This design comes from an exercise in tuning for small area, a short achievable clock period and few clock cycles per item on the open sky130 flow, not from production work. Where RTL was checked, it was by simulation tests only, not by an equivalence proof against the original. The series may have gaps, and a smaller design here may also do less where the tests do not look. Only the layout flow was run in runs 2 to 9; the RTL was not checked for function there.

Run 1, cell sizes after repair:
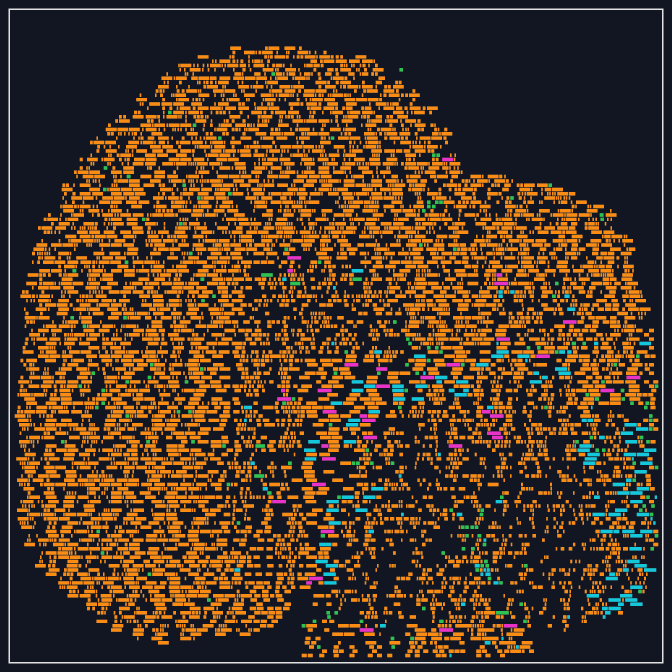
Run 1, final layout:
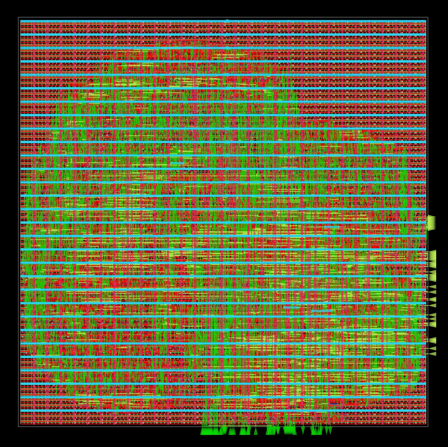
Run 1, cell area per tile:
21 x 21 tiles, from white (low) to dark blue (high), 0 to 100% covered.
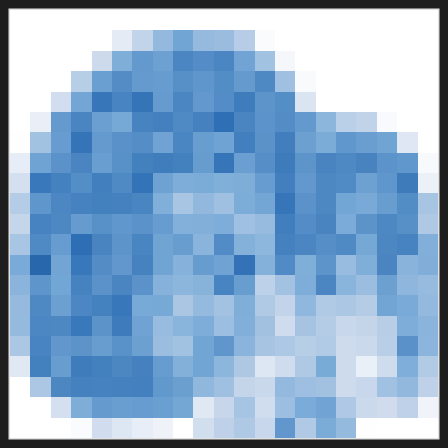
==> design.v <==
`default_nettype	none
module	slowmpy(i_clk, i_reset, i_stb, i_a, i_b, i_aux, o_busy,
		o_done, o_p, o_aux);
	parameter			LGNA = 6;
	parameter	[LGNA:0]	NA = 33;
	parameter	[0:0]		OPT_SIGNED = 1'b1;
	localparam	NB = NA;	 
	input	wire	i_clk, i_reset;
	input	wire	i_stb;
	input	wire	signed	[(NA-1):0]	i_a;
	input	wire	signed	[(NB-1):0]	i_b;
	input	wire				i_aux;
	output	reg				o_busy, o_done;
	output	reg	signed	[(NA+NB-1):0]	o_p;
	output	reg				o_aux;
	reg	[LGNA-1:0]	count;
	reg	[NA-1:0]	p_a;
	reg	[NB-1:0]	p_b;
	reg	[NA+NB-1:0]	partial;
	reg			aux;
	reg	almost_done;
	wire	pre_done;
	assign	pre_done = (count == 0);
	always @(posedge i_clk)
		almost_done <= (!i_reset)&&(o_busy)&&(pre_done);
	always @(posedge i_clk)
	if (i_reset)
	begin
		aux    <= 0;
		o_done <= 0;
		o_busy <= 0;
	end else if ((!o_busy)&&(i_stb))
	begin
		o_done <= 0;
		o_busy <= 1;
		aux    <= i_aux;
	end else if ((o_busy)&&(almost_done))
	begin
		o_done <= 1;
		o_busy <= 0;
	end else
		o_done <= 0;
	wire	[NA-1:0]	pwire;
	assign	pwire = (p_b[0] ? p_a : 0);
	always @(posedge i_clk)
	if (!o_busy)
	begin
		count <= NA[LGNA-1:0]-1;
		partial <= 0;
		p_a <= i_a;
		p_b <= i_b;
	end else begin
		p_b <= (p_b >> 1);
		partial[NB-2:0] <= partial[NB-1:1];
		if ((OPT_SIGNED)&&(pre_done))
			partial[NA+NB-1:NB-1] <= { 1'b0, partial[NA+NB-1:NB]} +
				{ 1'b0, pwire[NA-1], ~pwire[NA-2:0] };
		else if (OPT_SIGNED)
			partial[NA+NB-1:NB-1] <= {1'b0,partial[NA+NB-1:NB]} +
				{ 1'b0, !pwire[NA-1], pwire[NA-2:0] };
		else
			partial[NA+NB-1:NB-1] <= {1'b0, partial[NA+NB-1:NB]}
				+ ((p_b[0]) ? {1'b0,p_a} : 0);
		count <= count - 1;
	end
	always @(posedge i_clk)
	if (almost_done)
	begin
		if (OPT_SIGNED)
			o_p   <= partial[NA+NB-1:0]
				+ {1'b1,{(NA-2){1'b0}},1'b1, {(NB){1'b0}}};
		else
			o_p   <= partial[NA+NB-1:0];
		o_aux <= aux;
	end
endmodule
`default_nettype	none
module	mpyop(i_clk,i_reset, i_stb, i_op, i_a, i_b, o_valid, o_busy, o_result, o_hi);
	parameter	IMPLEMENT_MPY = 1;
	input	wire		i_clk, i_reset, i_stb;
	input	wire	[1:0]	i_op;  
	input	wire	[31:0]	i_a, i_b;
	output	wire		o_valid;  
	output	wire		o_busy;  
	output	wire	[63:0]	o_result;  
	output	reg		o_hi;	 
	generate
	if (IMPLEMENT_MPY == 0)
	begin : MPYNONE  
		assign	o_result   = 64'h00;
		assign	o_busy     = 1'b0;
		assign	o_valid    = i_stb;
		always @(*) o_hi = 1'b0;  
	end else begin : IMPY
	if (IMPLEMENT_MPY == 1)
	begin : MPY1CK  
		wire	signed	[63:0]	w_mpy_a_input, w_mpy_b_input;
		assign	w_mpy_a_input = {{(32){(i_a[31])&(i_op[0])}},i_a[31:0]};
		assign	w_mpy_b_input = {{(32){(i_b[31])&(i_op[0])}},i_b[31:0]};
		assign	o_result = w_mpy_a_input * w_mpy_b_input;
		assign	o_busy  = 1'b0;
		assign	o_valid = 1'b0;
		always @(*) o_hi = i_op[1];
	end else begin: MPN1
	if (IMPLEMENT_MPY == 2)
	begin : MPY2CK  
		reg	signed	[63:0]	r_mpy_a_input, r_mpy_b_input;
		always @(posedge i_clk)
		begin
			r_mpy_a_input <={{(32){(i_a[31])&(i_op[0])}},i_a[31:0]};
			r_mpy_b_input <={{(32){(i_b[31])&(i_op[0])}},i_b[31:0]};
		end
		assign	o_result = r_mpy_a_input * r_mpy_b_input;
		assign	o_busy  = 1'b0;
		reg	mpypipe;
		always @(posedge i_clk)
			if (i_reset)
				mpypipe <= 1'b0;
			else
				mpypipe <= (i_stb);
		assign	o_valid = mpypipe;  
		always @(posedge i_clk)
		if (i_stb)
			o_hi  <= i_op[1];
	end else begin : MPN2
	if (IMPLEMENT_MPY == 3)
	begin : MPY3CK  
		reg	signed	[63:0]	r_smpy_result;
		reg		[63:0]	r_umpy_result;
		reg	signed	[31:0]	r_mpy_a_input, r_mpy_b_input;
		reg		[1:0]	mpypipe;
		reg		[1:0]	r_sgn;
		always @(posedge i_clk)
			if (i_reset)
				mpypipe <= 2'b0;
			else
			mpypipe <= { mpypipe[0], i_stb };
		always @(posedge i_clk)
		begin
			r_mpy_a_input <= i_a[31:0];
			r_mpy_b_input <= i_b[31:0];
			r_sgn <= { r_sgn[0], i_op[0] };
		end
		wire		[31:0]	u_mpy_a_input, u_mpy_b_input;
		assign	u_mpy_a_input = r_mpy_a_input;
		assign	u_mpy_b_input = r_mpy_b_input;
		always @(posedge i_clk)
			r_smpy_result <= r_mpy_a_input * r_mpy_b_input;
		always @(posedge i_clk)
			r_umpy_result <= u_mpy_a_input * u_mpy_b_input;
		always @(posedge i_clk)
		if (i_stb)
			o_hi  <= i_op[1];
		assign	o_busy  = mpypipe[0];
		assign	o_result = (r_sgn[1])?r_smpy_result:r_umpy_result;
		assign	o_valid = mpypipe[1];
	end else begin : MPN3
	if (IMPLEMENT_MPY == 4)
	begin : MPY4CK  
		reg	[63:0]	r_mpy_result;
		reg	[31:0]	r_mpy_a_input, r_mpy_b_input;
		reg		r_mpy_signed;
		reg	[2:0]	mpypipe;
		always @(posedge i_clk)
		begin
			if (i_reset)
				mpypipe <= 3'h0;
			else begin
				mpypipe[0] <= i_stb;
				mpypipe[1] <= mpypipe[0];
				mpypipe[2] <= mpypipe[1];
			end
			if (i_op[0])  
			begin
				r_mpy_a_input <= {(~i_a[31]),i_a[30:0]};
				r_mpy_b_input <= {(~i_b[31]),i_b[30:0]};
			end else begin
				r_mpy_a_input <= i_a[31:0];
				r_mpy_b_input <= i_b[31:0];
			end
			r_mpy_signed  <= i_op[0];
			if (i_stb)
				o_hi  <= i_op[1];
		end
		assign	o_busy  = |mpypipe[1:0];
		assign	o_valid = mpypipe[2];
		reg	[31:0]	pp_f, pp_l;  
		reg	[32:0]	pp_oi;  
		reg	[32:0]	pp_s;
		always @(posedge i_clk)
		begin
			pp_f<=r_mpy_a_input[31:16]*r_mpy_b_input[31:16];
			pp_oi<=r_mpy_a_input[31:16]*r_mpy_b_input[15: 0]
				+ r_mpy_a_input[15: 0]*r_mpy_b_input[31:16];
			pp_l<=r_mpy_a_input[15: 0]*r_mpy_b_input[15: 0];
			if (r_mpy_signed)
				pp_s <= 32'h8000_0000-(
				  	r_mpy_a_input[31:0]
					+ r_mpy_b_input[31:0]);
			else
				pp_s <= 33'h0;
		end
		always @(posedge i_clk)
		begin
			r_mpy_result[15:0] <= pp_l[15:0];
			r_mpy_result[63:16] <=
			  	{ 32'h00, pp_l[31:16] }
				+ { 15'h00, pp_oi }
				+ { pp_s, 15'h00 }
				+ { pp_f, 16'h00 };
		end
		assign	o_result = r_mpy_result;
	end else begin : MPYSLOW
		/*verilator lint_off UNUSED*/
		wire		unused_aux;
		wire	[65:0]	full_result;
		/*verilator lint_on UNUSED*/
		slowmpy #(.LGNA(6), .NA(33)) slowmpyi(i_clk, i_reset, i_stb,
			{ (i_op[0])&(i_a[31]), i_a },
			{ (i_op[0])&(i_b[31]), i_b }, 1'b0, o_busy,
				o_valid, full_result, unused_aux);
		assign	o_result = full_result[63:0];
		always @(posedge i_clk)
		if (i_stb)
			o_hi  <= i_op[1];
	end end end end end
	endgenerate  
endmodule
`default_nettype	none
module	cpuops(i_clk,i_reset, i_stb, i_op, i_a, i_b, o_c, o_f, o_valid,
			o_busy);
	parameter		IMPLEMENT_MPY = 3;
	parameter	[0:0]	OPT_SHIFTS = 1'b1;
	input	wire	i_clk, i_reset, i_stb;
	input	wire	[3:0]	i_op;
	input	wire	[31:0]	i_a, i_b;
	output	reg	[31:0]	o_c;
	output	wire	[3:0]	o_f;
	output	reg		o_valid;
	output	wire		o_busy;
	genvar	k;
	wire	[32:0]		w_lsr_result, w_asr_result, w_lsl_result;
	generate if (OPT_SHIFTS)
	begin : IMPLEMENT_SHIFTS
		wire	signed	[32:0]	w_pre_asr_input, w_pre_asr_shifted;
		assign	w_pre_asr_input = { i_a, 1'b0 };
		assign	w_pre_asr_shifted = w_pre_asr_input >>> i_b[4:0];
		assign	w_asr_result = (|i_b[31:5])? {(33){i_a[31]}}
					: w_pre_asr_shifted; 
		assign	w_lsr_result = ((|i_b[31:6])||(i_b[5]&&(i_b[4:0]!=0)))? 33'h00
					:((i_b[5])?{32'h0,i_a[31]}
					: ( { i_a, 1'b0 } >> (i_b[4:0]) )); 
		assign	w_lsl_result = ((|i_b[31:6])||(i_b[5]&&(i_b[4:0]!=0)))? 33'h00
					:((i_b[5])?{i_a[0], 32'h0}
					: ({1'b0, i_a } << i_b[4:0]));	 
	end else begin : NO_SHIFTS
		assign	w_asr_result = {   i_a[31], i_a[31:0] };
		assign	w_lsr_result = {      1'b0, i_a[31:0] };
		assign	w_lsl_result = { i_a[31:0],      1'b0 };
	end endgenerate
	wire	[31:0]	w_brev_result;
	generate
	for(k=0; k<32; k=k+1)
	begin : bit_reversal_cpuop
		assign w_brev_result[k] = i_b[31-k];
	end endgenerate
	wire	z, n, v;
	reg	c, pre_sign, set_ovfl, keep_sgn_on_ovfl;
	always @(posedge i_clk)
	if (i_stb)  
		set_ovfl<=(((i_op==4'h0)&&(i_a[31] != i_b[31])) 
			||((i_op==4'h2)&&(i_a[31] == i_b[31]))  
			||(i_op == 4'h6)  
			||(i_op == 4'h5));  
	always @(posedge i_clk)
	if (i_stb)  
		keep_sgn_on_ovfl<=
			(((i_op==4'h0)&&(i_a[31] != i_b[31])) 
			||((i_op==4'h2)&&(i_a[31] == i_b[31])));  
	wire	[63:0]	mpy_result;  
	wire	mpyhi;		 
	wire	mpybusy;	 
	wire	mpydone;	 
	wire	this_is_a_multiply_op;
	assign	this_is_a_multiply_op = (i_stb)&&((i_op[3:1]==3'h5)||(i_op[3:0]==4'hc));
	mpyop #(.IMPLEMENT_MPY(IMPLEMENT_MPY)) thempy(i_clk, i_reset, this_is_a_multiply_op, i_op[1:0],
		i_a, i_b, mpydone, mpybusy, mpy_result, mpyhi);
	always @(posedge i_clk)
	if (i_stb)
	begin
		pre_sign <= (i_a[31]);
		c <= 1'b0;
		casez(i_op)
		4'b0000:{c,o_c } <= {1'b0,i_a}-{1'b0,i_b}; 
		4'b0001:   o_c   <= i_a & i_b;		 
		4'b0010:{c,o_c } <= i_a + i_b;		 
		4'b0011:   o_c   <= i_a | i_b;		 
		4'b0100:   o_c   <= i_a ^ i_b;		 
		4'b0101:{o_c,c } <= w_lsr_result[32:0];	 
		4'b0110:{c,o_c } <= w_lsl_result[32:0];  
		4'b0111:{o_c,c } <= w_asr_result[32:0];	 
		4'b1000:   o_c   <= w_brev_result;	 
		4'b1001:   o_c   <= { i_a[31:16], i_b[15:0] };  
		4'b1010:   o_c   <= mpy_result[63:32];	 
		4'b1011:   o_c   <= mpy_result[63:32];	 
		4'b1100:   o_c   <= mpy_result[31:0];	 
		default:   o_c   <= i_b;		 
		endcase
	end else  
		o_c <= (mpyhi)?mpy_result[63:32]:mpy_result[31:0];
	reg	r_busy;
	always @(posedge i_clk)
	if (i_reset)
		r_busy <= 1'b0;
	else if (IMPLEMENT_MPY > 1)
		r_busy <= ((i_stb)&&(this_is_a_multiply_op))||mpybusy;
	else
		r_busy <= 1'b0;
	assign	o_busy = (r_busy);  
	assign	z = (o_c == 32'h0000);
	assign	n = (o_c[31]);
	assign	v = (set_ovfl)&&(pre_sign != o_c[31]);
	wire	vx = (keep_sgn_on_ovfl)&&(pre_sign != o_c[31]);
	assign	o_f = { v, n^vx, c, z };
	always @(posedge i_clk)
	if (i_reset)
		o_valid <= 1'b0;
	else if (IMPLEMENT_MPY <= 1)
		o_valid <= (i_stb);
	else
		o_valid <=((i_stb)&&(!this_is_a_multiply_op))||(mpydone);
endmodule
==> run.sh <==
#!/bin/bash
# synth_recipe.tcl (not shown) runs the flow's synth.tcl, then flattens the netlist and writes it again
# the make line also repeats each setting of config.mk as NAME=value (left out here)
make -C /OpenROAD-flow-scripts/flow DESIGN_CONFIG=/design/flow/config.mk WORK_HOME=/design/flow/orfs CLKGATE_MAP_FILE= SYNTH_SCRIPT=/design/flow/synth_recipe.tcl finish
==> config.mk <==
export PLATFORM = sky130hd
export DESIGN_NAME = cpuops
export DESIGN_NICKNAME = cpuops
export VERILOG_FILES = /design/flow/design.v
export SDC_FILE = /design/flow/constraint.sdc
export NUM_CORES = 4
export LEC_CHECK = 0
export CAP_MARGIN = 20
export CORE_MARGIN = 2
export CORE_UTILIZATION = 40
export SLEW_MARGIN = 20
==> constraint.sdc <==
create_clock -name core_clock -period 10.0 [get_ports {i_clk}]
set_input_delay 2.0000 -clock core_clock [delete_from_list [all_inputs] [get_ports {i_clk}]]
set_output_delay 2.0000 -clock core_clock [all_outputs]
set_load 0.01 [all_outputs]
==> results.tsv, run 1 <==
stage	metric	value	unit
outcome	outcome	finished clean	
drt	via count	53000	
sta	Finish-stage setup viols	0	
critical_path	FF-to-FF Start	thempy.IMPY.MPN1.MPN2.MPY3CK.r_mpy_b_input[7]	
grt	vias in the first global route	56900	
sta	Final min period	8.87	ns
logic_synthesis	Synth Flop Type	dfxtp_1	
sta	Slew HR	21.5	%
clock_network	# hold bufs at CTS	0	
logic_synthesis	Yosys cell types	92	
sta	RSZ-0062 raised after global routing	no	
drt	Routed Antenna Nets	0	
floorplanning	Initial Utilization	40.3	%
drt	DR vias/cell	5.55	
critical_path	Worst Reg-to-Reg Cells	26	
drt	Routed wire per std cell	25.1	um
drt	drt drc	0	
place	Placement Cell Area	0.0711	mm2
logic_synthesis	Synthesized Nets	9418	
place	placed cells	9488	
floorplanning	Die X	415	um
logic_synthesis	total number of yosys warnings	2	
clock_network	Num CTS Buffers	27	
sta	FMAX	0.113	GHz
place	Placer Congestion	1.00	
logic_synthesis	count of flip-flops with a built-in enable after synthesis	5	
layout	share of cells above drive strength 1	4.77	%
critical_path	type of origin of the critical path	register	
layout	Final nets	9342	
drt	initial DRC count	4967	
sta	post-route clock period utilization	88.7	%
worst_hold_path	WHS Endpoint	thempy.IMPY.MPN1.MPN2.MPY3CK.r_sgn[1]	
floorplanning	number of top-level pins	109	
worst_hold_path	hold crit path type	register to register	
critical_path	Setup CP Type	register to register	
clock_network	post-CTS setup buffer count	0	
sta	Hold Fails Final Rpt	0	
critical_path	Crit. Startpoint	thempy.IMPY.MPN1.MPN2.MPY3CK.r_mpy_b_input[7]	
clock_network	Resized Gates After CTS	0	
clock_network	CTS max path bufs	3	
place	post-DP HPWL	198000	um
sta	hold_ws	0.326	ns
grt	GR Overflow Total	0	
critical_path	crit path DAT	9.34	ns
logic_synthesis	ys async rst share	0	%
clock_network	htree depth	1	
floorplanning	Die Y	415	um
logic_synthesis	flops & latches, synth	233	
layout	Area Growth Syn to Fin	6.68	%
place	Port Buffers	108	
critical_path	Worst Path Max Fanout	23	
worst_hold_path	hold depth	0	
Testbench counts for the RTL of run 1, summed over its fixed seeds: cycles 24,638, items 16,384.
## Picture notes: 'cell sizes after repair'
[drive 3 to 4] green | cells: 169
[drive 2] cyan | cells: 144
[drive 1 or less] orange | cells: 6980
[drive 6 and up] magenta | cells: 37

## Picture notes: 'final layout'
die area: 0.172 mm2
design area: 0.0720 mm2
Detailed Route WL: 240000 um
fin util: 43.0%

## Picture notes: 'cell area per tile'
mean over tiles: 40%
fullest tile: 78%
tiles over 75% full: 0.50%

[run 1: cells in the mapped netlist (18+ instances only)]
master	n	share of area, %
inv_1	1651	9.2
fa_1	1474	44
nand2_1	698	3.9
and2_1	519	4.8
ha_1	484	9.0
clkbuf_1	325	1.8
nor2_1	297	1.7
a21oi_1	255	1.9
dfxtp_1	228	6.8
o21ai_0	214	1.6
mux2i_1	104	1.5
xnor2_1	93	1.2
a21o_1	88	0.98
nand3_1	76	0.56
mux4_2	67	2.2
nor3_1	53	0.39
nor2b_1	47	0.44
o22ai_1	45	0.42
xor2_1	45	0.58
a221oi_1	39	0.51
nand2b_1	37	0.34
o21bai_1	30	0.33
a31oi_1	29	0.27
nand4_1	29	0.27
o21a_1	29	0.32
a211oi_1	28	0.31
o211ai_1	26	0.29
nor4_1	23	0.21
a22oi_1	22	0.24
o221ai_1	22	0.29
buf_1	20	0.11
mux2_2	18	0.30
[run 1: placed cells by master (no fill, tap or decap), types with 14 or more instances in the layout]
cell type,instances
inv_1,1650
fa_1,1474
nand2_1,698
and2_1,519
ha_1,484
nor2_1,294
a21oi_1,255
o21ai_0,214
dfxtp_1,214
buf_4,156
mux2i_1,104
clkdlybuf4s50_1,102
xnor2_1,93
a21o_1,88
nand3_1,76
mux4_2,67
nor3_1,50
nor2b_1,47
xor2_1,45
o22ai_1,45
a221oi_1,39
nand2b_1,37
o21bai_1,30
nand4_1,29
o21a_1,29
a211oi_1,28
a31oi_1,28
clkbuf_16,27
o211ai_1,26
nor4_1,23
o221ai_1,22
a22oi_1,22
mux2_2,18
o31ai_1,17
and3_1,15
a221o_1,15
a211o_1,14
o2111ai_1,14
[run 1: cell type report]
cell class / count / area, um2
Timing Repair Buffer: 265 / 2260
Fill cell: 16600 / 95400
Multi-Input combinational cell: 5133 / 55100
Clock buffer: 29 / 703
Tap cell: 2204 / 2760
Clock inverter: 17 / 158
Sequential cell: 233 / 4730
Inverter: 1653 / 6200
Antenna cell: 9 / 22.5
[run 1: sequential cells by signal (all words and copies together) (netlist names)]
signal,cells
keep_sgn_on_ovfl,1
thempy.IMPY.MPN1.MPN2.MPY3CK.r_smpy_result,62
thempy.IMPY.MPN1.MPN2.MPY3CK.r_umpy_result,64
set_ovfl,1
thempy.IMPY.MPN1.MPN2.MPY3CK.r_sgn,2
c,1
thempy.o_hi,1
thempy.IMPY.MPN1.MPN2.MPY3CK.r_mpy_a_input,32
thempy.IMPY.MPN1.MPN2.MPY3CK.r_mpy_b_input,32
r_busy,1
o_valid,1
thempy.IMPY.MPN1.MPN2.MPY3CK.mpypipe,2
pre_sign,1
o_c,32
[run 1: cells by family after synthesis]
| group | after synthesis | share of synthesized area [%] |
|---|---|---|
| buffers and inverters | 2023 | 11.3 |
| adders and majority gates | 1958 | 52.7 |
| DFF | 233 | 6.99 |
| muxes | 189 | 4.08 |
| xor gates and xnor gates | 138 | 1.79 |
| AOI/OAI and AO/OA | 999 | 9.75 |
| and+or+nand+nor | 1849 | 13.3 |
[run 1: worst max-delay path, stage by stage, from the launching register on]
cell and delay (ns):
dfxtp_1 1.05, buf_4 0.34, and2_1 0.16, fa_1 0.45, fa_1 0.52, inv_1 0.05, fa_1 0.51, fa_1 0.50
inv_1 0.04, ha_1 0.28, ha_1 0.29, inv_1 0.05, fa_1 0.47, fa_1 0.51, inv_1 0.05, ha_1 0.33
and2_1 0.16, nand3_1 0.09, o31ai_1 0.79, nor4b_2 0.55, o21ai_0 0.23, o21bai_1 0.42, a31oi_1 0.20, nor2b_1 0.14
o21a_1 0.13, o21ai_0 0.08, a221oi_1 0.34
[run 1: per-stage QoR]
stage / utilization [%] / setup slack, ns
floorplan: - / 2.24
global placement: 42.4 / 1.16
detailed placement: 42.5 / 1.26
CTS: 43.0 / 1.24
global route: 43.0 / 0.842
finish: 43.0 / 1.13
[run 1: per-layer routing]
metal / routed length, um / vias up / GRT usage [%]
met2: 112000 / 2160 / 45.4
met1: 99600 / 27700 / 37.6
met4: 9580 / 8 / 9.58
li1: - / 22700 / -
met5: 58 / - / 0
met3: 19100 / 414 / 5.08
Run 1, signal routing as the flow saved it:
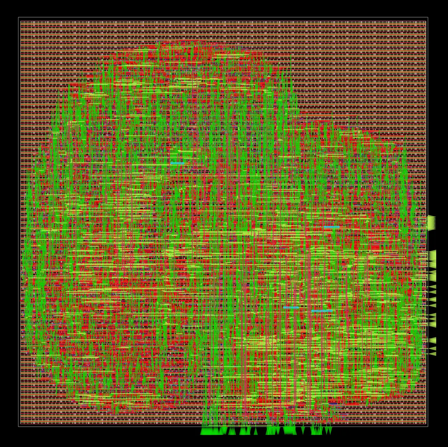

--- run 2 (changed files replaced; the others as in run 1) ---
==> design.v <==
`default_nettype	none
module	slowmpy(i_clk, i_reset, i_stb, i_a, i_b, i_aux, o_busy,
		o_done, o_p, o_aux);
	parameter			LGNA = 6;
	parameter	[LGNA:0]	NA = 33;
	parameter	[0:0]		OPT_SIGNED = 1'b1;
	localparam	NB = NA;	 
	input	wire	i_clk, i_reset;
	input	wire	i_stb;
	input	wire	signed	[(NA-1):0]	i_a;
	input	wire	signed	[(NB-1):0]	i_b;
	input	wire				i_aux;
	output	reg				o_busy, o_done;
	output	reg	signed	[(NA+NB-1):0]	o_p;
	output	reg				o_aux;
	reg	[LGNA-1:0]	count;
	reg	[NA-1:0]	p_a;
	reg	[NB-1:0]	p_b;
	reg	[NA+NB-1:0]	partial;
	reg			aux;
	reg	almost_done;
	wire	pre_done;
	assign	pre_done = (count == 0);
	always @(posedge i_clk)
		almost_done <= (!i_reset)&&(o_busy)&&(pre_done);
	always @(posedge i_clk)
	if (i_reset)
	begin
		aux    <= 0;
		o_done <= 0;
		o_busy <= 0;
	end else if ((!o_busy)&&(i_stb))
	begin
		o_done <= 0;
		o_busy <= 1;
		aux    <= i_aux;
	end else if ((o_busy)&&(almost_done))
	begin
		o_done <= 1;
		o_busy <= 0;
	end else
		o_done <= 0;
	wire	[NA-1:0]	pwire;
	assign	pwire = (p_b[0] ? p_a : 0);
	always @(posedge i_clk)
	if (!o_busy)
	begin
		count <= NA[LGNA-1:0]-1;
		partial <= 0;
		p_a <= i_a;
		p_b <= i_b;
	end else begin
		p_b <= (p_b >> 1);
		partial[NB-2:0] <= partial[NB-1:1];
		if ((OPT_SIGNED)&&(pre_done))
			partial[NA+NB-1:NB-1] <= { 1'b0, partial[NA+NB-1:NB]} +
				{ 1'b0, pwire[NA-1], ~pwire[NA-2:0] };
		else if (OPT_SIGNED)
			partial[NA+NB-1:NB-1] <= {1'b0,partial[NA+NB-1:NB]} +
				{ 1'b0, !pwire[NA-1], pwire[NA-2:0] };
		else
			partial[NA+NB-1:NB-1] <= {1'b0, partial[NA+NB-1:NB]}
				+ ((p_b[0]) ? {1'b0,p_a} : 0);
		count <= count - 1;
	end
	always @(posedge i_clk)
	if (almost_done)
	begin
		if (OPT_SIGNED)
			o_p   <= partial[NA+NB-1:0]
				+ {1'b1,{(NA-2){1'b0}},1'b1, {(NB){1'b0}}};
		else
			o_p   <= partial[NA+NB-1:0];
		o_aux <= aux;
	end
endmodule
`default_nettype	none
module	mpyop(i_clk, i_reset, i_start, i_op, i_a, i_b, o_busy, o_last, o_next);
	input	wire		i_clk, i_reset, i_start;
	input	wire	[1:0]	i_op;	 
	input	wire	[31:0]	i_a, i_b;
	output	wire		o_busy;	 
	output	wire		o_last;	 
	output	wire	[31:0]	o_next;	 
	reg	[3:0]		stage;
	reg	signed	[33:0]	r_a;
	reg	signed	[33:0]	acc;
	reg	[31:0]		bsh;
	reg			r_sgn, r_hi;
	always @(posedge i_clk)
	if (i_reset)
		stage <= 4'h0;
	else
		stage <= { stage[2:0], i_start };
	assign	o_busy = |stage[3:0];
	assign	o_last = stage[3];
	wire	signed	[8:0]	chunk;
	assign	chunk = { stage[3] & r_sgn & bsh[7], bsh[7:0] };
	wire	signed	[42:0]	prod;
	assign	prod = acc + r_a * chunk;
	always @(posedge i_clk)
	if (i_start)
	begin
		r_a   <= { {(2){i_op[0] & i_a[31]}}, i_a };
		bsh   <= i_b;
		acc   <= 34'h0;
		r_sgn <= i_op[0];
		r_hi  <= i_op[1];
	end else begin
		acc <= prod[41:8];
		bsh <= { prod[7:0], bsh[31:8] };
	end
	assign	o_next = (r_hi) ? prod[39:8] : { prod[7:0], bsh[31:8] };
endmodule
`default_nettype	none
module	cpuops(i_clk,i_reset, i_stb, i_op, i_a, i_b, o_c, o_f, o_valid,
			o_busy);
	input	wire	i_clk, i_reset, i_stb;
	input	wire	[3:0]	i_op;
	input	wire	[31:0]	i_a, i_b;
	output	reg	[31:0]	o_c;
	output	wire	[3:0]	o_f;
	output	reg		o_valid;
	output	wire		o_busy;
	genvar	k;
	wire	[32:0]		w_lsr_result, w_asr_result, w_lsl_result;
	wire	signed	[32:0]	w_pre_asr_input, w_pre_asr_shifted;
	assign	w_pre_asr_input = { i_a, 1'b0 };
	assign	w_pre_asr_shifted = w_pre_asr_input >>> i_b[4:0];
	assign	w_asr_result = (|i_b[31:5])? {(33){i_a[31]}}
				: w_pre_asr_shifted;
	assign	w_lsr_result = ((|i_b[31:6])||(i_b[5]&&(i_b[4:0]!=0)))? 33'h00
				:((i_b[5])?{32'h0,i_a[31]}
				: ( { i_a, 1'b0 } >> (i_b[4:0]) ));
	assign	w_lsl_result = ((|i_b[31:6])||(i_b[5]&&(i_b[4:0]!=0)))? 33'h00
				:((i_b[5])?{i_a[0], 32'h0}
				: ({1'b0, i_a } << i_b[4:0]));
	wire	[31:0]	w_brev_result;
	generate
	for(k=0; k<32; k=k+1)
	begin : bit_reversal_cpuop
		assign w_brev_result[k] = i_b[31-k];
	end endgenerate
	wire	z, n, v;
	reg	c, pre_sign, set_ovfl, keep_sgn_on_ovfl;
	always @(posedge i_clk)
	if (i_stb)
		set_ovfl<=(((i_op==4'h0)&&(i_a[31] != i_b[31]))
			||((i_op==4'h2)&&(i_a[31] == i_b[31]))
			||(i_op == 4'h6)
			||(i_op == 4'h5));
	always @(posedge i_clk)
	if (i_stb)
		keep_sgn_on_ovfl<=
			(((i_op==4'h0)&&(i_a[31] != i_b[31]))
			||((i_op==4'h2)&&(i_a[31] == i_b[31])));
	wire	this_is_a_multiply_op;
	assign	this_is_a_multiply_op = (i_stb)&&((i_op[3:1]==3'h5)||(i_op[3:0]==4'hc));
	wire		mpybusy, mpylast;
	wire	[31:0]	mpy_next;
	mpyop	thempy(i_clk, i_reset, this_is_a_multiply_op, i_op[1:0],
		i_a, i_b, mpybusy, mpylast, mpy_next);
	always @(posedge i_clk)
	if (i_stb)
	begin
		pre_sign <= (i_a[31]);
		c <= 1'b0;
		casez(i_op)
		4'b0000:{c,o_c } <= {1'b0,i_a}-{1'b0,i_b};
		4'b0001:   o_c   <= i_a & i_b;
		4'b0010:{c,o_c } <= i_a + i_b;
		4'b0011:   o_c   <= i_a | i_b;
		4'b0100:   o_c   <= i_a ^ i_b;
		4'b0101:{o_c,c } <= w_lsr_result[32:0];
		4'b0110:{c,o_c } <= w_lsl_result[32:0];
		4'b0111:{o_c,c } <= w_asr_result[32:0];
		4'b1000:   o_c   <= w_brev_result;
		4'b1001:   o_c   <= { i_a[31:16], i_b[15:0] };
		default:   o_c   <= i_b;
		endcase
	end else if (mpylast)
		o_c <= mpy_next;
	assign	o_busy = mpybusy;
	assign	z = (o_c == 32'h0000);
	assign	n = (o_c[31]);
	assign	v = (set_ovfl)&&(pre_sign != o_c[31]);
	wire	vx = (keep_sgn_on_ovfl)&&(pre_sign != o_c[31]);
	assign	o_f = { v, n^vx, c, z };
	always @(posedge i_clk)
	if (i_reset)
		o_valid <= 1'b0;
	else
		o_valid <=((i_stb)&&(!this_is_a_multiply_op))||(mpylast);
endmodule
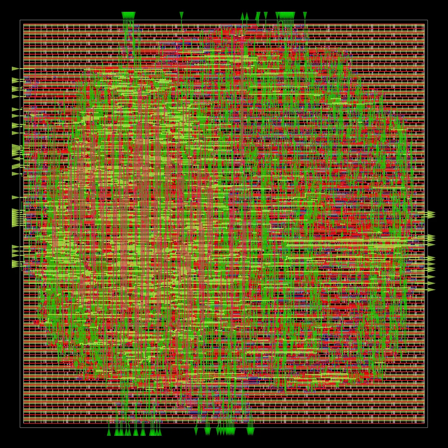
Run 2: signal routing as the flow saved it
Top Metal Used: met4
total track usage: 31.6%
WL met3: 10300 um
Routed wire per std cell: 26.5 um
Detailed Route WL: 105000 um

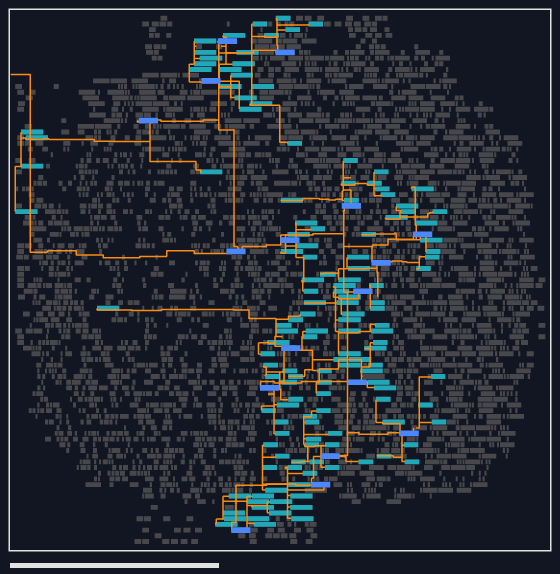
Run 2: routed clock nets over the placement
The bar under the picture is 100 um long.
[clock wires] orange | length: 2410 um
[flip-flops] cyan | count: 142
[cells driving clock nets] blue | count: 17
routed clock nets: 18

==> run 2 against run 1 <==
Compared with the run above:
- non-clock buffer count decreased by 100
- cell count decreased by 58%
- sequential cell count decreased by 91
- utilization increased by 0.79 points
- maximum frequency increased by 20%
- cell area decreased by 61%
- via count decreased by 54%
- die area decreased by 61%
- routed wire length decreased by 56%
- highest routed layer is now met4
- critical endpoint is now o_c[31]
==> results.tsv, run 2 <==
stage	metric	value	unit
outcome	outcome	finished clean	
layout	Top Registers	thempy.acc: 34 flops, thempy.r_a: 33 flops	
logic_synthesis	count of flip-flops with a built-in enable after synthesis	71	
layout	design area	0.0281	mm2
place	Placement Cell Area	0.0275	mm2
logic_synthesis	total number of yosys warnings	2	
sta	post-route clock period utilization	73.9	%
critical_path	most used cell, CP	fa_1	
clock_network	Num CTS Buffers	17	
logic_synthesis	commonest cells in the netlist	431 x inv_1, 320 x nand2_1, 277 x fa_1	
clock_network	post-CTS setup buffer count	0	
sta	Finish-stage setup viols	0	
floorplanning	number of top-level pins	109	
drt	DR vias/cell	6.18	
sta	Hold Fails Final Rpt	0	
clock_network	Resized Gates After CTS	0	
floorplanning	Die Y	258	um
logic_synthesis	ranking of synthesized cells by area	fa_1 21%, ha_1 9.3%, edfxtp_1 8.2%	
logic_synthesis	Synthesized Nets	3669	
sta	FMAX	0.135	GHz
sta	RSZ-0062 raised after global routing	no	
worst_hold_path	hold crit path type	register to register	
floorplanning	die area	0.0667	mm2
drt	drt drc	0	
layout	Final nets	3647	
drt	via count	24600	
critical_path	Cell Chain, Critical Path	buf_4 > nand3_1 > buf_4 > or2_2 > fa_1 > fa_1 > inv_1 > fa_1 > fa_1 > inv_1 > fa_1 > inv_1 > ha_1 > o211ai_1 > nand2_1 > a31oi_4 > a211oi_2 > o2111ai_1 > a211o_1 > a31oi_1 > xnor2_1 > a221oi_1 > o31a_1	
place	pre-CTS WS	2.75	ns
floorplanning	Initial Utilization	40.3	%
place	post-DP HPWL	81600	um
logic_synthesis	Yosys cell types	99	
layout	Top reg by flops	thempy.acc	
sta	hold_ws	0.445	ns
logic_synthesis	Synth Flop Type	edfxtp_1	
clock_network	htree depth	4	
critical_path	Slowest Stage Delay on Critical Path	0.80	ns
critical_path	crit path DAT	7.75	ns
sta	Final min period	7.39	ns
drt	initial DRC count	3003	
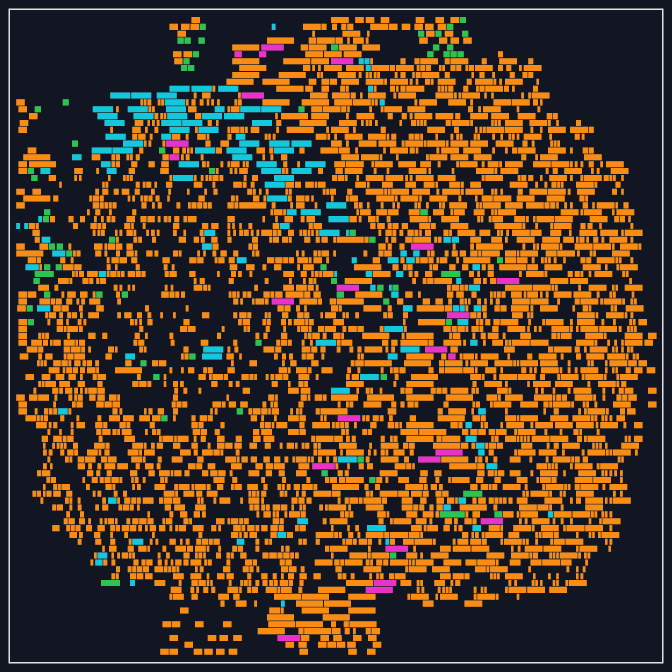
Run 2: cell sizes after repair
[drive 3 to 4] green | cells: 70
[drive 1 or less] orange | cells: 2899
[drive 6 and up] magenta | cells: 23
[drive 2] cyan | cells: 128

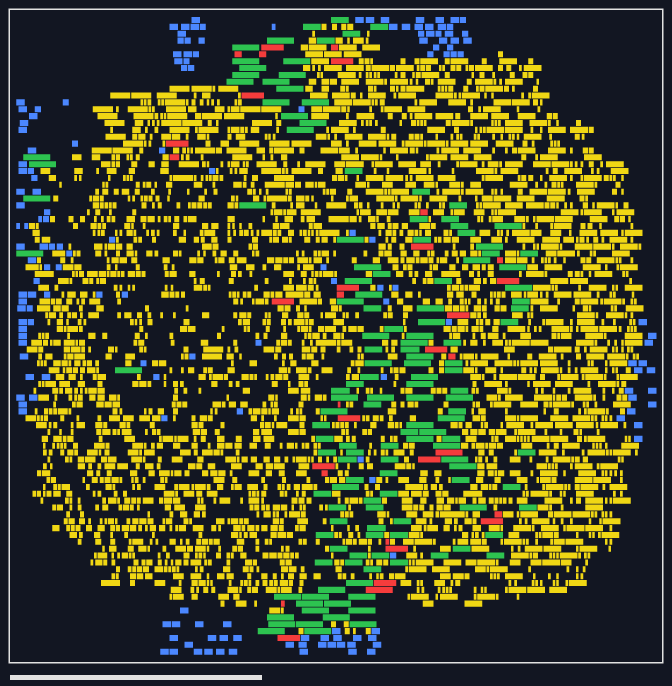
Run 2: cell classes on the final placement
The bar under the picture is 100 um long.
[all other logic] yellow | cells: 2781 | share of their area: 79%
[clock drivers and dummy loads] red | cells: 32 | share of their area: 2.2%
[other buffers and delay cells] blue | cells: 165 | share of their area: 5.5%
[flip-flops] green | cells: 142 | share of their area: 13%

## run 2: kinds of logic (layout without fill, tap and decap cells)
family	Yosys count	count (layout)	share of synthesized area (%)
AOI/OAI and AO/OA	758	758	19.8
xor gates and xnor gates	56	56	1.90
adders and majority gates	469	469	30.7
buffers and inverters	640	631	9.91
DFF	142	142	13.7
muxes	106	106	6.58
and+or+nand+nor	958	958	17.4
## run 2: area by class of cell
type	count	area (um2)	share of cell area (%)
inverters	434	1630	5.79
well taps	855	1070	3.80
multi-input cells	2347	19800	70.4
clock inverters	15	161	0.574
repair buffers	165	1480	5.28
flip-flops and latches	142	3560	12.7
clock buffers	17	425	1.51
## run 2: final timing paths
check | cells after the start | slack [ns] | startpoint | end
setup reg to reg | 23 | 2.61 | thempy.bsh[7] | o_c[31]
hold reg to reg | 2 | 0.44 | thempy.bsh[23] | thempy.bsh[15]
hold / removal | 2 | 0.44 | thempy.bsh[23] | thempy.bsh[15]
setup / recovery | 23 | 2.61 | thempy.bsh[7] | o_c[31]
## run 2: routing by layer
layer / track usage (%) / up-vias / part of all wire, %
met5: 0 / - / 0
met4: 19.9 / 0 / 7.5
met3: 6.70 / 362 / 9.8
met2: 48.3 / 1439 / 43
met1: 41.0 / 12100 / 39
li1: - / 10600 / -
## run 2: critical path: cells and delay by family (launching register included)
family | cells | cell delay, ns
compound gates | 8 | 2.55
flops | 1 | 0.31
buf+inv | 5 | 0.76
xor+xnor | 1 | 0.20
simple gates | 3 | 0.61
fa+ha+maj | 6 | 2.79
## run 2: per-stage QoR
step	utilization, %
after global routing	43.8
after CTS	43.8
after floorplan	-
after detailed placement	42.9
final	43.8
after global placement	42.9
Run 2, final layout:
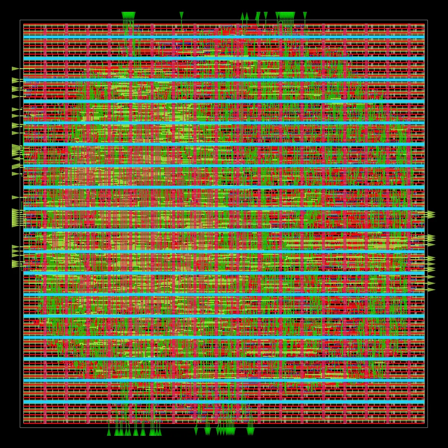

## Run 3: files that changed since run 2, shown whole
==> design.v <==
`default_nettype	none
module	slowmpy(i_clk, i_reset, i_stb, i_a, i_b, i_aux, o_busy,
		o_done, o_p, o_aux);
	parameter			LGNA = 6;
	parameter	[LGNA:0]	NA = 33;
	parameter	[0:0]		OPT_SIGNED = 1'b1;
	localparam	NB = NA;	 
	input	wire	i_clk, i_reset;
	input	wire	i_stb;
	input	wire	signed	[(NA-1):0]	i_a;
	input	wire	signed	[(NB-1):0]	i_b;
	input	wire				i_aux;
	output	reg				o_busy, o_done;
	output	reg	signed	[(NA+NB-1):0]	o_p;
	output	reg				o_aux;
	reg	[LGNA-1:0]	count;
	reg	[NA-1:0]	p_a;
	reg	[NB-1:0]	p_b;
	reg	[NA+NB-1:0]	partial;
	reg			aux;
	reg	almost_done;
	wire	pre_done;
	assign	pre_done = (count == 0);
	always @(posedge i_clk)
		almost_done <= (!i_reset)&&(o_busy)&&(pre_done);
	always @(posedge i_clk)
	if (i_reset)
	begin
		aux    <= 0;
		o_done <= 0;
		o_busy <= 0;
	end else if ((!o_busy)&&(i_stb))
	begin
		o_done <= 0;
		o_busy <= 1;
		aux    <= i_aux;
	end else if ((o_busy)&&(almost_done))
	begin
		o_done <= 1;
		o_busy <= 0;
	end else
		o_done <= 0;
	wire	[NA-1:0]	pwire;
	assign	pwire = (p_b[0] ? p_a : 0);
	always @(posedge i_clk)
	if (!o_busy)
	begin
		count <= NA[LGNA-1:0]-1;
		partial <= 0;
		p_a <= i_a;
		p_b <= i_b;
	end else begin
		p_b <= (p_b >> 1);
		partial[NB-2:0] <= partial[NB-1:1];
		if ((OPT_SIGNED)&&(pre_done))
			partial[NA+NB-1:NB-1] <= { 1'b0, partial[NA+NB-1:NB]} +
				{ 1'b0, pwire[NA-1], ~pwire[NA-2:0] };
		else if (OPT_SIGNED)
			partial[NA+NB-1:NB-1] <= {1'b0,partial[NA+NB-1:NB]} +
				{ 1'b0, !pwire[NA-1], pwire[NA-2:0] };
		else
			partial[NA+NB-1:NB-1] <= {1'b0, partial[NA+NB-1:NB]}
				+ ((p_b[0]) ? {1'b0,p_a} : 0);
		count <= count - 1;
	end
	always @(posedge i_clk)
	if (almost_done)
	begin
		if (OPT_SIGNED)
			o_p   <= partial[NA+NB-1:0]
				+ {1'b1,{(NA-2){1'b0}},1'b1, {(NB){1'b0}}};
		else
			o_p   <= partial[NA+NB-1:0];
		o_aux <= aux;
	end
endmodule
`default_nettype	none
module	mpyop(i_clk, i_reset, i_start, i_op, i_a, i_b, o_busy, o_last, o_next);
	parameter	ND = 6, NS = 3;
	localparam	NB = 2*ND;		 
	localparam	R  = 32 - NB*(NS-1);	 
	localparam	SW = 34 + NB;		 
	localparam	XTRA = (NB*NS < 34);	 
	input	wire		i_clk, i_reset, i_start;
	input	wire	[1:0]	i_op;	 
	input	wire	[31:0]	i_a, i_b;
	output	wire		o_busy;	 
	output	wire		o_last;	 
	output	wire	[31:0]	o_next;	 
	genvar	i;
	reg	[NS-1:0]	stage;
	reg	[32:0]		r_a;	 
	reg	[33:0]		acc;	 
	reg	[31:0]		bsh;	 
	reg			bprev, r_sgn, r_hi;
	always @(posedge i_clk)
	if (i_reset)
		stage <= 0;
	else
		stage <= { stage[NS-2:0], i_start };
	assign	o_busy = |stage;
	assign	o_last = stage[NS-1];
	wire	ext = r_sgn & bsh[R-1];	 
	wire	[NB-1:0]	chunk;
	generate for(i=0; i<NB; i=i+1)
	begin : CHUNK
		if (i < R)
			assign chunk[i] = bsh[i];
		else
			assign chunk[i] = (o_last) ? ext : bsh[i];
	end endgenerate
	wire	[33:0]	a_x1 = { r_a[32], r_a };
	wire	[33:0]	a_x2 = { r_a, 1'b0 };
	wire	[SW-1:0]	rows	[0:ND];
	wire	[SW-1:0]	negs;
	generate for(i=0; i<ND; i=i+1)
	begin : BOOTH
		wire	b1 = chunk[2*i+1];
		wire	b0 = chunk[2*i];
		wire	bm;
		if (i == 0)
			assign bm = bprev;
		else
			assign bm = chunk[2*i-1];
		wire	one = b0 ^ bm;
		wire	two = (b1 & !b0 & !bm) | (!b1 & b0 & bm);
		wire	neg = b1;
		wire	[33:0]	pp = ((one) ? a_x1 : 34'h0) | ((two) ? a_x2 : 34'h0);
		wire	[33:0]	row = pp ^ {(34){neg}};
		assign	rows[i] = { {(SW-34){1'b0}}, !row[33], row[32:0] } << (2*i);
		assign	negs[2*i] = neg;
		assign	negs[2*i+1] = 1'b0;
	end endgenerate
	generate for(i=2*ND; i<SW; i=i+1)
	begin : NEGZ
		assign	negs[i] = 1'b0;
	end endgenerate
	generate if (XTRA)
	begin : EXTRA_ROW
		assign	rows[ND] = { {(SW-33-NB){1'b0}},
			(r_a & {(33){o_last & !r_sgn & bsh[R-1]}}), {(NB){1'b0}} };
	end else begin : NO_EXTRA
		assign	rows[ND] = 0;
	end endgenerate
	function [SW-1:0] kconst(input dummy);
		integer	j;
		begin
			kconst = 0;
			kconst = kconst - ({{(SW-1){1'b0}},1'b1} << 33);
			for(j=0; j<ND; j=j+1)
				kconst = kconst - ({{(SW-1){1'b0}},1'b1} << (33+2*j));
		end
	endfunction
	localparam	[SW-1:0]	KC = kconst(1'b0);
	wire	[SW-1:0]	accx = { {(SW-34){1'b0}}, !acc[33], acc[32:0] };
	reg	[SW-1:0]	rsum;
	integer	j;
	always @(*)
	begin
		rsum = accx + negs + KC + rows[ND];
		for(j=0; j<ND; j=j+1)
			rsum = rsum + rows[j];
	end
	always @(posedge i_clk)
	if (i_start)
	begin
		r_a   <= { i_op[0] & i_a[31], i_a };
		bsh   <= i_b;
		bprev <= 1'b0;
		acc   <= 34'h0;
		r_sgn <= i_op[0];
		r_hi  <= i_op[1];
	end else begin
		acc   <= rsum[NB+33:NB];
		bsh   <= { rsum[NB-1:0], bsh[31:NB] };
		bprev <= chunk[NB-1];
	end
	assign	o_next = (r_hi) ? rsum[R+31:R] : { rsum[R-1:0], bsh[31:R] };
endmodule
`default_nettype	none
module	cpuops(i_clk,i_reset, i_stb, i_op, i_a, i_b, o_c, o_f, o_valid,
			o_busy);
	input	wire	i_clk, i_reset, i_stb;
	input	wire	[3:0]	i_op;
	input	wire	[31:0]	i_a, i_b;
	output	reg	[31:0]	o_c;
	output	wire	[3:0]	o_f;
	output	reg		o_valid;
	output	wire		o_busy;
	genvar	k;
	wire		sub = (i_op == 4'h0);
	wire	[32:0]	sum = { 1'b0, i_a } + { 1'b0, i_b ^ {(32){sub}} }
				+ { 32'h0, sub };
	wire		c_add = sum[32] ^ sub;
	wire	[31:0]	a_rev, b_rev;
	generate for(k=0; k<32; k=k+1)
	begin : REV
		assign	a_rev[k] = i_a[31-k];
		assign	b_rev[k] = i_b[31-k];
	end endgenerate
	wire		lsl  = (i_op[1:0] == 2'b10);	 
	wire		fill = (i_op[1:0] == 2'b11) & i_a[31];
	wire		big  = (|i_b[31:6]) || (i_b[5] && (i_b[4:0] != 0));
	wire	[32:0]	sh_in = { (lsl) ? a_rev : i_a, 1'b0 };
	wire	signed	[33:0]	sh_x = { fill, sh_in };
	wire	[33:0]	sh_y = sh_x >>> i_b[4:0];
	wire	[32:0]	sh_r = (big) ? {(33){fill}}
				: ((i_b[5]) ? { {(32){fill}}, sh_in[32] } : sh_y[32:0]);
	wire	[31:0]	sh_rev;
	generate for(k=0; k<32; k=k+1)
	begin : SREV
		assign	sh_rev[k] = sh_r[32-k];
	end endgenerate
	reg	c, pre_sign, set_ovfl, keep_sgn_on_ovfl;
	wire	this_is_a_multiply_op;
	assign	this_is_a_multiply_op = (i_stb)&&((i_op[3:1]==3'h5)||(i_op[3:0]==4'hc));
	wire		mpybusy, mpylast;
	wire	[31:0]	mpy_next;
	mpyop	thempy(i_clk, i_reset, this_is_a_multiply_op, i_op[1:0],
		i_a, i_b, mpybusy, mpylast, mpy_next);
	reg	[31:0]	alu;
	reg		alu_c;
	always @(*)
	begin
		alu_c = 1'b0;
		case(i_op)
		4'h0: begin alu = sum[31:0]; alu_c = c_add; end
		4'h1: alu = i_a & i_b;
		4'h2: begin alu = sum[31:0]; alu_c = c_add; end
		4'h3: alu = i_a | i_b;
		4'h4: alu = i_a ^ i_b;
		4'h5: begin alu = sh_r[32:1]; alu_c = sh_r[0]; end
		4'h6: begin alu = sh_rev;     alu_c = sh_r[0]; end
		4'h7: begin alu = sh_r[32:1]; alu_c = sh_r[0]; end
		4'h8: alu = b_rev;
		4'h9: alu = { i_a[31:16], i_b[15:0] };
		default: alu = i_b;
		endcase
	end
	always @(posedge i_clk)
	begin
		pre_sign <= i_a[31];
		c <= i_stb & alu_c;
		set_ovfl <= i_stb && (((i_op==4'h0)&&(i_a[31] != i_b[31]))
			||((i_op==4'h2)&&(i_a[31] == i_b[31]))
			||(i_op == 4'h6)
			||(i_op == 4'h5));
		keep_sgn_on_ovfl <= i_stb &&
			(((i_op==4'h0)&&(i_a[31] != i_b[31]))
			||((i_op==4'h2)&&(i_a[31] == i_b[31])));
		o_c <= (i_stb) ? alu : mpy_next;
	end
	assign	o_busy = mpybusy;
	wire	z = (o_c == 32'h0000);
	wire	n = (o_c[31]);
	wire	v = (set_ovfl)&&(pre_sign != o_c[31]);
	wire	vx = (keep_sgn_on_ovfl)&&(pre_sign != o_c[31]);
	assign	o_f = { v, n^vx, c, z };
	always @(posedge i_clk)
	if (i_reset)
		o_valid <= 1'b0;
	else
		o_valid <=((i_stb)&&(!this_is_a_multiply_op))||(mpylast);
endmodule
==> config.mk <==
export PLATFORM = sky130hd
export DESIGN_NAME = cpuops
export DESIGN_NICKNAME = cpuops
export VERILOG_FILES = /design/flow/design.v
export SDC_FILE = /design/flow/constraint.sdc
export NUM_CORES = 4
export LEC_CHECK = 0
export ABC_CLOCK_PERIOD_IN_PS = 4500
export CAP_MARGIN = 20
export CORE_MARGIN = 2
export CORE_UTILIZATION = 40
export SETUP_SLACK_MARGIN = 5
export SLEW_MARGIN = 20
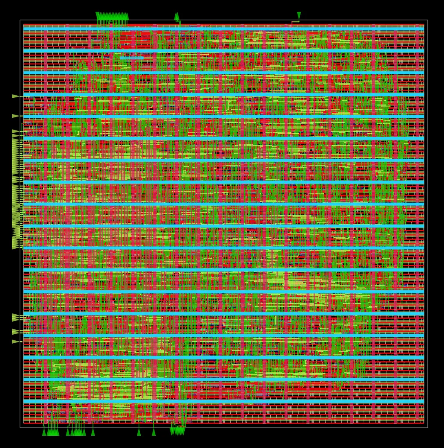
Run 3: final layout
Die X: 253 um
Non-Filler Instances: 4019
Detailed Route WL: 117000 um
fin util: 49.6%

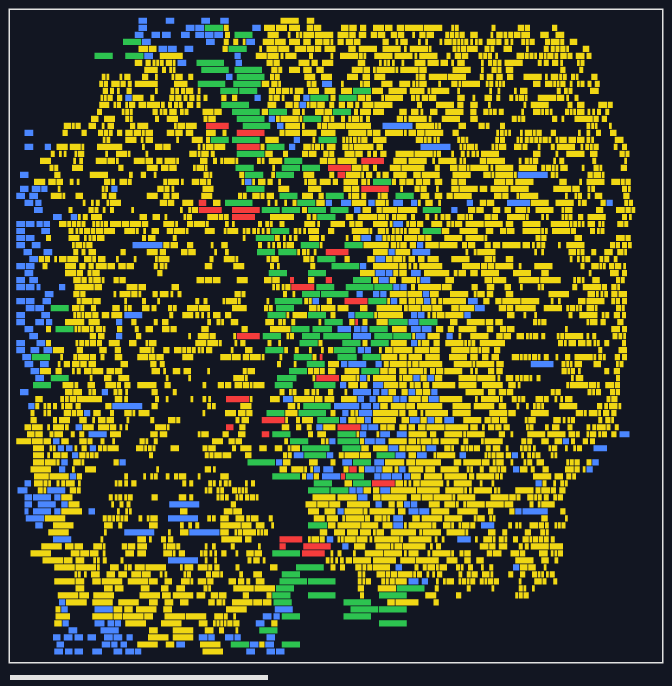
Run 3: cell classes on the final placement
The bar under the picture is 100 um long.
[all other logic] yellow | cells: 2731 | share of their area: 75%
[flip-flops] green | cells: 142 | share of their area: 11%
[other buffers and delay cells] blue | cells: 322 | share of their area: 12%
[clock drivers and dummy loads] red | cells: 32 | share of their area: 2.1%

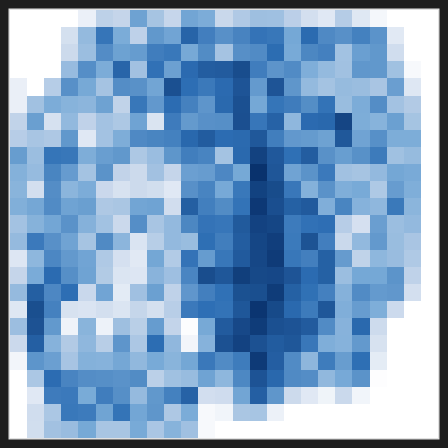
Run 3: cell area per tile
25 x 25 tiles, from white (low) to dark blue (high), 0 to 100% covered.
tiles over 75% full: 15%
nearly empty tiles: 13%
emptiest ninth of the die: lower right
mean over tiles: 46%
fullest tile: 99%

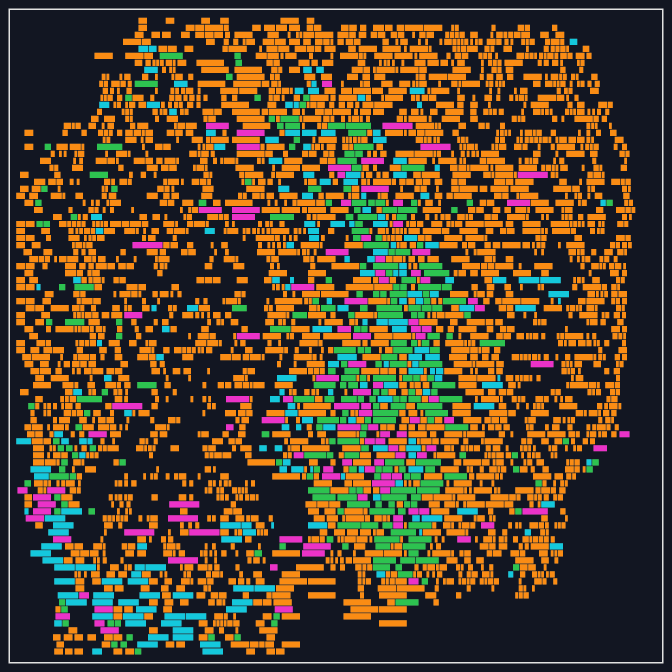
Run 3: cell sizes after repair
[drive 2] cyan | cells: 205
[drive 3 to 4] green | cells: 262
[drive 6 and up] magenta | cells: 109
[drive 1 or less] orange | cells: 2651

==> run 3 against run 2 <==
Compared with the run above:
- routed wire length rose by 11%
- critical path type unchanged
- highest routed layer is now met5
- still clean
- critical path depth rose by 14
- die area fell by 4.0%
==> results.tsv, run 3 <==
stage	metric	value	unit
logic_synthesis	Yosys top cell by area	fa_1	
critical_path	crit path DAT	7.15	ns
logic_synthesis	cell with the most instances after synthesis	nor2_1	
logic_synthesis	Synth top area share	12.6	%
logic_synthesis	Yosys cell types	86	
logic_synthesis	commonest cells in the netlist	307 x nor2_1, 298 x a21oi_1, 249 x clkbuf_1	
layout	final-layout fill cell count	5748	
grt	met2 usage	55.1	%
clock_network	CTS max path bufs	2	
sta	Slew HR	23.3	%
sta	Final min period	6.83	ns
outcome	outcome	finished clean	
logic_synthesis	Synth Flop Type	dfxtp_1	
drt	drt drc	0	
critical_path	Setup CP Type	register to register	
grt	met1 usage	46.8	%
critical_path	Crit. Startpoint	thempy.bsh[1]	
layout	Multi-input gate area	0.0214	mm2
critical_path	worst r2r dst	o_c[9]	
critical_path	reg-to-reg setup timing slack	3.17	ns
critical_path	Slowest Stage Delay on Critical Path	0.48	ns
grt	total track usage	35.5	%
logic_synthesis	Synth Area in Simple Gates	14.2	%
logic_synthesis	Compound-Gate Fraction of Synth Area	28.1	%
layout	number of flip-flops in the largest register	34	
critical_path	worst setup path endpoint	o_c[9]	
sta	Finish-stage setup viols	0	
logic_synthesis	Synth Area in Adders	23.3	%
floorplanning	Initial Utilization	40.4	%
critical_path	CP top delay family	adder cells	
sta	FMAX	0.146	GHz
layout	Top Registers	thempy.acc: 34 flops, thempy.r_a: 33 flops	
clock_network	htree depth	4	
critical_path	most used cell, CP	buf_6	
place	Port Buffers	108	
## run 3: cell types whose count changed in the layout (fill, tap and decap cells not counted), sizes merged, moves of 106 or more
cell   change
inv      -221
buf      +144
nand2    -108
fa       -121
a21oi    +106
o22ai    +117
## run 3: worst min-delay path by stage
stage | depth (start not counted) | slack (ns) | from | to
after floorplan | 2 | 0.42 | thempy.bsh[25] | thempy.bsh[13]
after global placement | 2 | 0.44 | thempy.bsh[13] | thempy.bsh[1]
after detailed placement | 2 | 0.45 | thempy.bsh[29] | thempy.bsh[17]
after CTS | 1 | 0.46 | thempy.stage[1] | thempy.stage[2]
after global routing | 1 | 0.47 | thempy.stage[1] | thempy.stage[2]
final | 1 | 0.46 | thempy.stage[0] | thempy.stage[1]
## run 3: area by class of cell
type,count,area share [%]
Antenna cell,2,0.0164
Clock inverter,13,0.619
Inverter,217,2.79
Timing Repair Buffer,322,11.2
Tap cell,790,3.24
Clock buffer,19,1.42
Multi-Input combinational cell,2514,70.2
Sequential cell,142,10.6
## run 3: stage by stage
stage	setup WS (ns)	hold slack (ns)	cell area, um2
2_1_floorplan	3.64	0.417	25200
3_3_place_gp	2.37	0.440	26600
3_5_place_dp	2.28	0.445	26600
4_1_cts	3.35	0.459	29500
5_1_grt	3.10	0.465	30500
6_report	3.17	0.463	30500
## run 3: logic make-up (layout without fill, tap and decap cells)
| logic type | count (synthesis) | count (layout) |
|---|---|---|
| muxes | 110 | 110 |
| xor gates and xnor gates | 200 | 200 |
| DFF | 142 | 142 |
| buffers and inverters | 523 | 571 |
| adders and majority gates | 374 | 374 |
| other | 0 | 2 |
| and+or+nand+nor | 778 | 779 |
| AOI/OAI and AO/OA | 1051 | 1051 |
## run 3: timing repair
item | 4_1_cts | 5_1_grt
gates cloned | 11 | 2
setup buffers | 80 | 48
pin swaps | 83 | 85
endpoints found under the setup margin | 74 | 73
gates resized for setup | 281 | 127
## run 3: per-layer routing
| layer | part of all wire, % | vias to the layer above |
|---|---|---|
| met5 | 0.010 | - |
| met4 | 7.4 | 2 |
| met1 | 39 | 13100 |
| met2 | 44 | 1744 |
| li1 | - | 11600 |
| met3 | 9.3 | 352 |
Run 3, signal routing as the flow saved it:
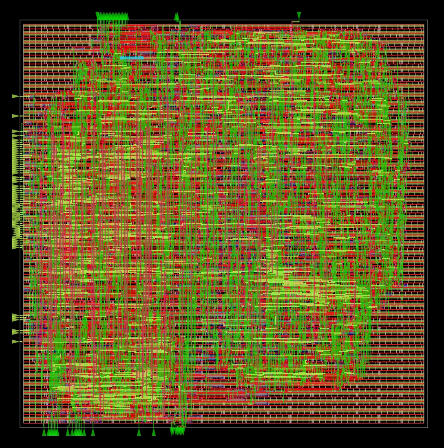

==> inputs of run 4 (changes only) <==
--- a/config.mk
+++ b/config.mk
@@ -5,9 +5,7 @@
 export SDC_FILE = /design/flow/constraint.sdc
 export NUM_CORES = 4
 export LEC_CHECK = 0
-export ABC_CLOCK_PERIOD_IN_PS = 4500
 export CAP_MARGIN = 20
 export CORE_MARGIN = 2
 export CORE_UTILIZATION = 40
-export SETUP_SLACK_MARGIN = 5
 export SLEW_MARGIN = 20
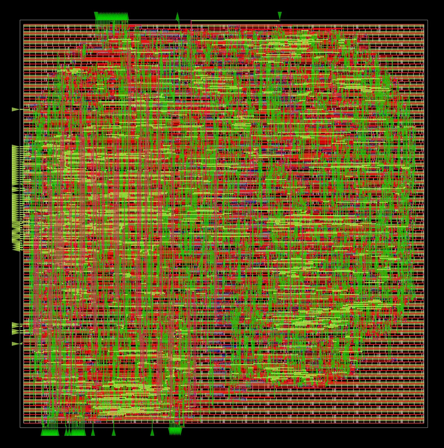
Run 4: signal routing as the flow saved it
Routed wire per std cell: 27.9 um
via count: 25500
Detailed Route WL: 108000 um
total track usage: 33.8%

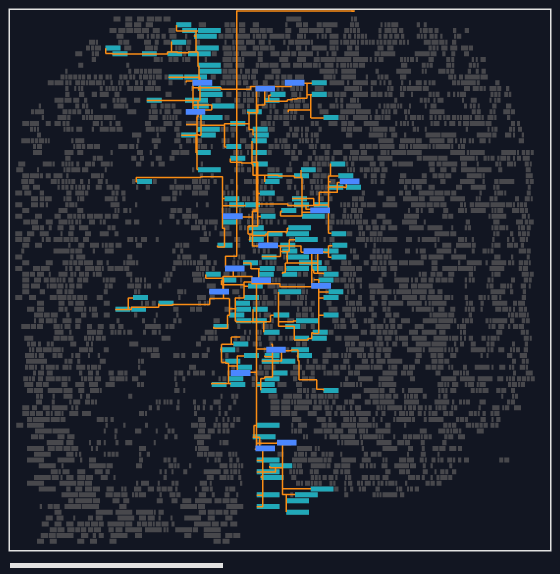
Run 4: routed clock nets over the placement
The bar under the picture is 100 um long.
[clock wires] orange | length: 2030 um
[flip-flops] cyan | count: 142
[cells driving clock nets] blue | count: 17
routed clock nets: 18

==> run 4 against run 3 <==
Compared with the run above:
- still clean on timing, DRC and antenna
- die area stayed put
- maximum frequency is 15% lower
- area after synthesis stayed put
- cell area is 12% lower
- non-clock buffer count is 139 lower
==> results.tsv, run 4 <==
stage	metric	value	unit
logic_synthesis	Synthesized Nets	3592	
grt	met3 Track Usage GR	4.34	%
grt	GR Overflow Total	0	
worst_hold_path	hold crit path type	register to register	
sta	Final min period	8.00	ns
layout	fin util	43.8	%
drt	Routed Antenna Nets	0	
grt	busiest grt layer	met2	
layout	design area	0.0269	mm2
floorplanning	Initial Utilization	40.4	%
critical_path	Slowest Stage Delay on Critical Path	0.64	ns
layout	number of flip-flops in the largest register	34	
critical_path	slowest cell on the critical path	nor2b_1	
clock_network	CTS max path bufs	2	
logic_synthesis	Yosys cell types	86	
logic_synthesis	Synth top area share	12.6	%
critical_path	most used cell, CP	fa_1	
critical_path	buffers plus inverters on the worst setup path	3	
layout	register area	0.00321	mm2
layout	Multi-input gate area	0.0197	mm2
layout	Final nets	3488	
drt	drt drc	0	
place	pre-CTS WS	2.12	ns
sta	RSZ-0062 raised after global routing	no	
clock_network	post-CTS setup buffer count	0	
place	post-DP HPWL	82400	um
clock_network	Resized Gates After CTS	0	
logic_synthesis	Synth Flop Type	dfxtp_1	
place	Placement Cell Area	0.0264	mm2
worst_hold_path	hold depth	2	
layout	Top reg by flops	thempy.acc	
logic_synthesis	count of flip-flops with a built-in enable after synthesis	35	
place	Port Buffers	108	
critical_path	Cell Chain, Critical Path	buf_4 > nand3_1 > o21ai_4 > buf_4 > ha_1 > a31o_2 > nor2b_1 > nand4_1 > xor2_1 > fa_1 > fa_1 > inv_1 > fa_1 > fa_1 > ha_1 > a21o_1 > a21o_1 > a221o_1 > a221oi_1 > o31ai_2 > a311o_1 > a31oi_1 > xor2_1 > a221oi_1	
logic_synthesis	ranking of synthesized cells by area	fa_1 13%, ha_1 9.4%, dfxtp_1 8.6%	
layout	share of cells above drive strength 1	6.58	%
floorplanning	die area	0.0640	mm2
drt	initial DRC count	2786	
worst_hold_path	WHS Endpoint	thempy.bsh[10]	
layout	Top Registers	thempy.acc: 34 flops, thempy.r_a: 33 flops	
outcome	outcome	finished clean	
layout	commonest non-fill, non-tap cell in the layout	nor2_1	
sta	Setup WS post-layout	2.00	ns
layout	final-layout fill cell count	6169	
clock_network	Num CTS Buffers	17	
critical_path	Setup CP Type	register to register	
sta	post-route clock period utilization	80.0	%
floorplanning	number of top-level pins	109	
clock_network	htree depth	4	
critical_path	type of origin of the critical path	register	
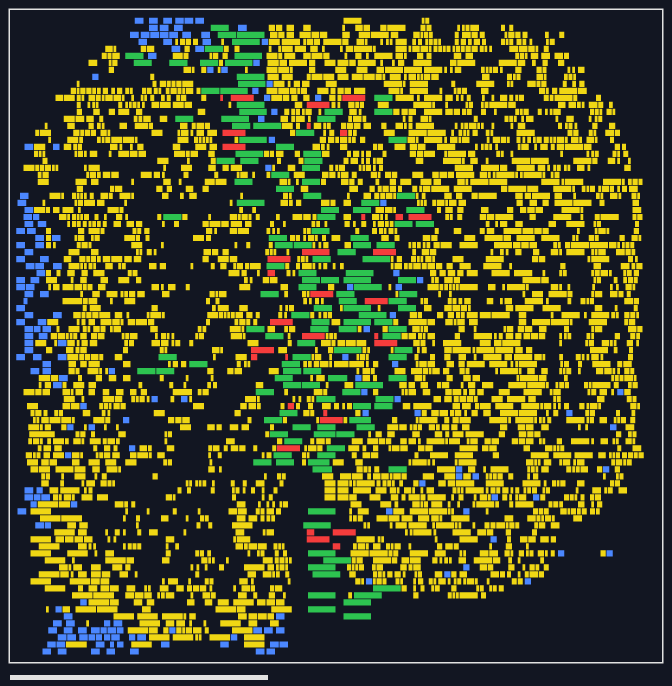
Run 4: cell classes on the final placement
The bar under the picture is 100 um long.
[all other logic] yellow | cells: 2730 | share of their area: 79%
[flip-flops] green | cells: 142 | share of their area: 12%
[other buffers and delay cells] blue | cells: 183 | share of their area: 6.3%
[clock drivers and dummy loads] red | cells: 32 | share of their area: 2.2%

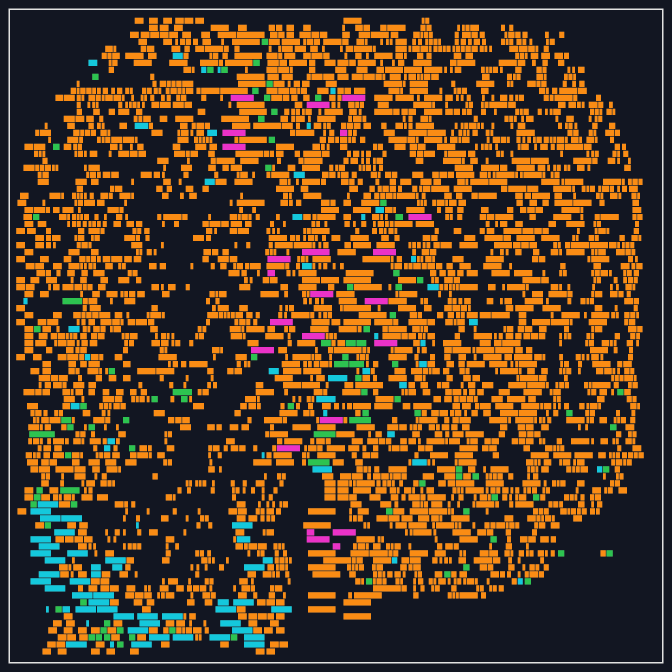
Run 4: cell sizes after repair
[drive 2] cyan | cells: 89
[drive 3 to 4] green | cells: 91
[drive 1 or less] orange | cells: 2884
[drive 6 and up] magenta | cells: 23

[run 4: how the worst max path moves through the flow]
stage              end  slack [ns]  depth (start not counted)
6_report       o_c[27]        2.00                         24
5_1_grt        o_c[27]        1.60                         24
4_1_cts        o_c[27]        2.09                         24
3_5_place_dp   o_c[27]        2.12                         24
3_3_place_gp   o_c[27]        2.35                         24
2_1_floorplan  o_c[27]        2.74                         27
[run 4: final cells by class]
type | instances | area share [%]
Tap cell | 790 | 3.67
Inverter | 217 | 3.02
Sequential cell | 142 | 11.9
Multi-Input combinational cell | 2513 | 73.2
Clock inverter | 12 | 0.404
Timing Repair Buffer | 183 | 6.07
Clock buffer | 20 | 1.70
[run 4: stage by stage]
step	cells	hold slack [ns]
after floorplan	3178	0.417
after global placement	3845	0.447
after detailed placement	3845	0.447
after CTS	3877	0.460
after global routing	3877	0.489
final	3877	0.462
[run 4: logic make-up after synthesis]
logic type	share of synthesized area (%)
multiplexers	6.44
flip-flops	12.9
XOR/XNOR	7.06
adder cells (fa/ha/maj)	23.3
buffers and inverters	8.09
AO/OA/AOI/OAI	28.1
AND/OR/NAND/NOR	14.2
[run 4: metal layers]
metal	part of all wire, %	vias up	wire, um
met5	0	-	0
met4	6.1	0	6600
met3	8.1	232	8800
met2	44	1364	47900
met1	42	12600	45100
li1	-	11300	-
[run 4: tightest hold or removal path, stage by stage, from the launching register on]
cell and delay [ns]:
dfxtp_1 0.32, nand2_1 0.05, o21ai_0 0.06
Run 4, final layout:
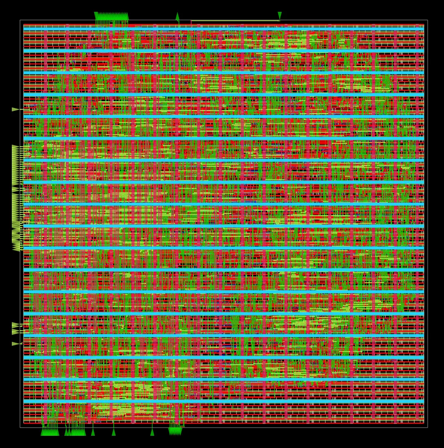

==> inputs of run 5 (changes only) <==
--- a/config.mk
+++ b/config.mk
@@ -8,4 +8,5 @@
 export CAP_MARGIN = 20
 export CORE_MARGIN = 2
 export CORE_UTILIZATION = 40
+export SETUP_SLACK_MARGIN = 3
 export SLEW_MARGIN = 20
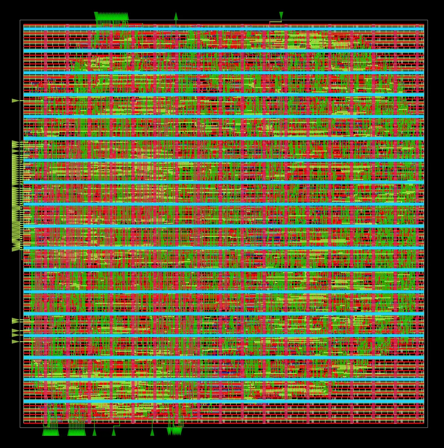
Run 5: final layout
fin util: 44.7%
number of top-level pins: 109
Die Y: 253 um
Detailed Route WL: 112000 um

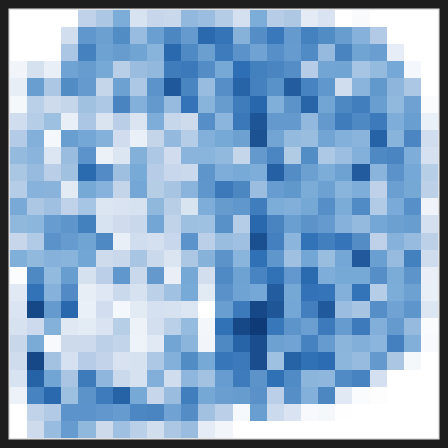
Run 5: cell area per tile
25 x 25 tiles, from white (low) to dark blue (high), 0 to 100% covered.
mean over tiles: 41%
tiles over 75% full: 5.4%
nearly empty tiles: 8.2%
fullest tile: 96%
densest ninth of the die: top center

==> run 5 against run 4 <==
Compared with the run above:
- still clean
- worst hold slack got worse by 0.0015 ns
- first-iteration DRC count is 12% higher
- cell count up 0.57%
- critical endpoint is now o_c[19]
==> results.tsv, run 5 <==
stage	metric	value	unit
critical_path	type of origin of the critical path	register	
sta	RSZ-0062 raised after global routing	yes	
place	Placement Cell Area	0.0263	mm2
logic_synthesis	mux cell area share after synthesis	6.44	%
logic_synthesis	total number of yosys warnings	2	
place	Port Buffers	108	
sta	Hold Fails Final Rpt	0	
layout	Area Growth Syn to Fin	10.7	%
clock_network	htree depth	4	
logic_synthesis	largest family of logic cells by synthesized area	compound AO/OA/AOI/OAI gates	
logic_synthesis	Synth Area in Adders	23.3	%
sta	Finish-stage setup viols	0	
critical_path	worst r2r dst	o_c[19]	
clock_network	# hold bufs at CTS	0	
sta	Final min period	6.90	ns
clock_network	CTS max path bufs	2	
drt	Routed wire per std cell	28.8	um
critical_path	Setup CP Type	register to register	
floorplanning	Initial Utilization	40.4	%
logic_synthesis	Synth top area share	12.6	%
layout	Antenna Cells	0	
logic_synthesis	Yosys cell types	86	
worst_hold_path	Worst Hold Launch	thempy.bsh[18]	
logic_synthesis	Compound-Gate Fraction of Synth Area	28.1	%
critical_path	Worst Path Max Fanout	5	
worst_hold_path	hold crit path type	register to register	
grt	vias in the first global route	24300	
place	post-DP HPWL	83800	um
logic_synthesis	count of flip-flops with a built-in enable after synthesis	35	
logic_synthesis	area share of xor/xnor cells in the synthesized design	7.06	%
logic_synthesis	commonest cells in the netlist	307 x nor2_1, 298 x a21oi_1, 249 x clkbuf_1	
outcome	outcome	finished clean	
logic_synthesis	flops & latches, synth	142	
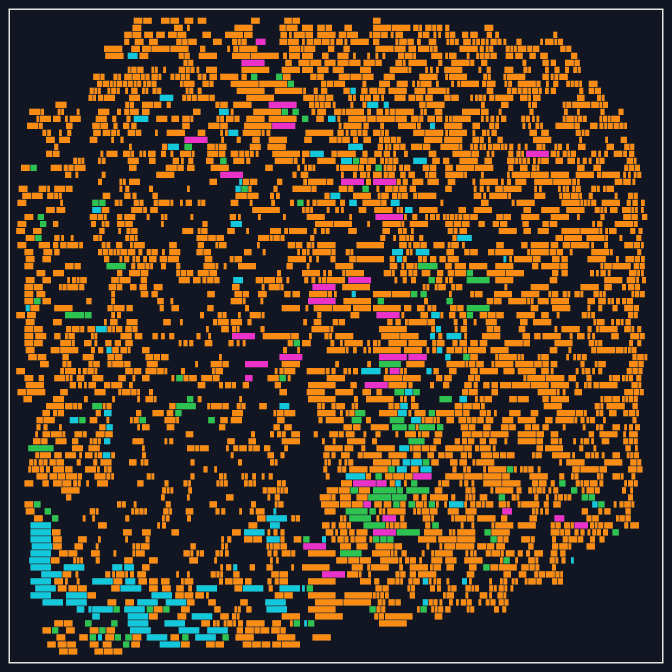
Run 5: cell sizes after repair
[drive 6 and up] magenta | cells: 33
[drive 3 to 4] green | cells: 115
[drive 1 or less] orange | cells: 2843
[drive 2] cyan | cells: 118

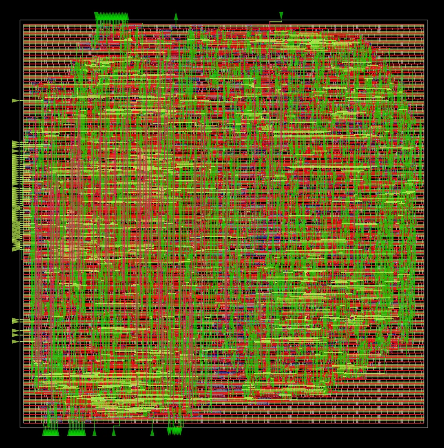
Run 5: signal routing as the flow saved it
total track usage: 34.5%
WL met3: 8720 um
met2 WL: 50600 um

-- run 5: repair_timing --
item,4_1_cts,5_1_grt
setup endpoints to repair,29,40
cloned,0,3
pin swaps,4,25
gates resized for setup,17,40
setup buffers,8,16
-- run 5: critical path, stage by stage, from the launching register on --
cell and delay (ns):
dfxtp_1 0.40, ha_4 0.24, a31oi_1 0.31, o21bai_2 0.11, a31oi_2 0.27, o21bai_2 0.13
a31oi_2 0.30, buf_4 0.18, nor2_1 0.04, xnor2_1 0.31, fa_1 0.49, fa_1 0.49
inv_1 0.06, fa_1 0.49, fa_1 0.44, ha_1 0.37, a21o_1 0.20, a211o_1 0.30
a21oi_2 0.26, nor2_1 0.16, a21oi_1 0.25, o21bai_1 0.14, xnor2_1 0.22, a21o_1 0.25
a211oi_2 0.36
-- run 5: per-layer routing --
layer / routed length, um / GRT usage (%) / vias to the layer above
li1: - / - / 11400
met1: 46300 / 46.1 / 12800
met2: 50600 / 54.7 / 1384
met3: 8720 / 4.30 / 244
met4: 6860 / 17.5 / 0
met5: 0 / 0 / -
-- run 5: per-stage QoR --
step                      worst slack [ns]  cells  hold slack, ns
after floorplan                       3.12   3178           0.417
after global placement                2.58   3839           0.437
after detailed placement              2.59   3839           0.452
after CTS                             3.00   3879           0.465
after global routing                  2.91   3899           0.481
final                                 3.10   3899           0.461
-- run 5: worst min-delay path by stage --
stage	end	cells after the start
CTS	thempy.bsh[8]	2
global route	thempy.stage[1]	1
detailed placement	thempy.bsh[8]	2
finish	thempy.bsh[6]	2
floorplan	thempy.bsh[13]	2
global placement	thempy.stage[2]	1
-- run 5: layout make-up --
| cell class | instances | area (um2) | area share (%) |
|---|---|---|---|
| multi-input cells | 2515 | 20000 | 72.7 |
| repair buffers | 203 | 1860 | 6.76 |
| inverters | 217 | 815 | 2.96 |
| flip-flops and latches | 142 | 3210 | 11.7 |
| clock buffers | 19 | 433 | 1.58 |
| clock inverters | 13 | 188 | 0.683 |
| well taps | 790 | 988 | 3.60 |
-- run 5: cells by family after synthesis --
logic type / after synthesis
flip-flops: 142
AO/OA/AOI/OAI: 1051
multiplexers: 110
AND/OR/NAND/NOR: 778
XOR/XNOR: 200
buffers and inverters: 523
adder cells (fa/ha/maj): 374
Run 5, cell classes on the final placement:
The bar under the picture is 100 um long.
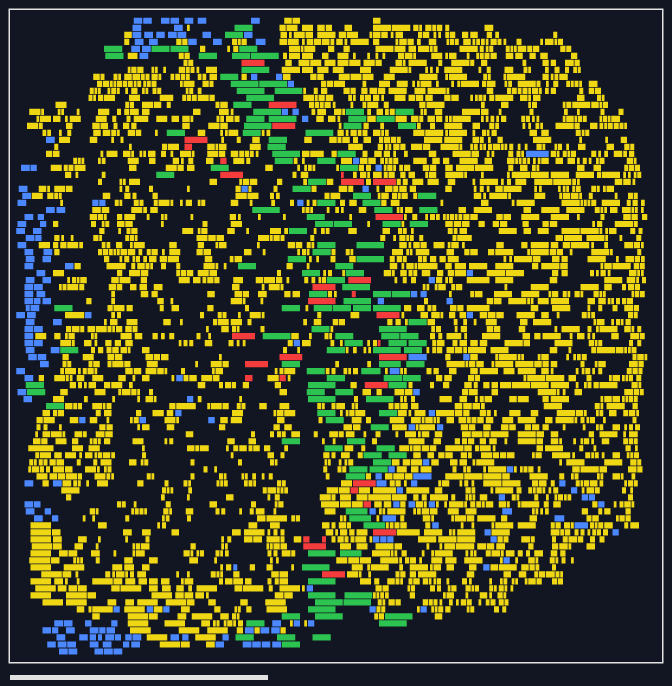

==> inputs of run 6 (changes only) <==
--- a/config.mk
+++ b/config.mk
@@ -8,5 +8,5 @@
 export CAP_MARGIN = 20
 export CORE_MARGIN = 2
 export CORE_UTILIZATION = 40
-export SETUP_SLACK_MARGIN = 3
+export SETUP_SLACK_MARGIN = 4
 export SLEW_MARGIN = 20
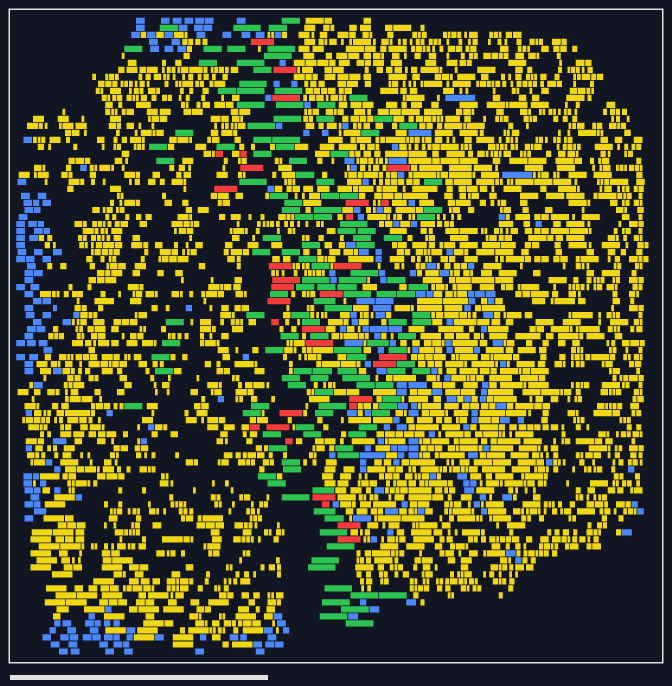
Run 6: cell classes on the final placement
The bar under the picture is 100 um long.
[clock drivers and dummy loads] red | cells: 32 | share of their area: 2.4%
[other buffers and delay cells] blue | cells: 288 | share of their area: 9.7%
[flip-flops] green | cells: 142 | share of their area: 11%
[all other logic] yellow | cells: 2733 | share of their area: 77%

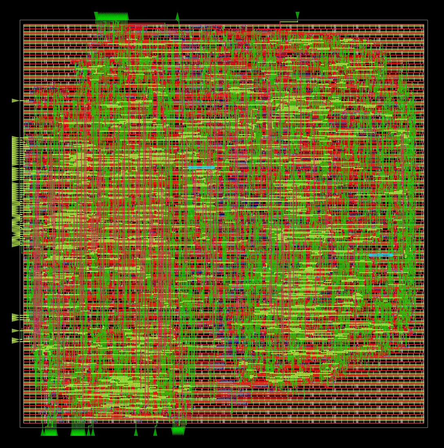
Run 6: signal routing as the flow saved it
DRT met1 WL: 46700 um
WL met3: 10400 um
via count: 26700
Top Metal Used: met5
total track usage: 35.2%

==> run 6 against run 5 <==
Compared with the run above:
- utilization grew 3.7 points
- largest cell class unchanged
- area after synthesis unchanged
- setup slack improved by 0.20 ns
- worst hold slack better by 0.015 ns
- via count is 3.5% higher
- critical path type unchanged
- highest routed layer is now met5
- clock skew fell by 0.0063 ns
- still clean on timing, DRC and antenna
- sequential share of layout area down 0.87 points
- register-to-register slack improved by 0.20 ns
==> results.tsv, run 6 <==
stage	metric	value	unit
outcome	outcome	finished clean	
sta	FMAX	0.149	GHz
grt	vias in the first global route	24700	
sta	Finish-stage setup viols	0	
layout	commonest non-fill, non-tap cell in the layout	nor2_1	
logic_synthesis	Synth Flop Type	dfxtp_1	
worst_hold_path	Worst Hold Launch	thempy.bsh[19]	
drt	initial DRC count	3191	
layout	Top reg by flops	thempy.acc	
logic_synthesis	Yosys cell types	86	
logic_synthesis	Synthesized Nets	3592	
sta	Slew HR	27.4	%
drt	Detailed Route WL	117000	um
logic_synthesis	commonest cells in the netlist	307 x nor2_1, 298 x a21oi_1, 249 x clkbuf_1	
place	post-DP HPWL	83800	um
critical_path	Worst Reg-to-Reg Cells	26	
sta	hold_ws	0.476	ns
logic_synthesis	ranking of synthesized cells by area	fa_1 13%, ha_1 9.4%, dfxtp_1 8.6%	
logic_synthesis	Yosys top cell by area	fa_1	
layout	Top Registers	thempy.acc: 34 flops, thempy.r_a: 33 flops	
clock_network	Num CTS Buffers	17	
place	Placer Congestion	1.05	
worst_hold_path	hold crit path type	register to register	
layout	final-layout fill cell count	5877	
critical_path	FF-to-FF Start	thempy.bsh[1]	
sta	Hold Fails Final Rpt	0	
sta	Final min period	6.70	ns
drt	Routed Antenna Nets	0	
worst_hold_path	WHS Endpoint	thempy.bsh[7]	
logic_synthesis	Synth top area share	12.6	%
floorplanning	number of top-level pins	109	
layout	number of flip-flops in the largest register	34	
floorplanning	Initial Utilization	40.4	%
critical_path	Setup CP Type	register to register	
layout	Antenna Cells	0	
drt	drt drc	0	
critical_path	crit path DAT	6.99	ns
logic_synthesis	total number of yosys warnings	2	
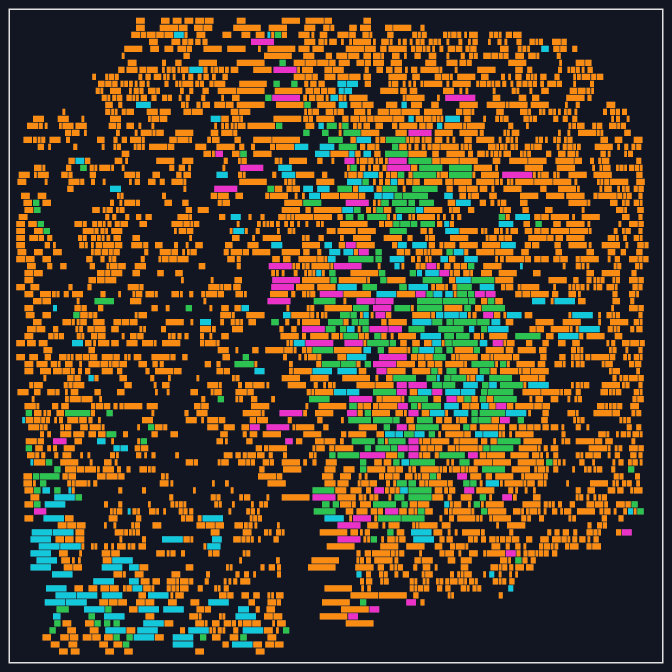
Run 6: cell sizes after repair
[drive 3 to 4] green | cells: 241
[drive 6 and up] magenta | cells: 78
[drive 2] cyan | cells: 188
[drive 1 or less] orange | cells: 2688

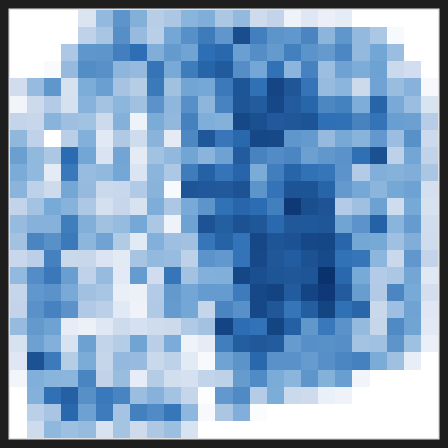
Run 6: cell area per tile
25 x 25 tiles, from white (low) to dark blue (high), 0 to 100% covered.
tiles over 75% full: 15%
mean over tiles: 45%
fullest tile: 99%
nearly empty tiles: 9.9%

[run 6: worst max-delay path by stage]
stage	from	to	slack, ns	cells past startpoint
after CTS	thempy.bsh[1]	o_c[27]	3.31	25
after global routing	thempy.bsh[1]	o_c[25]	3.12	26
final	thempy.bsh[1]	o_c[25]	3.30	26
after floorplan	thempy.stage[2]	o_c[27]	3.64	27
after global placement	thempy.bsh[9]	o_c[23]	2.66	24
after detailed placement	thempy.bsh[9]	o_c[19]	2.52	25
[run 6: through the flow]
stage / std cells / instance area [um2]
final: 3985 / 29700
after global routing: 3985 / 29700
after detailed placement: 3848 / 26500
after global placement: 3848 / 26500
after CTS: 3929 / 28200
after floorplan: 3178 / 25000
[run 6: logic make-up after synthesis]
kind of cell	after synthesis	share of synthesized area, %
buf+inv	523	8.09
fa+ha+maj	374	23.3
flops	142	12.9
compound gates	1051	28.1
mux	110	6.44
xor+xnor	200	7.06
simple gates	778	14.2
[run 6: worst max-delay path: stages (launching register included)]
cell and delay, ns:
dfxtp_4 0.36, ha_4 0.17, ha_4 0.16, a21oi_4 0.16, o21bai_2 0.08, a31o_2 0.29
a31o_4 0.25, a31o_4 0.23, nor2b_4 0.15, nand4_1 0.15, xor2_2 0.15, fa_1 0.44
fa_1 0.51, inv_2 0.04, fa_1 0.47, fa_1 0.57, ha_4 0.21, a21o_1 0.16
a21o_1 0.16, a221o_1 0.34, a221oi_2 0.33, o31ai_4 0.17, a311o_1 0.36, buf_4 0.15
xor2_2 0.15, mux2i_2 0.25, o22ai_1 0.11
[run 6: per-layer routing]
metal	global-route usage, %	vias to the layer above	wire length, um
met1	46.8	13100	46700
met4	18.7	4	7550
met2	55.5	1716	52700
met3	4.63	302	10400
met5	0	-	27
li1	-	11500	-
[run 6: layout make-up]
class                   instances  area, um2  area share (%)
clock buffers                  18        450            1.51
clock inverters                14        230           0.774
multi-input cells            2516      21300            71.5
flip-flops and latches        142       3220            10.8
well taps                     790        988            3.32
repair buffers                288       2780            9.34
inverters                     217        815            2.74
[run 6: timing repair]
action / in CTS / in global routing
gates cloned: 3 / 3
resized for setup: 112 / 204
setup buffers: 46 / 53
endpoints found under the setup margin: 62 / 63
pin swaps: 43 / 74
Run 6, routed clock nets over the placement:
The bar under the picture is 100 um long.
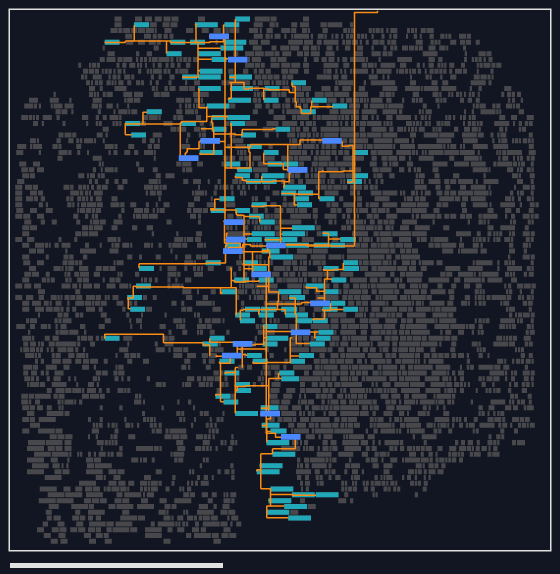

==> inputs of run 7 (changes only) <==
--- a/design.v
+++ b/design.v
@@ -80,7 +80,6 @@
 	localparam	NB = 2*ND;		 
 	localparam	R  = 32 - NB*(NS-1);	 
 	localparam	SW = 34 + NB;		 
-	localparam	XTRA = (NB*NS < 34);	 
 	input	wire		i_clk, i_reset, i_start;
 	input	wire	[1:0]	i_op;	 
 	input	wire	[31:0]	i_a, i_b;
@@ -92,7 +91,8 @@
 	reg	[32:0]		r_a;	 
 	reg	[33:0]		acc;	 
 	reg	[31:0]		bsh;	 
-	reg			bprev, r_sgn, r_hi;
+	reg			r_sgn, r_hi;
+	reg	[ND-1:0]	d_one, d_two, d_neg;	 
 	always @(posedge i_clk)
 	if (i_reset)
 		stage <= 0;
@@ -100,47 +100,46 @@
 		stage <= { stage[NS-2:0], i_start };
 	assign	o_busy = |stage;
 	assign	o_last = stage[NS-1];
-	wire	ext = r_sgn & bsh[R-1];	 
-	wire	[NB-1:0]	chunk;
+	wire	nlast = stage[NS-2];	 
+	wire	ext = r_sgn & bsh[R+NB-1];	 
+	wire	[NB:0]	nchunk;
 	generate for(i=0; i<NB; i=i+1)
-	begin : CHUNK
+	begin : NCHUNK
 		if (i < R)
-			assign chunk[i] = bsh[i];
+			assign nchunk[i+1] = (i_start) ? i_b[i] : bsh[NB+i];
 		else
-			assign chunk[i] = (o_last) ? ext : bsh[i];
+			assign nchunk[i+1] = (i_start) ? i_b[i]
+					: ((nlast) ? ext : bsh[NB+i]);
+	end endgenerate
+	assign	nchunk[0] = (i_start) ? 1'b0 : bsh[NB-1];
+	generate for(i=0; i<ND; i=i+1)
+	begin : ENC
+		wire	bm = nchunk[2*i];
+		wire	b0 = nchunk[2*i+1];
+		wire	b1 = nchunk[2*i+2];
+		always @(posedge i_clk)
+		begin
+			d_one[i] <= b0 ^ bm;
+			d_two[i] <= (b1 & !b0 & !bm) | (!b1 & b0 & bm);
+			d_neg[i] <= b1;
+		end
 	end endgenerate
 	wire	[33:0]	a_x1 = { r_a[32], r_a };
 	wire	[33:0]	a_x2 = { r_a, 1'b0 };
-	wire	[SW-1:0]	rows	[0:ND];
+	wire	[SW-1:0]	rows	[0:ND-1];
 	wire	[SW-1:0]	negs;
 	generate for(i=0; i<ND; i=i+1)
 	begin : BOOTH
-		wire	b1 = chunk[2*i+1];
-		wire	b0 = chunk[2*i];
-		wire	bm;
-		if (i == 0)
-			assign bm = bprev;
-		else
-			assign bm = chunk[2*i-1];
-		wire	one = b0 ^ bm;
-		wire	two = (b1 & !b0 & !bm) | (!b1 & b0 & bm);
-		wire	neg = b1;
-		wire	[33:0]	pp = ((one) ? a_x1 : 34'h0) | ((two) ? a_x2 : 34'h0);
-		wire	[33:0]	row = pp ^ {(34){neg}};
+		wire	[33:0]	pp = ((d_one[i]) ? a_x1 : 34'h0)
+				| ((d_two[i]) ? a_x2 : 34'h0);
+		wire	[33:0]	row = pp ^ {(34){d_neg[i]}};
 		assign	rows[i] = { {(SW-34){1'b0}}, !row[33], row[32:0] } << (2*i);
-		assign	negs[2*i] = neg;
+		assign	negs[2*i] = d_neg[i];
 		assign	negs[2*i+1] = 1'b0;
 	end endgenerate
 	generate for(i=2*ND; i<SW; i=i+1)
 	begin : NEGZ
 		assign	negs[i] = 1'b0;
-	end endgenerate
-	generate if (XTRA)
-	begin : EXTRA_ROW
-		assign	rows[ND] = { {(SW-33-NB){1'b0}},
-			(r_a & {(33){o_last & !r_sgn & bsh[R-1]}}), {(NB){1'b0}} };
-	end else begin : NO_EXTRA
-		assign	rows[ND] = 0;
 	end endgenerate
 	function [SW-1:0] kconst(input dummy);
 		integer	j;
@@ -152,12 +151,13 @@
 		end
 	endfunction
 	localparam	[SW-1:0]	KC = kconst(1'b0);
-	wire	[SW-1:0]	accx = { {(SW-34){1'b0}}, !acc[33], acc[32:0] };
+	wire	[33:0]	acc_in = (stage[0]) ? 34'h0 : acc;
+	wire	[SW-1:0]	accx = { {(SW-34){1'b0}}, !acc_in[33], acc_in[32:0] };
 	reg	[SW-1:0]	rsum;
 	integer	j;
 	always @(*)
 	begin
-		rsum = accx + negs + KC + rows[ND];
+		rsum = accx + negs + KC;
 		for(j=0; j<ND; j=j+1)
 			rsum = rsum + rows[j];
 	end
@@ -166,15 +166,12 @@
 	begin
 		r_a   <= { i_op[0] & i_a[31], i_a };
 		bsh   <= i_b;
-		bprev <= 1'b0;
-		acc   <= 34'h0;
 		r_sgn <= i_op[0];
 		r_hi  <= i_op[1];
-	end else begin
+	end else
+		bsh   <= { rsum[NB-1:0], bsh[31:NB] };
+	always @(posedge i_clk)
 		acc   <= rsum[NB+33:NB];
-		bsh   <= { rsum[NB-1:0], bsh[31:NB] };
-		bprev <= chunk[NB-1];
-	end
 	assign	o_next = (r_hi) ? rsum[R+31:R] : { rsum[R-1:0], bsh[31:R] };
 endmodule
 `default_nettype	none
--- a/config.mk
+++ b/config.mk
@@ -8,5 +8,5 @@
 export CAP_MARGIN = 20
 export CORE_MARGIN = 2
 export CORE_UTILIZATION = 40
-export SETUP_SLACK_MARGIN = 4
+export SETUP_SLACK_MARGIN = 3
 export SLEW_MARGIN = 20
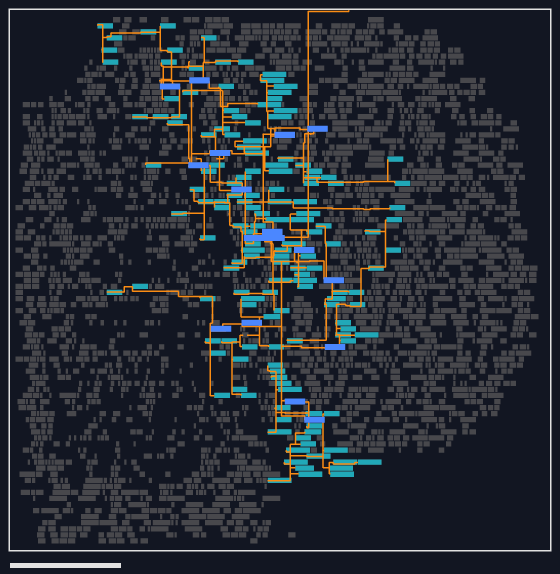
Run 7: routed clock nets over the placement
The bar under the picture is 50 um long.
[cells driving clock nets] blue | count: 17
[clock wires] orange | length: 2180 um
[flip-flops] cyan | count: 151
routed clock nets: 18

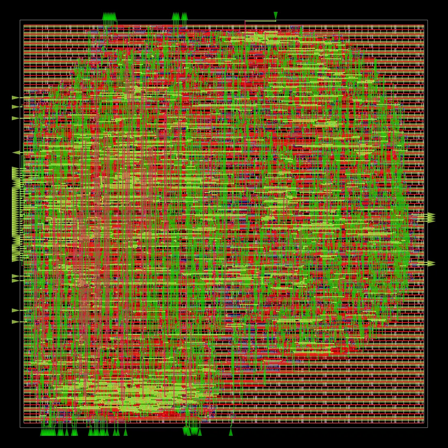
Run 7: signal routing as the flow saved it
Top Metal Used: met4
total track usage: 32.8%
Detailed Route WL: 98500 um
DRT met1 WL: 40300 um

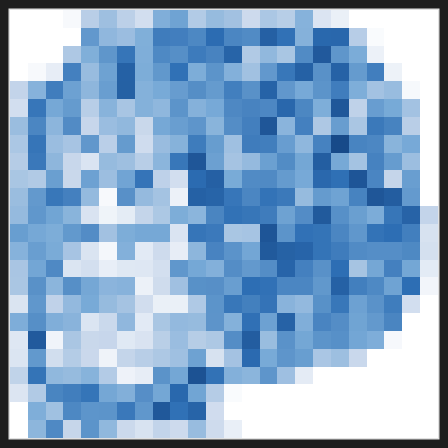
Run 7: cell area per tile
24 x 24 tiles, from white (low) to dark blue (high), 0 to 100% covered.
emptiest ninth of the die: lower right
fullest tile: 90%
mean over tiles: 42%

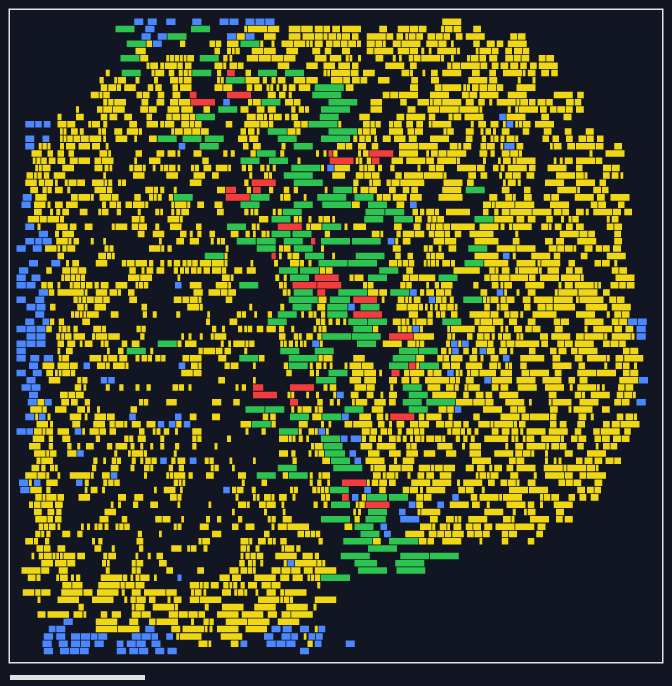
Run 7: cell classes on the final placement
The bar under the picture is 50 um long.
[all other logic] yellow | cells: 2318 | share of their area: 77%
[clock drivers and dummy loads] red | cells: 32 | share of their area: 2.3%
[other buffers and delay cells] blue | cells: 185 | share of their area: 6.8%
[flip-flops] green | cells: 151 | share of their area: 14%

==> run 7 against run 6 <==
Compared with the run above:
- global-route usage decreased by 2.3 points
- sequential share of layout area increased by 2.4 points
- non-clock buffer count decreased by 103
- critical path type unchanged
- first-iteration DRC count decreased by 21%
- count of clock-buffer cells in the layout decreased by 1
- still clean
- die area decreased by 8.3%
==> results.tsv, run 7 <==
stage	metric	value	unit
logic_synthesis	Synth top area share	13.7	%
layout	number of flip-flops in the largest register	34	
critical_path	Worst Reg-to-Reg Cells	29	
layout	share of cells above drive strength 1	9.49	%
place	placed cells	3387	
layout	Non-Filler Instances	3443	
logic_synthesis	Synth Area in Adders	24.0	%
outcome	outcome	finished clean	
logic_synthesis	Compound-Gate Fraction of Synth Area	23.4	%
critical_path	Worst Path Max Fanout	11	
floorplanning	number of top-level pins	109	
critical_path	FF-to-FF Start	thempy.stage[0]	
layout	design area	0.0256	mm2
floorplanning	Initial Utilization	40.4	%
logic_synthesis	mux cell area share after synthesis	6.39	%
layout	highest-count cells in the layout ignoring fill and taps	227 x a22oi_1, 225 x xnor2_1, 210 x nand2_1, 210 x inv_1, 169 x ha_1	
logic_synthesis	count of flip-flops with a built-in enable after synthesis	35	
place	Placement Cell Area	0.0244	mm2
worst_hold_path	hold crit path type	register to register	
logic_synthesis	cell with the most instances after synthesis	a22oi_1	
layout	Final nets	3087	
place	pre-CTS WS	2.09	ns
critical_path	type of origin of the critical path	register	
logic_synthesis	commonest cells in the netlist	227 x a22oi_1, 226 x xnor2_1, 212 x inv_1	
layout	register area	0.00339	mm2
sta	Finish-stage setup viols	0	
place	post-DP HPWL	74400	um
critical_path	worst r2r dst	thempy.acc[32]	
logic_synthesis	Synthesized Nets	3096	
run 7: changes by cell type in the layout (fill, tap and decap cells not counted), sizes merged, moves of 19 or more:
cell / change
o31ai: -25
nor2: -194
a221oi: -100
a22oi: +112
nand3: -19
xnor2: +130
and2: -22
a21oi: -131
maj3: -31
buf: -99
o22ai: -113
run 7: cells by family after synthesis:
kind of cell	count (synthesis)
flops	151
mux	99
compound gates	785
xor+xnor	339
simple gates	535
buf+inv	430
fa+ha+maj	343
run 7: metrics by stage:
| step | hold slack [ns] | utilization, % |
|---|---|---|
| after floorplan | 0.417 | - |
| after global placement | 0.445 | 43.3 |
| after detailed placement | 0.454 | 43.3 |
| after CTS | 0.465 | 44.6 |
| after global routing | 0.482 | 45.6 |
| final | 0.462 | 45.6 |
run 7: repair_timing:
action	4_1_cts	5_1_grt
cloned	0	1
pin swaps	7	33
setup buffers	4	18
endpoints found under the setup margin	41	25
resized for setup	38	67
run 7: worst max-delay path by stage:
| stage | startpoint | to | slack [ns] | cells past startpoint |
|---|---|---|---|---|
| floorplan | thempy.stage[0] | thempy.acc[31] | 3.08 | 30 |
| global placement | thempy.stage[0] | o_c[25] | 2.11 | 27 |
| detailed placement | thempy.stage[0] | o_c[29] | 2.09 | 27 |
| CTS | thempy.bsh[5] | o_c[29] | 2.99 | 28 |
| global route | thempy.stage[0] | thempy.acc[32] | 2.87 | 29 |
| finish | thempy.stage[0] | thempy.acc[32] | 3.13 | 29 |
run 7: cell type report:
| class | count | share of cell area, % |
|---|---|---|
| clock buffers | 17 | 1.66 |
| flip-flops and latches | 151 | 13.2 |
| clock inverters | 15 | 0.556 |
| inverters | 216 | 3.18 |
| diodes | 1 | 0.00976 |
| well taps | 756 | 3.69 |
| repair inverters | 1 | 0.0195 |
| repair buffers | 185 | 6.53 |
| multi-input cells | 2101 | 71.1 |
run 7: metal layers:
layer	vias up	share of wire, %	track usage [%]
li1	9529	-	-
met1	10900	41	45.2
met2	1283	44	50.4
met3	234	9.1	4.36
met4	0	6.0	16.4
met5	-	0	0
run 7: worst min-delay path: stages (launching register included):
cell	delay (ns)
dfxtp_1	0.33
nand2_1	0.05
o21ai_0	0.05
Run 7, final layout:
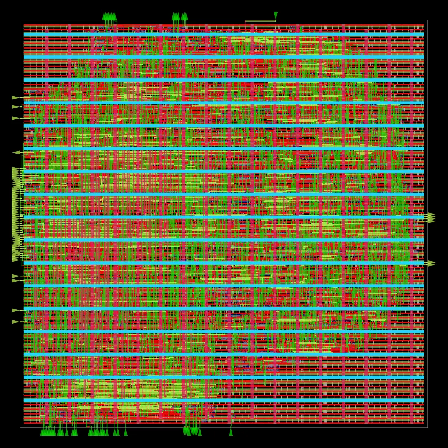

==> inputs of run 8 (changes only) <==
--- a/config.mk
+++ b/config.mk
@@ -8,5 +8,5 @@
 export CAP_MARGIN = 20
 export CORE_MARGIN = 2
 export CORE_UTILIZATION = 40
-export SETUP_SLACK_MARGIN = 3
+export SETUP_SLACK_MARGIN = 4.5
 export SLEW_MARGIN = 20
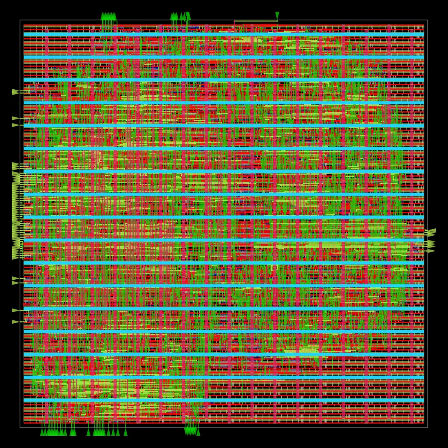
Run 8: final layout
# rows: 87
Die Y: 242 um
design area: 0.0276 mm2
Die X: 242 um

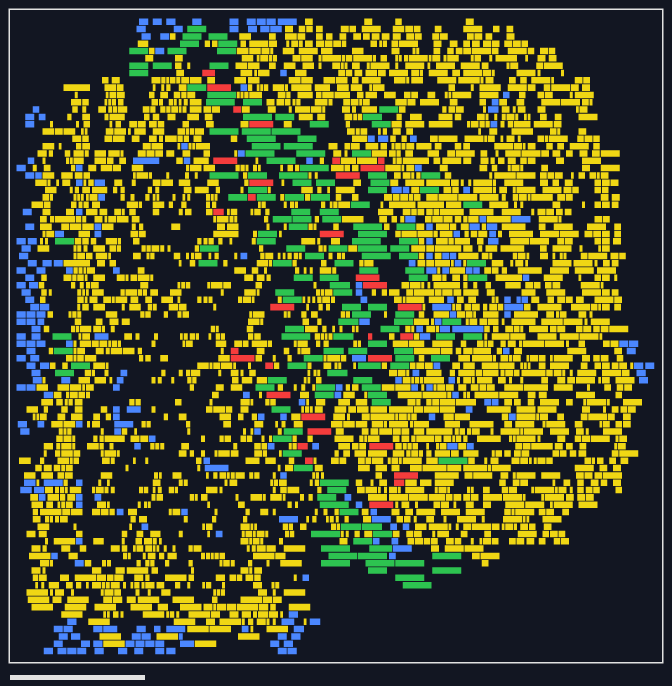
Run 8: cell classes on the final placement
The bar under the picture is 50 um long.
[other buffers and delay cells] blue | cells: 253 | share of their area: 9.2%
[all other logic] yellow | cells: 2318 | share of their area: 76%
[flip-flops] green | cells: 151 | share of their area: 13%
[clock drivers and dummy loads] red | cells: 32 | share of their area: 2.3%

==> run 8 against run 7 <==
Compared with the run above:
- still clean on timing, DRC and antenna
- clock skew is 0.011 ns higher
- worst hold slack gained 0.0030 ns
- cell area up 7.4%
- count of clock-buffer cells in the layout is 4 higher
- synthesized cell count unchanged
- non-clock buffer count grew 68
- critical endpoint is now o_c[29]
==> results.tsv, run 8 <==
stage	metric	value	unit
outcome	outcome	finished clean	
clock_network	# hold bufs at CTS	0	
sta	post-route clock period utilization	68.9	%
floorplanning	number of top-level pins	109	
clock_network	CTS max path bufs	2	
logic_synthesis	cell with the most instances after synthesis	a22oi_1	
sta	FMAX	0.145	GHz
logic_synthesis	Synthesized Nets	3096	
place	post-DP HPWL	74100	um
layout	Final nets	3155	
critical_path	Worst Path Max Fanout	8	
place	Placer Congestion	1.02	
logic_synthesis	count of flip-flops with a built-in enable after synthesis	35	
sta	RSZ-0062 raised after global routing	yes	
drt	Routed Antenna Nets	0	
layout	fin util	49.0	%
sta	Finish-stage setup viols	0	
drt	Detailed Route WL	101000	um
logic_synthesis	ys async rst share	0	%
place	pre-CTS WS	2.18	ns
clock_network	Num CTS Buffers	17	
sta	Setup WS post-layout	3.11	ns
logic_synthesis	Yosys top cell by area	fa_1	
grt	GR Overflow Total	0	
drt	drt drc	0	
layout	number of flip-flops in the largest register	34	
layout	Multi-input gate area	0.0193	mm2
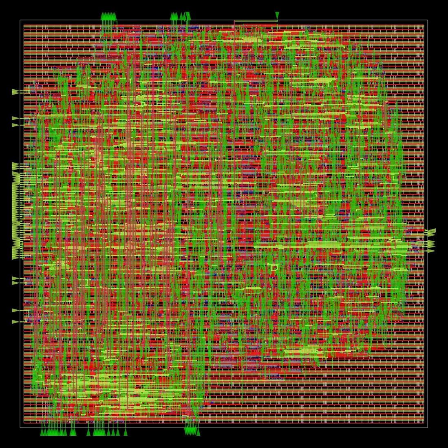
Run 8: signal routing as the flow saved it
Routed wire per std cell: 28.8 um
WL met3: 8980 um

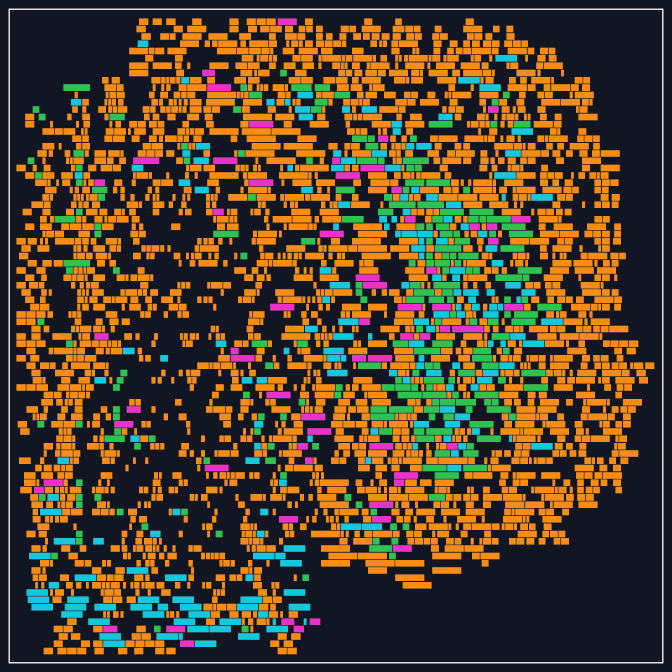
Run 8: cell sizes after repair
[drive 6 and up] magenta | cells: 62
[drive 2] cyan | cells: 188
[drive 3 to 4] green | cells: 218
[drive 1 or less] orange | cells: 2286

## run 8: critical path, stage by stage, from the launching register on
cell and delay, ns:
dfxtp_4 0.39, nor2b_4 0.15, ha_4 0.24, a31o_4 0.24, a41o_1 0.20, a31o_2 0.23, a31o_4 0.26, a31oi_4 0.17
nor3b_4 0.07, buf_12 0.14, buf_4 0.13, xnor2_2 0.19, fa_1 0.46, fa_1 0.49, inv_1 0.05, fa_1 0.50
fa_1 0.47, ha_4 0.36, and4_4 0.25, and3_4 0.19, nand3_2 0.10, o31a_1 0.30, a21o_1 0.20, nor2b_4 0.13
mux2i_1 0.13, o41ai_2 0.50, o211ai_1 0.18
## run 8: repair_timing
| action | CTS | global route |
|---|---|---|
| buffers inserted | 33 | 51 |
| endpoints found under the setup margin | 70 | 63 |
| gates resized for setup | 155 | 148 |
| pin swaps | 57 | 87 |
| gates cloned | 3 | 1 |
## run 8: final timing paths
check,to,slack [ns],depth (start not counted),start
max reg2reg,o_c[29],3.11,26,thempy.stage[0]
max,o_c[29],3.11,26,thempy.stage[0]
min,thempy.bsh[16],0.46,2,thempy.bsh[28]
min reg2reg,thempy.bsh[16],0.46,2,thempy.bsh[28]
## run 8: cells by family after synthesis
family                     synth area share [%]
adders and majority gates                  24.0
buffers and inverters                      7.22
muxes                                      6.39
AOI/OAI and AO/OA                          23.4
xor gates and xnor gates                   13.1
and+or+nand+nor                            11.1
DFF                                        14.8
## run 8: through the flow
step           std cells  hold slack (ns)
6_report            3511            0.465
5_1_grt             3510            0.491
4_1_cts             3458            0.463
3_5_place_dp        3390            0.449
3_3_place_gp        3390            0.447
2_1_floorplan       2682            0.417
## run 8: final cells by class
| cell class | instances | share of cell area (%) |
|---|---|---|
| Sequential cell | 151 | 12.3 |
| Antenna cell | 1 | 0.00908 |
| Inverter | 216 | 2.97 |
| Clock buffer | 21 | 1.83 |
| Timing Repair inverter | 1 | 0.0182 |
| Timing Repair Buffer | 253 | 8.92 |
| Multi-Input combinational cell | 2101 | 70.2 |
| Clock inverter | 11 | 0.359 |
| Tap cell | 756 | 3.43 |
## run 8: metal layers
metal	up-vias	GRT usage (%)	share of wire, %
li1	9664	-	-
met1	11200	43.4	40
met2	1383	52.6	45
met3	290	4.77	8.9
met4	0	19.2	6.6
met5	-	0	0
Run 8, cell area per tile:
24 x 24 tiles, from white (low) to dark blue (high), 0 to 100% covered.
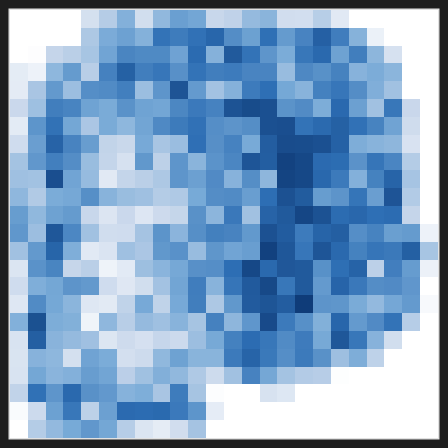

==> inputs of run 9 (changes only) <==
==> flow/run.sh (new file) <==
#!/bin/bash
# The standard layout, with timing repair free to resize the port buffers
# (MATCH_CELL_FOOTPRINT=0). Each tool's output goes to its own log here.
set -euo pipefail
bash standard.sh MATCH_CELL_FOOTPRINT=0 finish > standard_flow.log 2>&1
==> standard.sh (new file) <==
#!/bin/bash
# synth_recipe.tcl (not shown) runs the flow's synth.tcl, then flattens the netlist and writes it again
# the make line also repeats each setting of config.mk as NAME=value (left out here)
make -C /OpenROAD-flow-scripts/flow DESIGN_CONFIG=/design/flow/config.mk WORK_HOME=/design/flow/orfs CLKGATE_MAP_FILE= SYNTH_SCRIPT=/design/flow/synth_recipe.tcl "${@:-finish}"
--- a/config.mk
+++ b/config.mk
@@ -8,5 +8,5 @@
 export CAP_MARGIN = 20
 export CORE_MARGIN = 2
 export CORE_UTILIZATION = 40
-export SETUP_SLACK_MARGIN = 4.5
+export SETUP_SLACK_MARGIN = 3
 export SLEW_MARGIN = 20
removed: run.sh
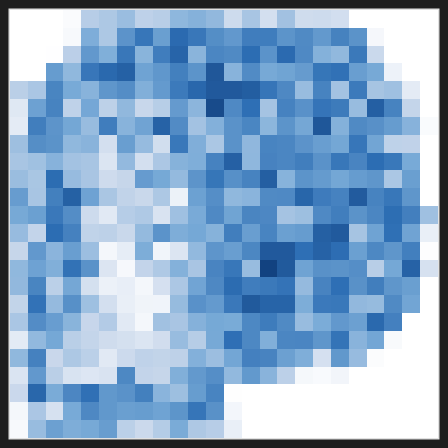
Run 9: cell area per tile
24 x 24 tiles, from white (low) to dark blue (high), 0 to 100% covered.
mean over tiles: 42%
fullest tile: 93%
emptiest ninth of the die: lower right
tiles over 75% full: 6.8%
nearly empty tiles: 14%

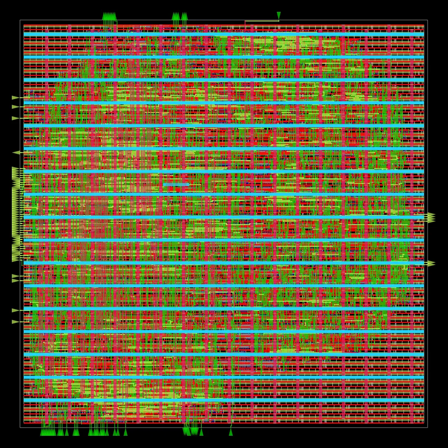
Run 9: final layout
die area: 0.0587 mm2
Detailed Route WL: 97800 um
fin util: 45.6%
design area: 0.0257 mm2

==> run 9 against run 8 <==
Compared with the run above:
- register-to-register slack better by 0.08 ns
- highest routed layer is now met5
- critical endpoint is now o_c[22]
- maximum frequency increased by 1.2%
==> results.tsv, run 9 <==
stage	metric	value	unit
sta	RSZ-0062 raised after global routing	yes	
drt	DR vias/cell	6.39	
layout	Top reg by flops	thempy.acc	
clock_network	CTS max path bufs	2	
layout	number of flip-flops in the largest register	34	
drt	Routed Antenna Nets	0	
clock_network	Num CTS Buffers	17	
logic_synthesis	flops & latches, synth	151	
layout	register area	0.00339	mm2
sta	Finish-stage setup viols	0	
logic_synthesis	count of flip-flops with a built-in enable after synthesis	35	
grt	vias in the first global route	21800	
clock_network	# hold bufs at CTS	0	
drt	drt drc	0	
floorplanning	Initial Utilization	40.4	%
logic_synthesis	Synth top area share	13.7	%
floorplanning	number of top-level pins	109	
sta	Hold Fails Final Rpt	0	
layout	share of cells above drive strength 1	9.47	%
floorplanning	Die Y	242	um
layout	Non-Filler Instances	3437	
logic_synthesis	cell with the most instances after synthesis	a22oi_1	
critical_path	reg-to-reg setup timing slack	3.20	ns
layout	Antenna Cells	0	
place	Placement Cell Area	0.0244	mm2
layout	final-layout fill cell count	5552	
logic_synthesis	commonest cells in the netlist	227 x a22oi_1, 226 x xnor2_1, 212 x inv_1	
outcome	outcome	finished clean	
logic_synthesis	Synthesized Nets	3096	
critical_path	type of origin of the critical path	register	
critical_path	Setup CP Type	register to register	
place	post-DP HPWL	75000	um
logic_synthesis	Yosys cell types	81	
sta	post-route clock period utilization	68.0	%
drt	Routed wire per std cell	28.5	um
floorplanning	Die X	242	um
layout	Top Registers	thempy.acc: 34 flops, thempy.r_a: 33 flops, o_c: 32 flops	
place	Port Buffers	108	
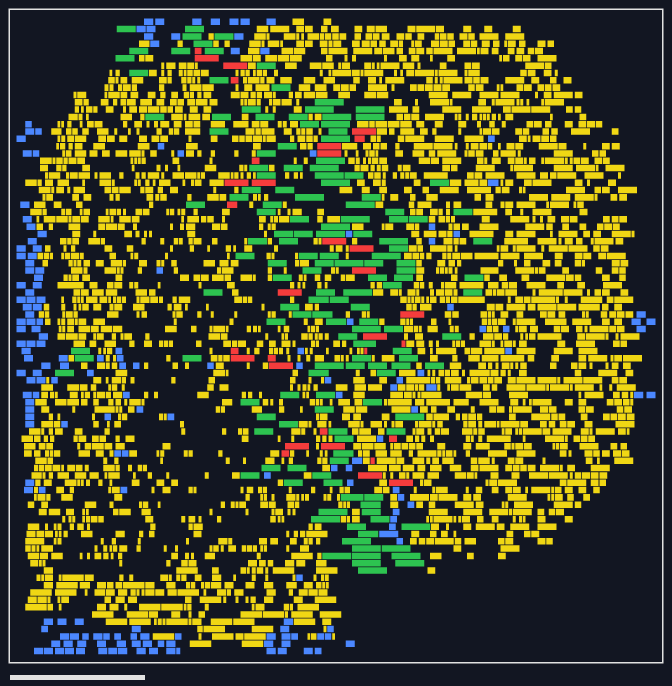
Run 9: cell classes on the final placement
The bar under the picture is 50 um long.
[all other logic] yellow | cells: 2317 | share of their area: 77%
[clock drivers and dummy loads] red | cells: 32 | share of their area: 2.3%
[other buffers and delay cells] blue | cells: 181 | share of their area: 6.7%
[flip-flops] green | cells: 151 | share of their area: 14%

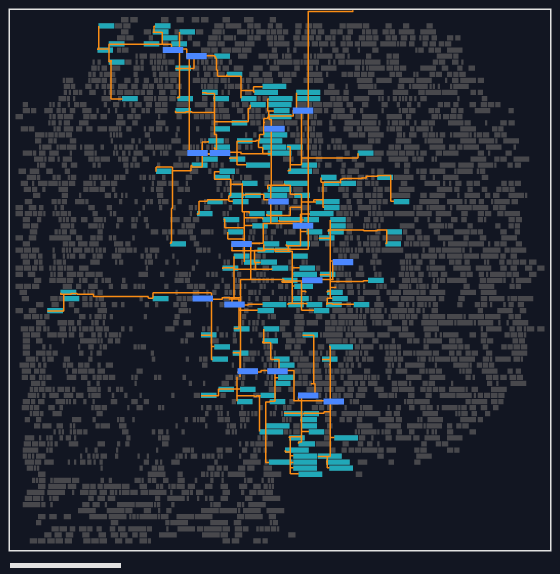
Run 9: routed clock nets over the placement
The bar under the picture is 50 um long.
[flip-flops] cyan | count: 151
[cells driving clock nets] blue | count: 17
[clock wires] orange | length: 2170 um
routed clock nets: 18

## run 9: layout make-up
| type | instances | area share (%) |
|---|---|---|
| clock buffer | 20 | 1.87 |
| clock inverter | 12 | 0.395 |
| inverter | 216 | 3.16 |
| multi-input combinational | 2101 | 71.3 |
| sequential | 151 | 13.2 |
| tap | 756 | 3.68 |
| timing repair buffer | 181 | 6.42 |
## run 9: per-layer routing
metal  track usage [%]  vias up  share of wire, %
met3              4.77      259               8.9
met2              50.5     1288                44
met5             0.490        -             0.013
li1                  -     9509                 -
met4              18.8        2               6.7
met1              43.8    10900                40
## run 9: final timing paths
check | from | end | cells past startpoint
max | thempy.stage[0] | o_c[22] | 27
min | thempy.bsh[31] | thempy.bsh[19] | 2
max reg2reg | thempy.stage[0] | o_c[22] | 27
min reg2reg | thempy.bsh[31] | thempy.bsh[19] | 2
## run 9: metrics by stage
step                      hold WS (ns)  worst slack, ns  utilization [%]
after global placement           0.445             2.03             43.3
after detailed placement         0.455             1.96             43.3
after CTS                        0.472             3.00             44.8
after global routing             0.490             2.96             45.6
after floorplan                  0.417             3.07                -
final                            0.481             3.20             45.6
## run 9: critical path, cell delays in order (launching register included)
cell	delay (ns)
dfxtp_4	0.39
nor2b_2	0.05
ha_2	0.19
buf_4	0.13
a31o_4	0.22
a41o_1	0.19
a31o_2	0.23
a31o_4	0.26
a31o_4	0.24
and2_1	0.15
nand4_1	0.12
xnor2_1	0.13
nand2_1	0.11
fa_2	0.59
fa_1	0.40
inv_1	0.08
fa_2	0.43
fa_2	0.57
ha_4	0.23
a21o_1	0.20
a21o_1	0.19
a21oi_2	0.17
o22ai_1	0.12
or4_1	0.43
o22ai_2	0.17
xnor2_1	0.27
nand2_1	0.13
a211oi_2	0.30
## run 9: cell families after synthesis
| logic type | Yosys count | synth area share (%) |
|---|---|---|
| multiplexers | 99 | 6.39 |
| AND/OR/NAND/NOR | 535 | 11.1 |
| AO/OA/AOI/OAI | 785 | 23.4 |
| flip-flops | 151 | 14.8 |
| XOR/XNOR | 339 | 13.1 |
| buffers and inverters | 430 | 7.22 |
| adder cells (fa/ha/maj) | 343 | 24.0 |
## run 9: timing repair
action,in CTS,in global routing
setup endpoints to repair,43,27
resized for setup,47,72
pin swaps,6,36
setup buffers,4,10

==> screenshots <==
Routed clock nets over the placement.
Plate I
The bar under the picture is 50 um long.
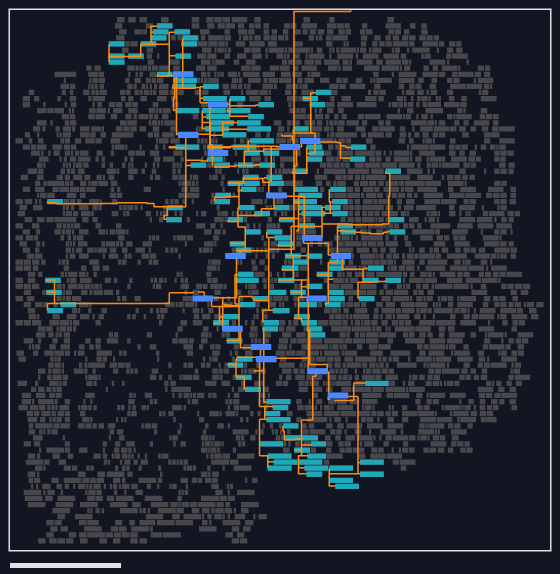
Plate II
The bar under the picture is 100 um long.
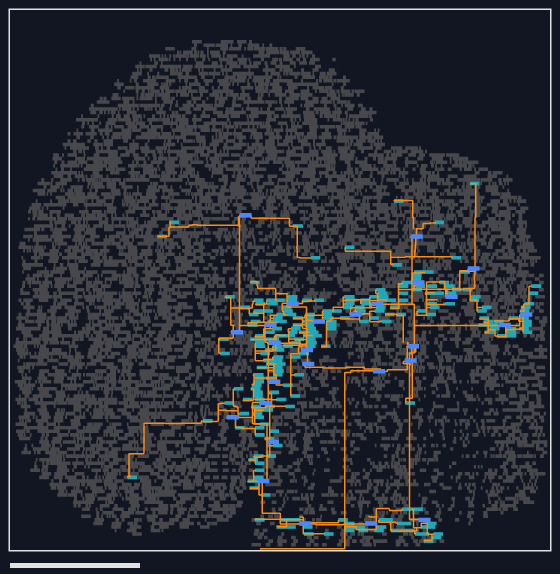
Plate III
The bar under the picture is 100 um long.
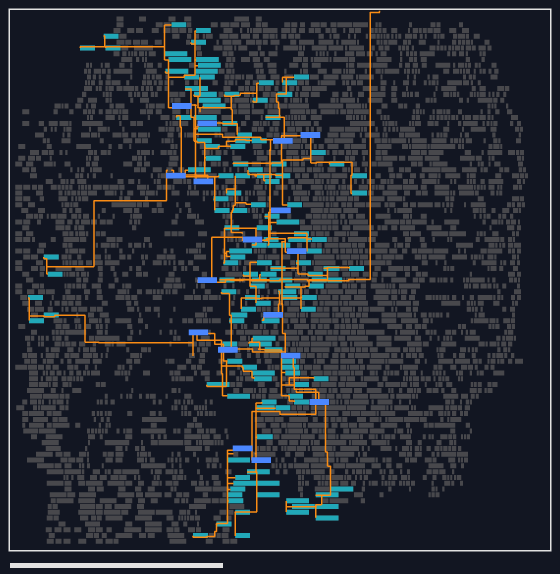
Plate II: run 1
Plate I: run 8
Plate III: run 3
- most sequential cells: Plate II
- largest die: Plate II

Key to Plate I:
[cells driving clock nets] blue | count: 17
[clock wires] orange | length: 2210 um
[flip-flops] cyan | count: 151
routed clock nets: 18

==> port drivers added, routing unchanged <==
How much do the figures lean on ideal ports? The routed layouts below were timed once more, with nothing changed but the port constraints. Step 1 sets driving cells, clkbuf_16 on the clock port and buf_2 on the other inputs (assumed; they add their load-dependent delay and slew). Step 2, shift: input delay + t, output delay - t, t = (earliest + latest rising clock arrival at the registers) / 2. This alone moves slack from input paths to output paths. a / b / c = ideal / step 1 / step 2; a / b = the first two.
run	shift t [ns]	setup WS [ns]	hold slack, ns
run 1	0.655	1.130 / 1.130 / 1.130	0.326 / 0.326 / 0.326
run 2	0.534	2.605 / 2.605 / 2.605	0.445 / 0.445 / 0.445
run 3	0.512	3.171 / 3.171 / 3.171	0.463 / 0.463 / 0.463
run 4	0.493	2.000 / 2.000 / 2.000	0.462 / 0.462 / 0.462
run 5	0.502	3.097 / 3.097 / 2.807	0.461 / 0.461 / 0.461
run 6	0.490	3.297 / 3.297 / 3.297	0.476 / 0.476 / 0.476
run 7	0.483	3.129 / 3.129 / 3.089	0.462 / 0.462 / 0.462
run 8	0.493	3.113 / 3.113 / 3.113	0.465 / 0.465 / 0.465
run 9	0.486	3.196 / 3.196 / 3.082	0.481 / 0.481 / 0.481
After both steps every run listed still meets setup and hold. For run 5, which loses most, drivers alone change the setup slack by 0.000 ns; drivers and shift together by -0.290 ns.
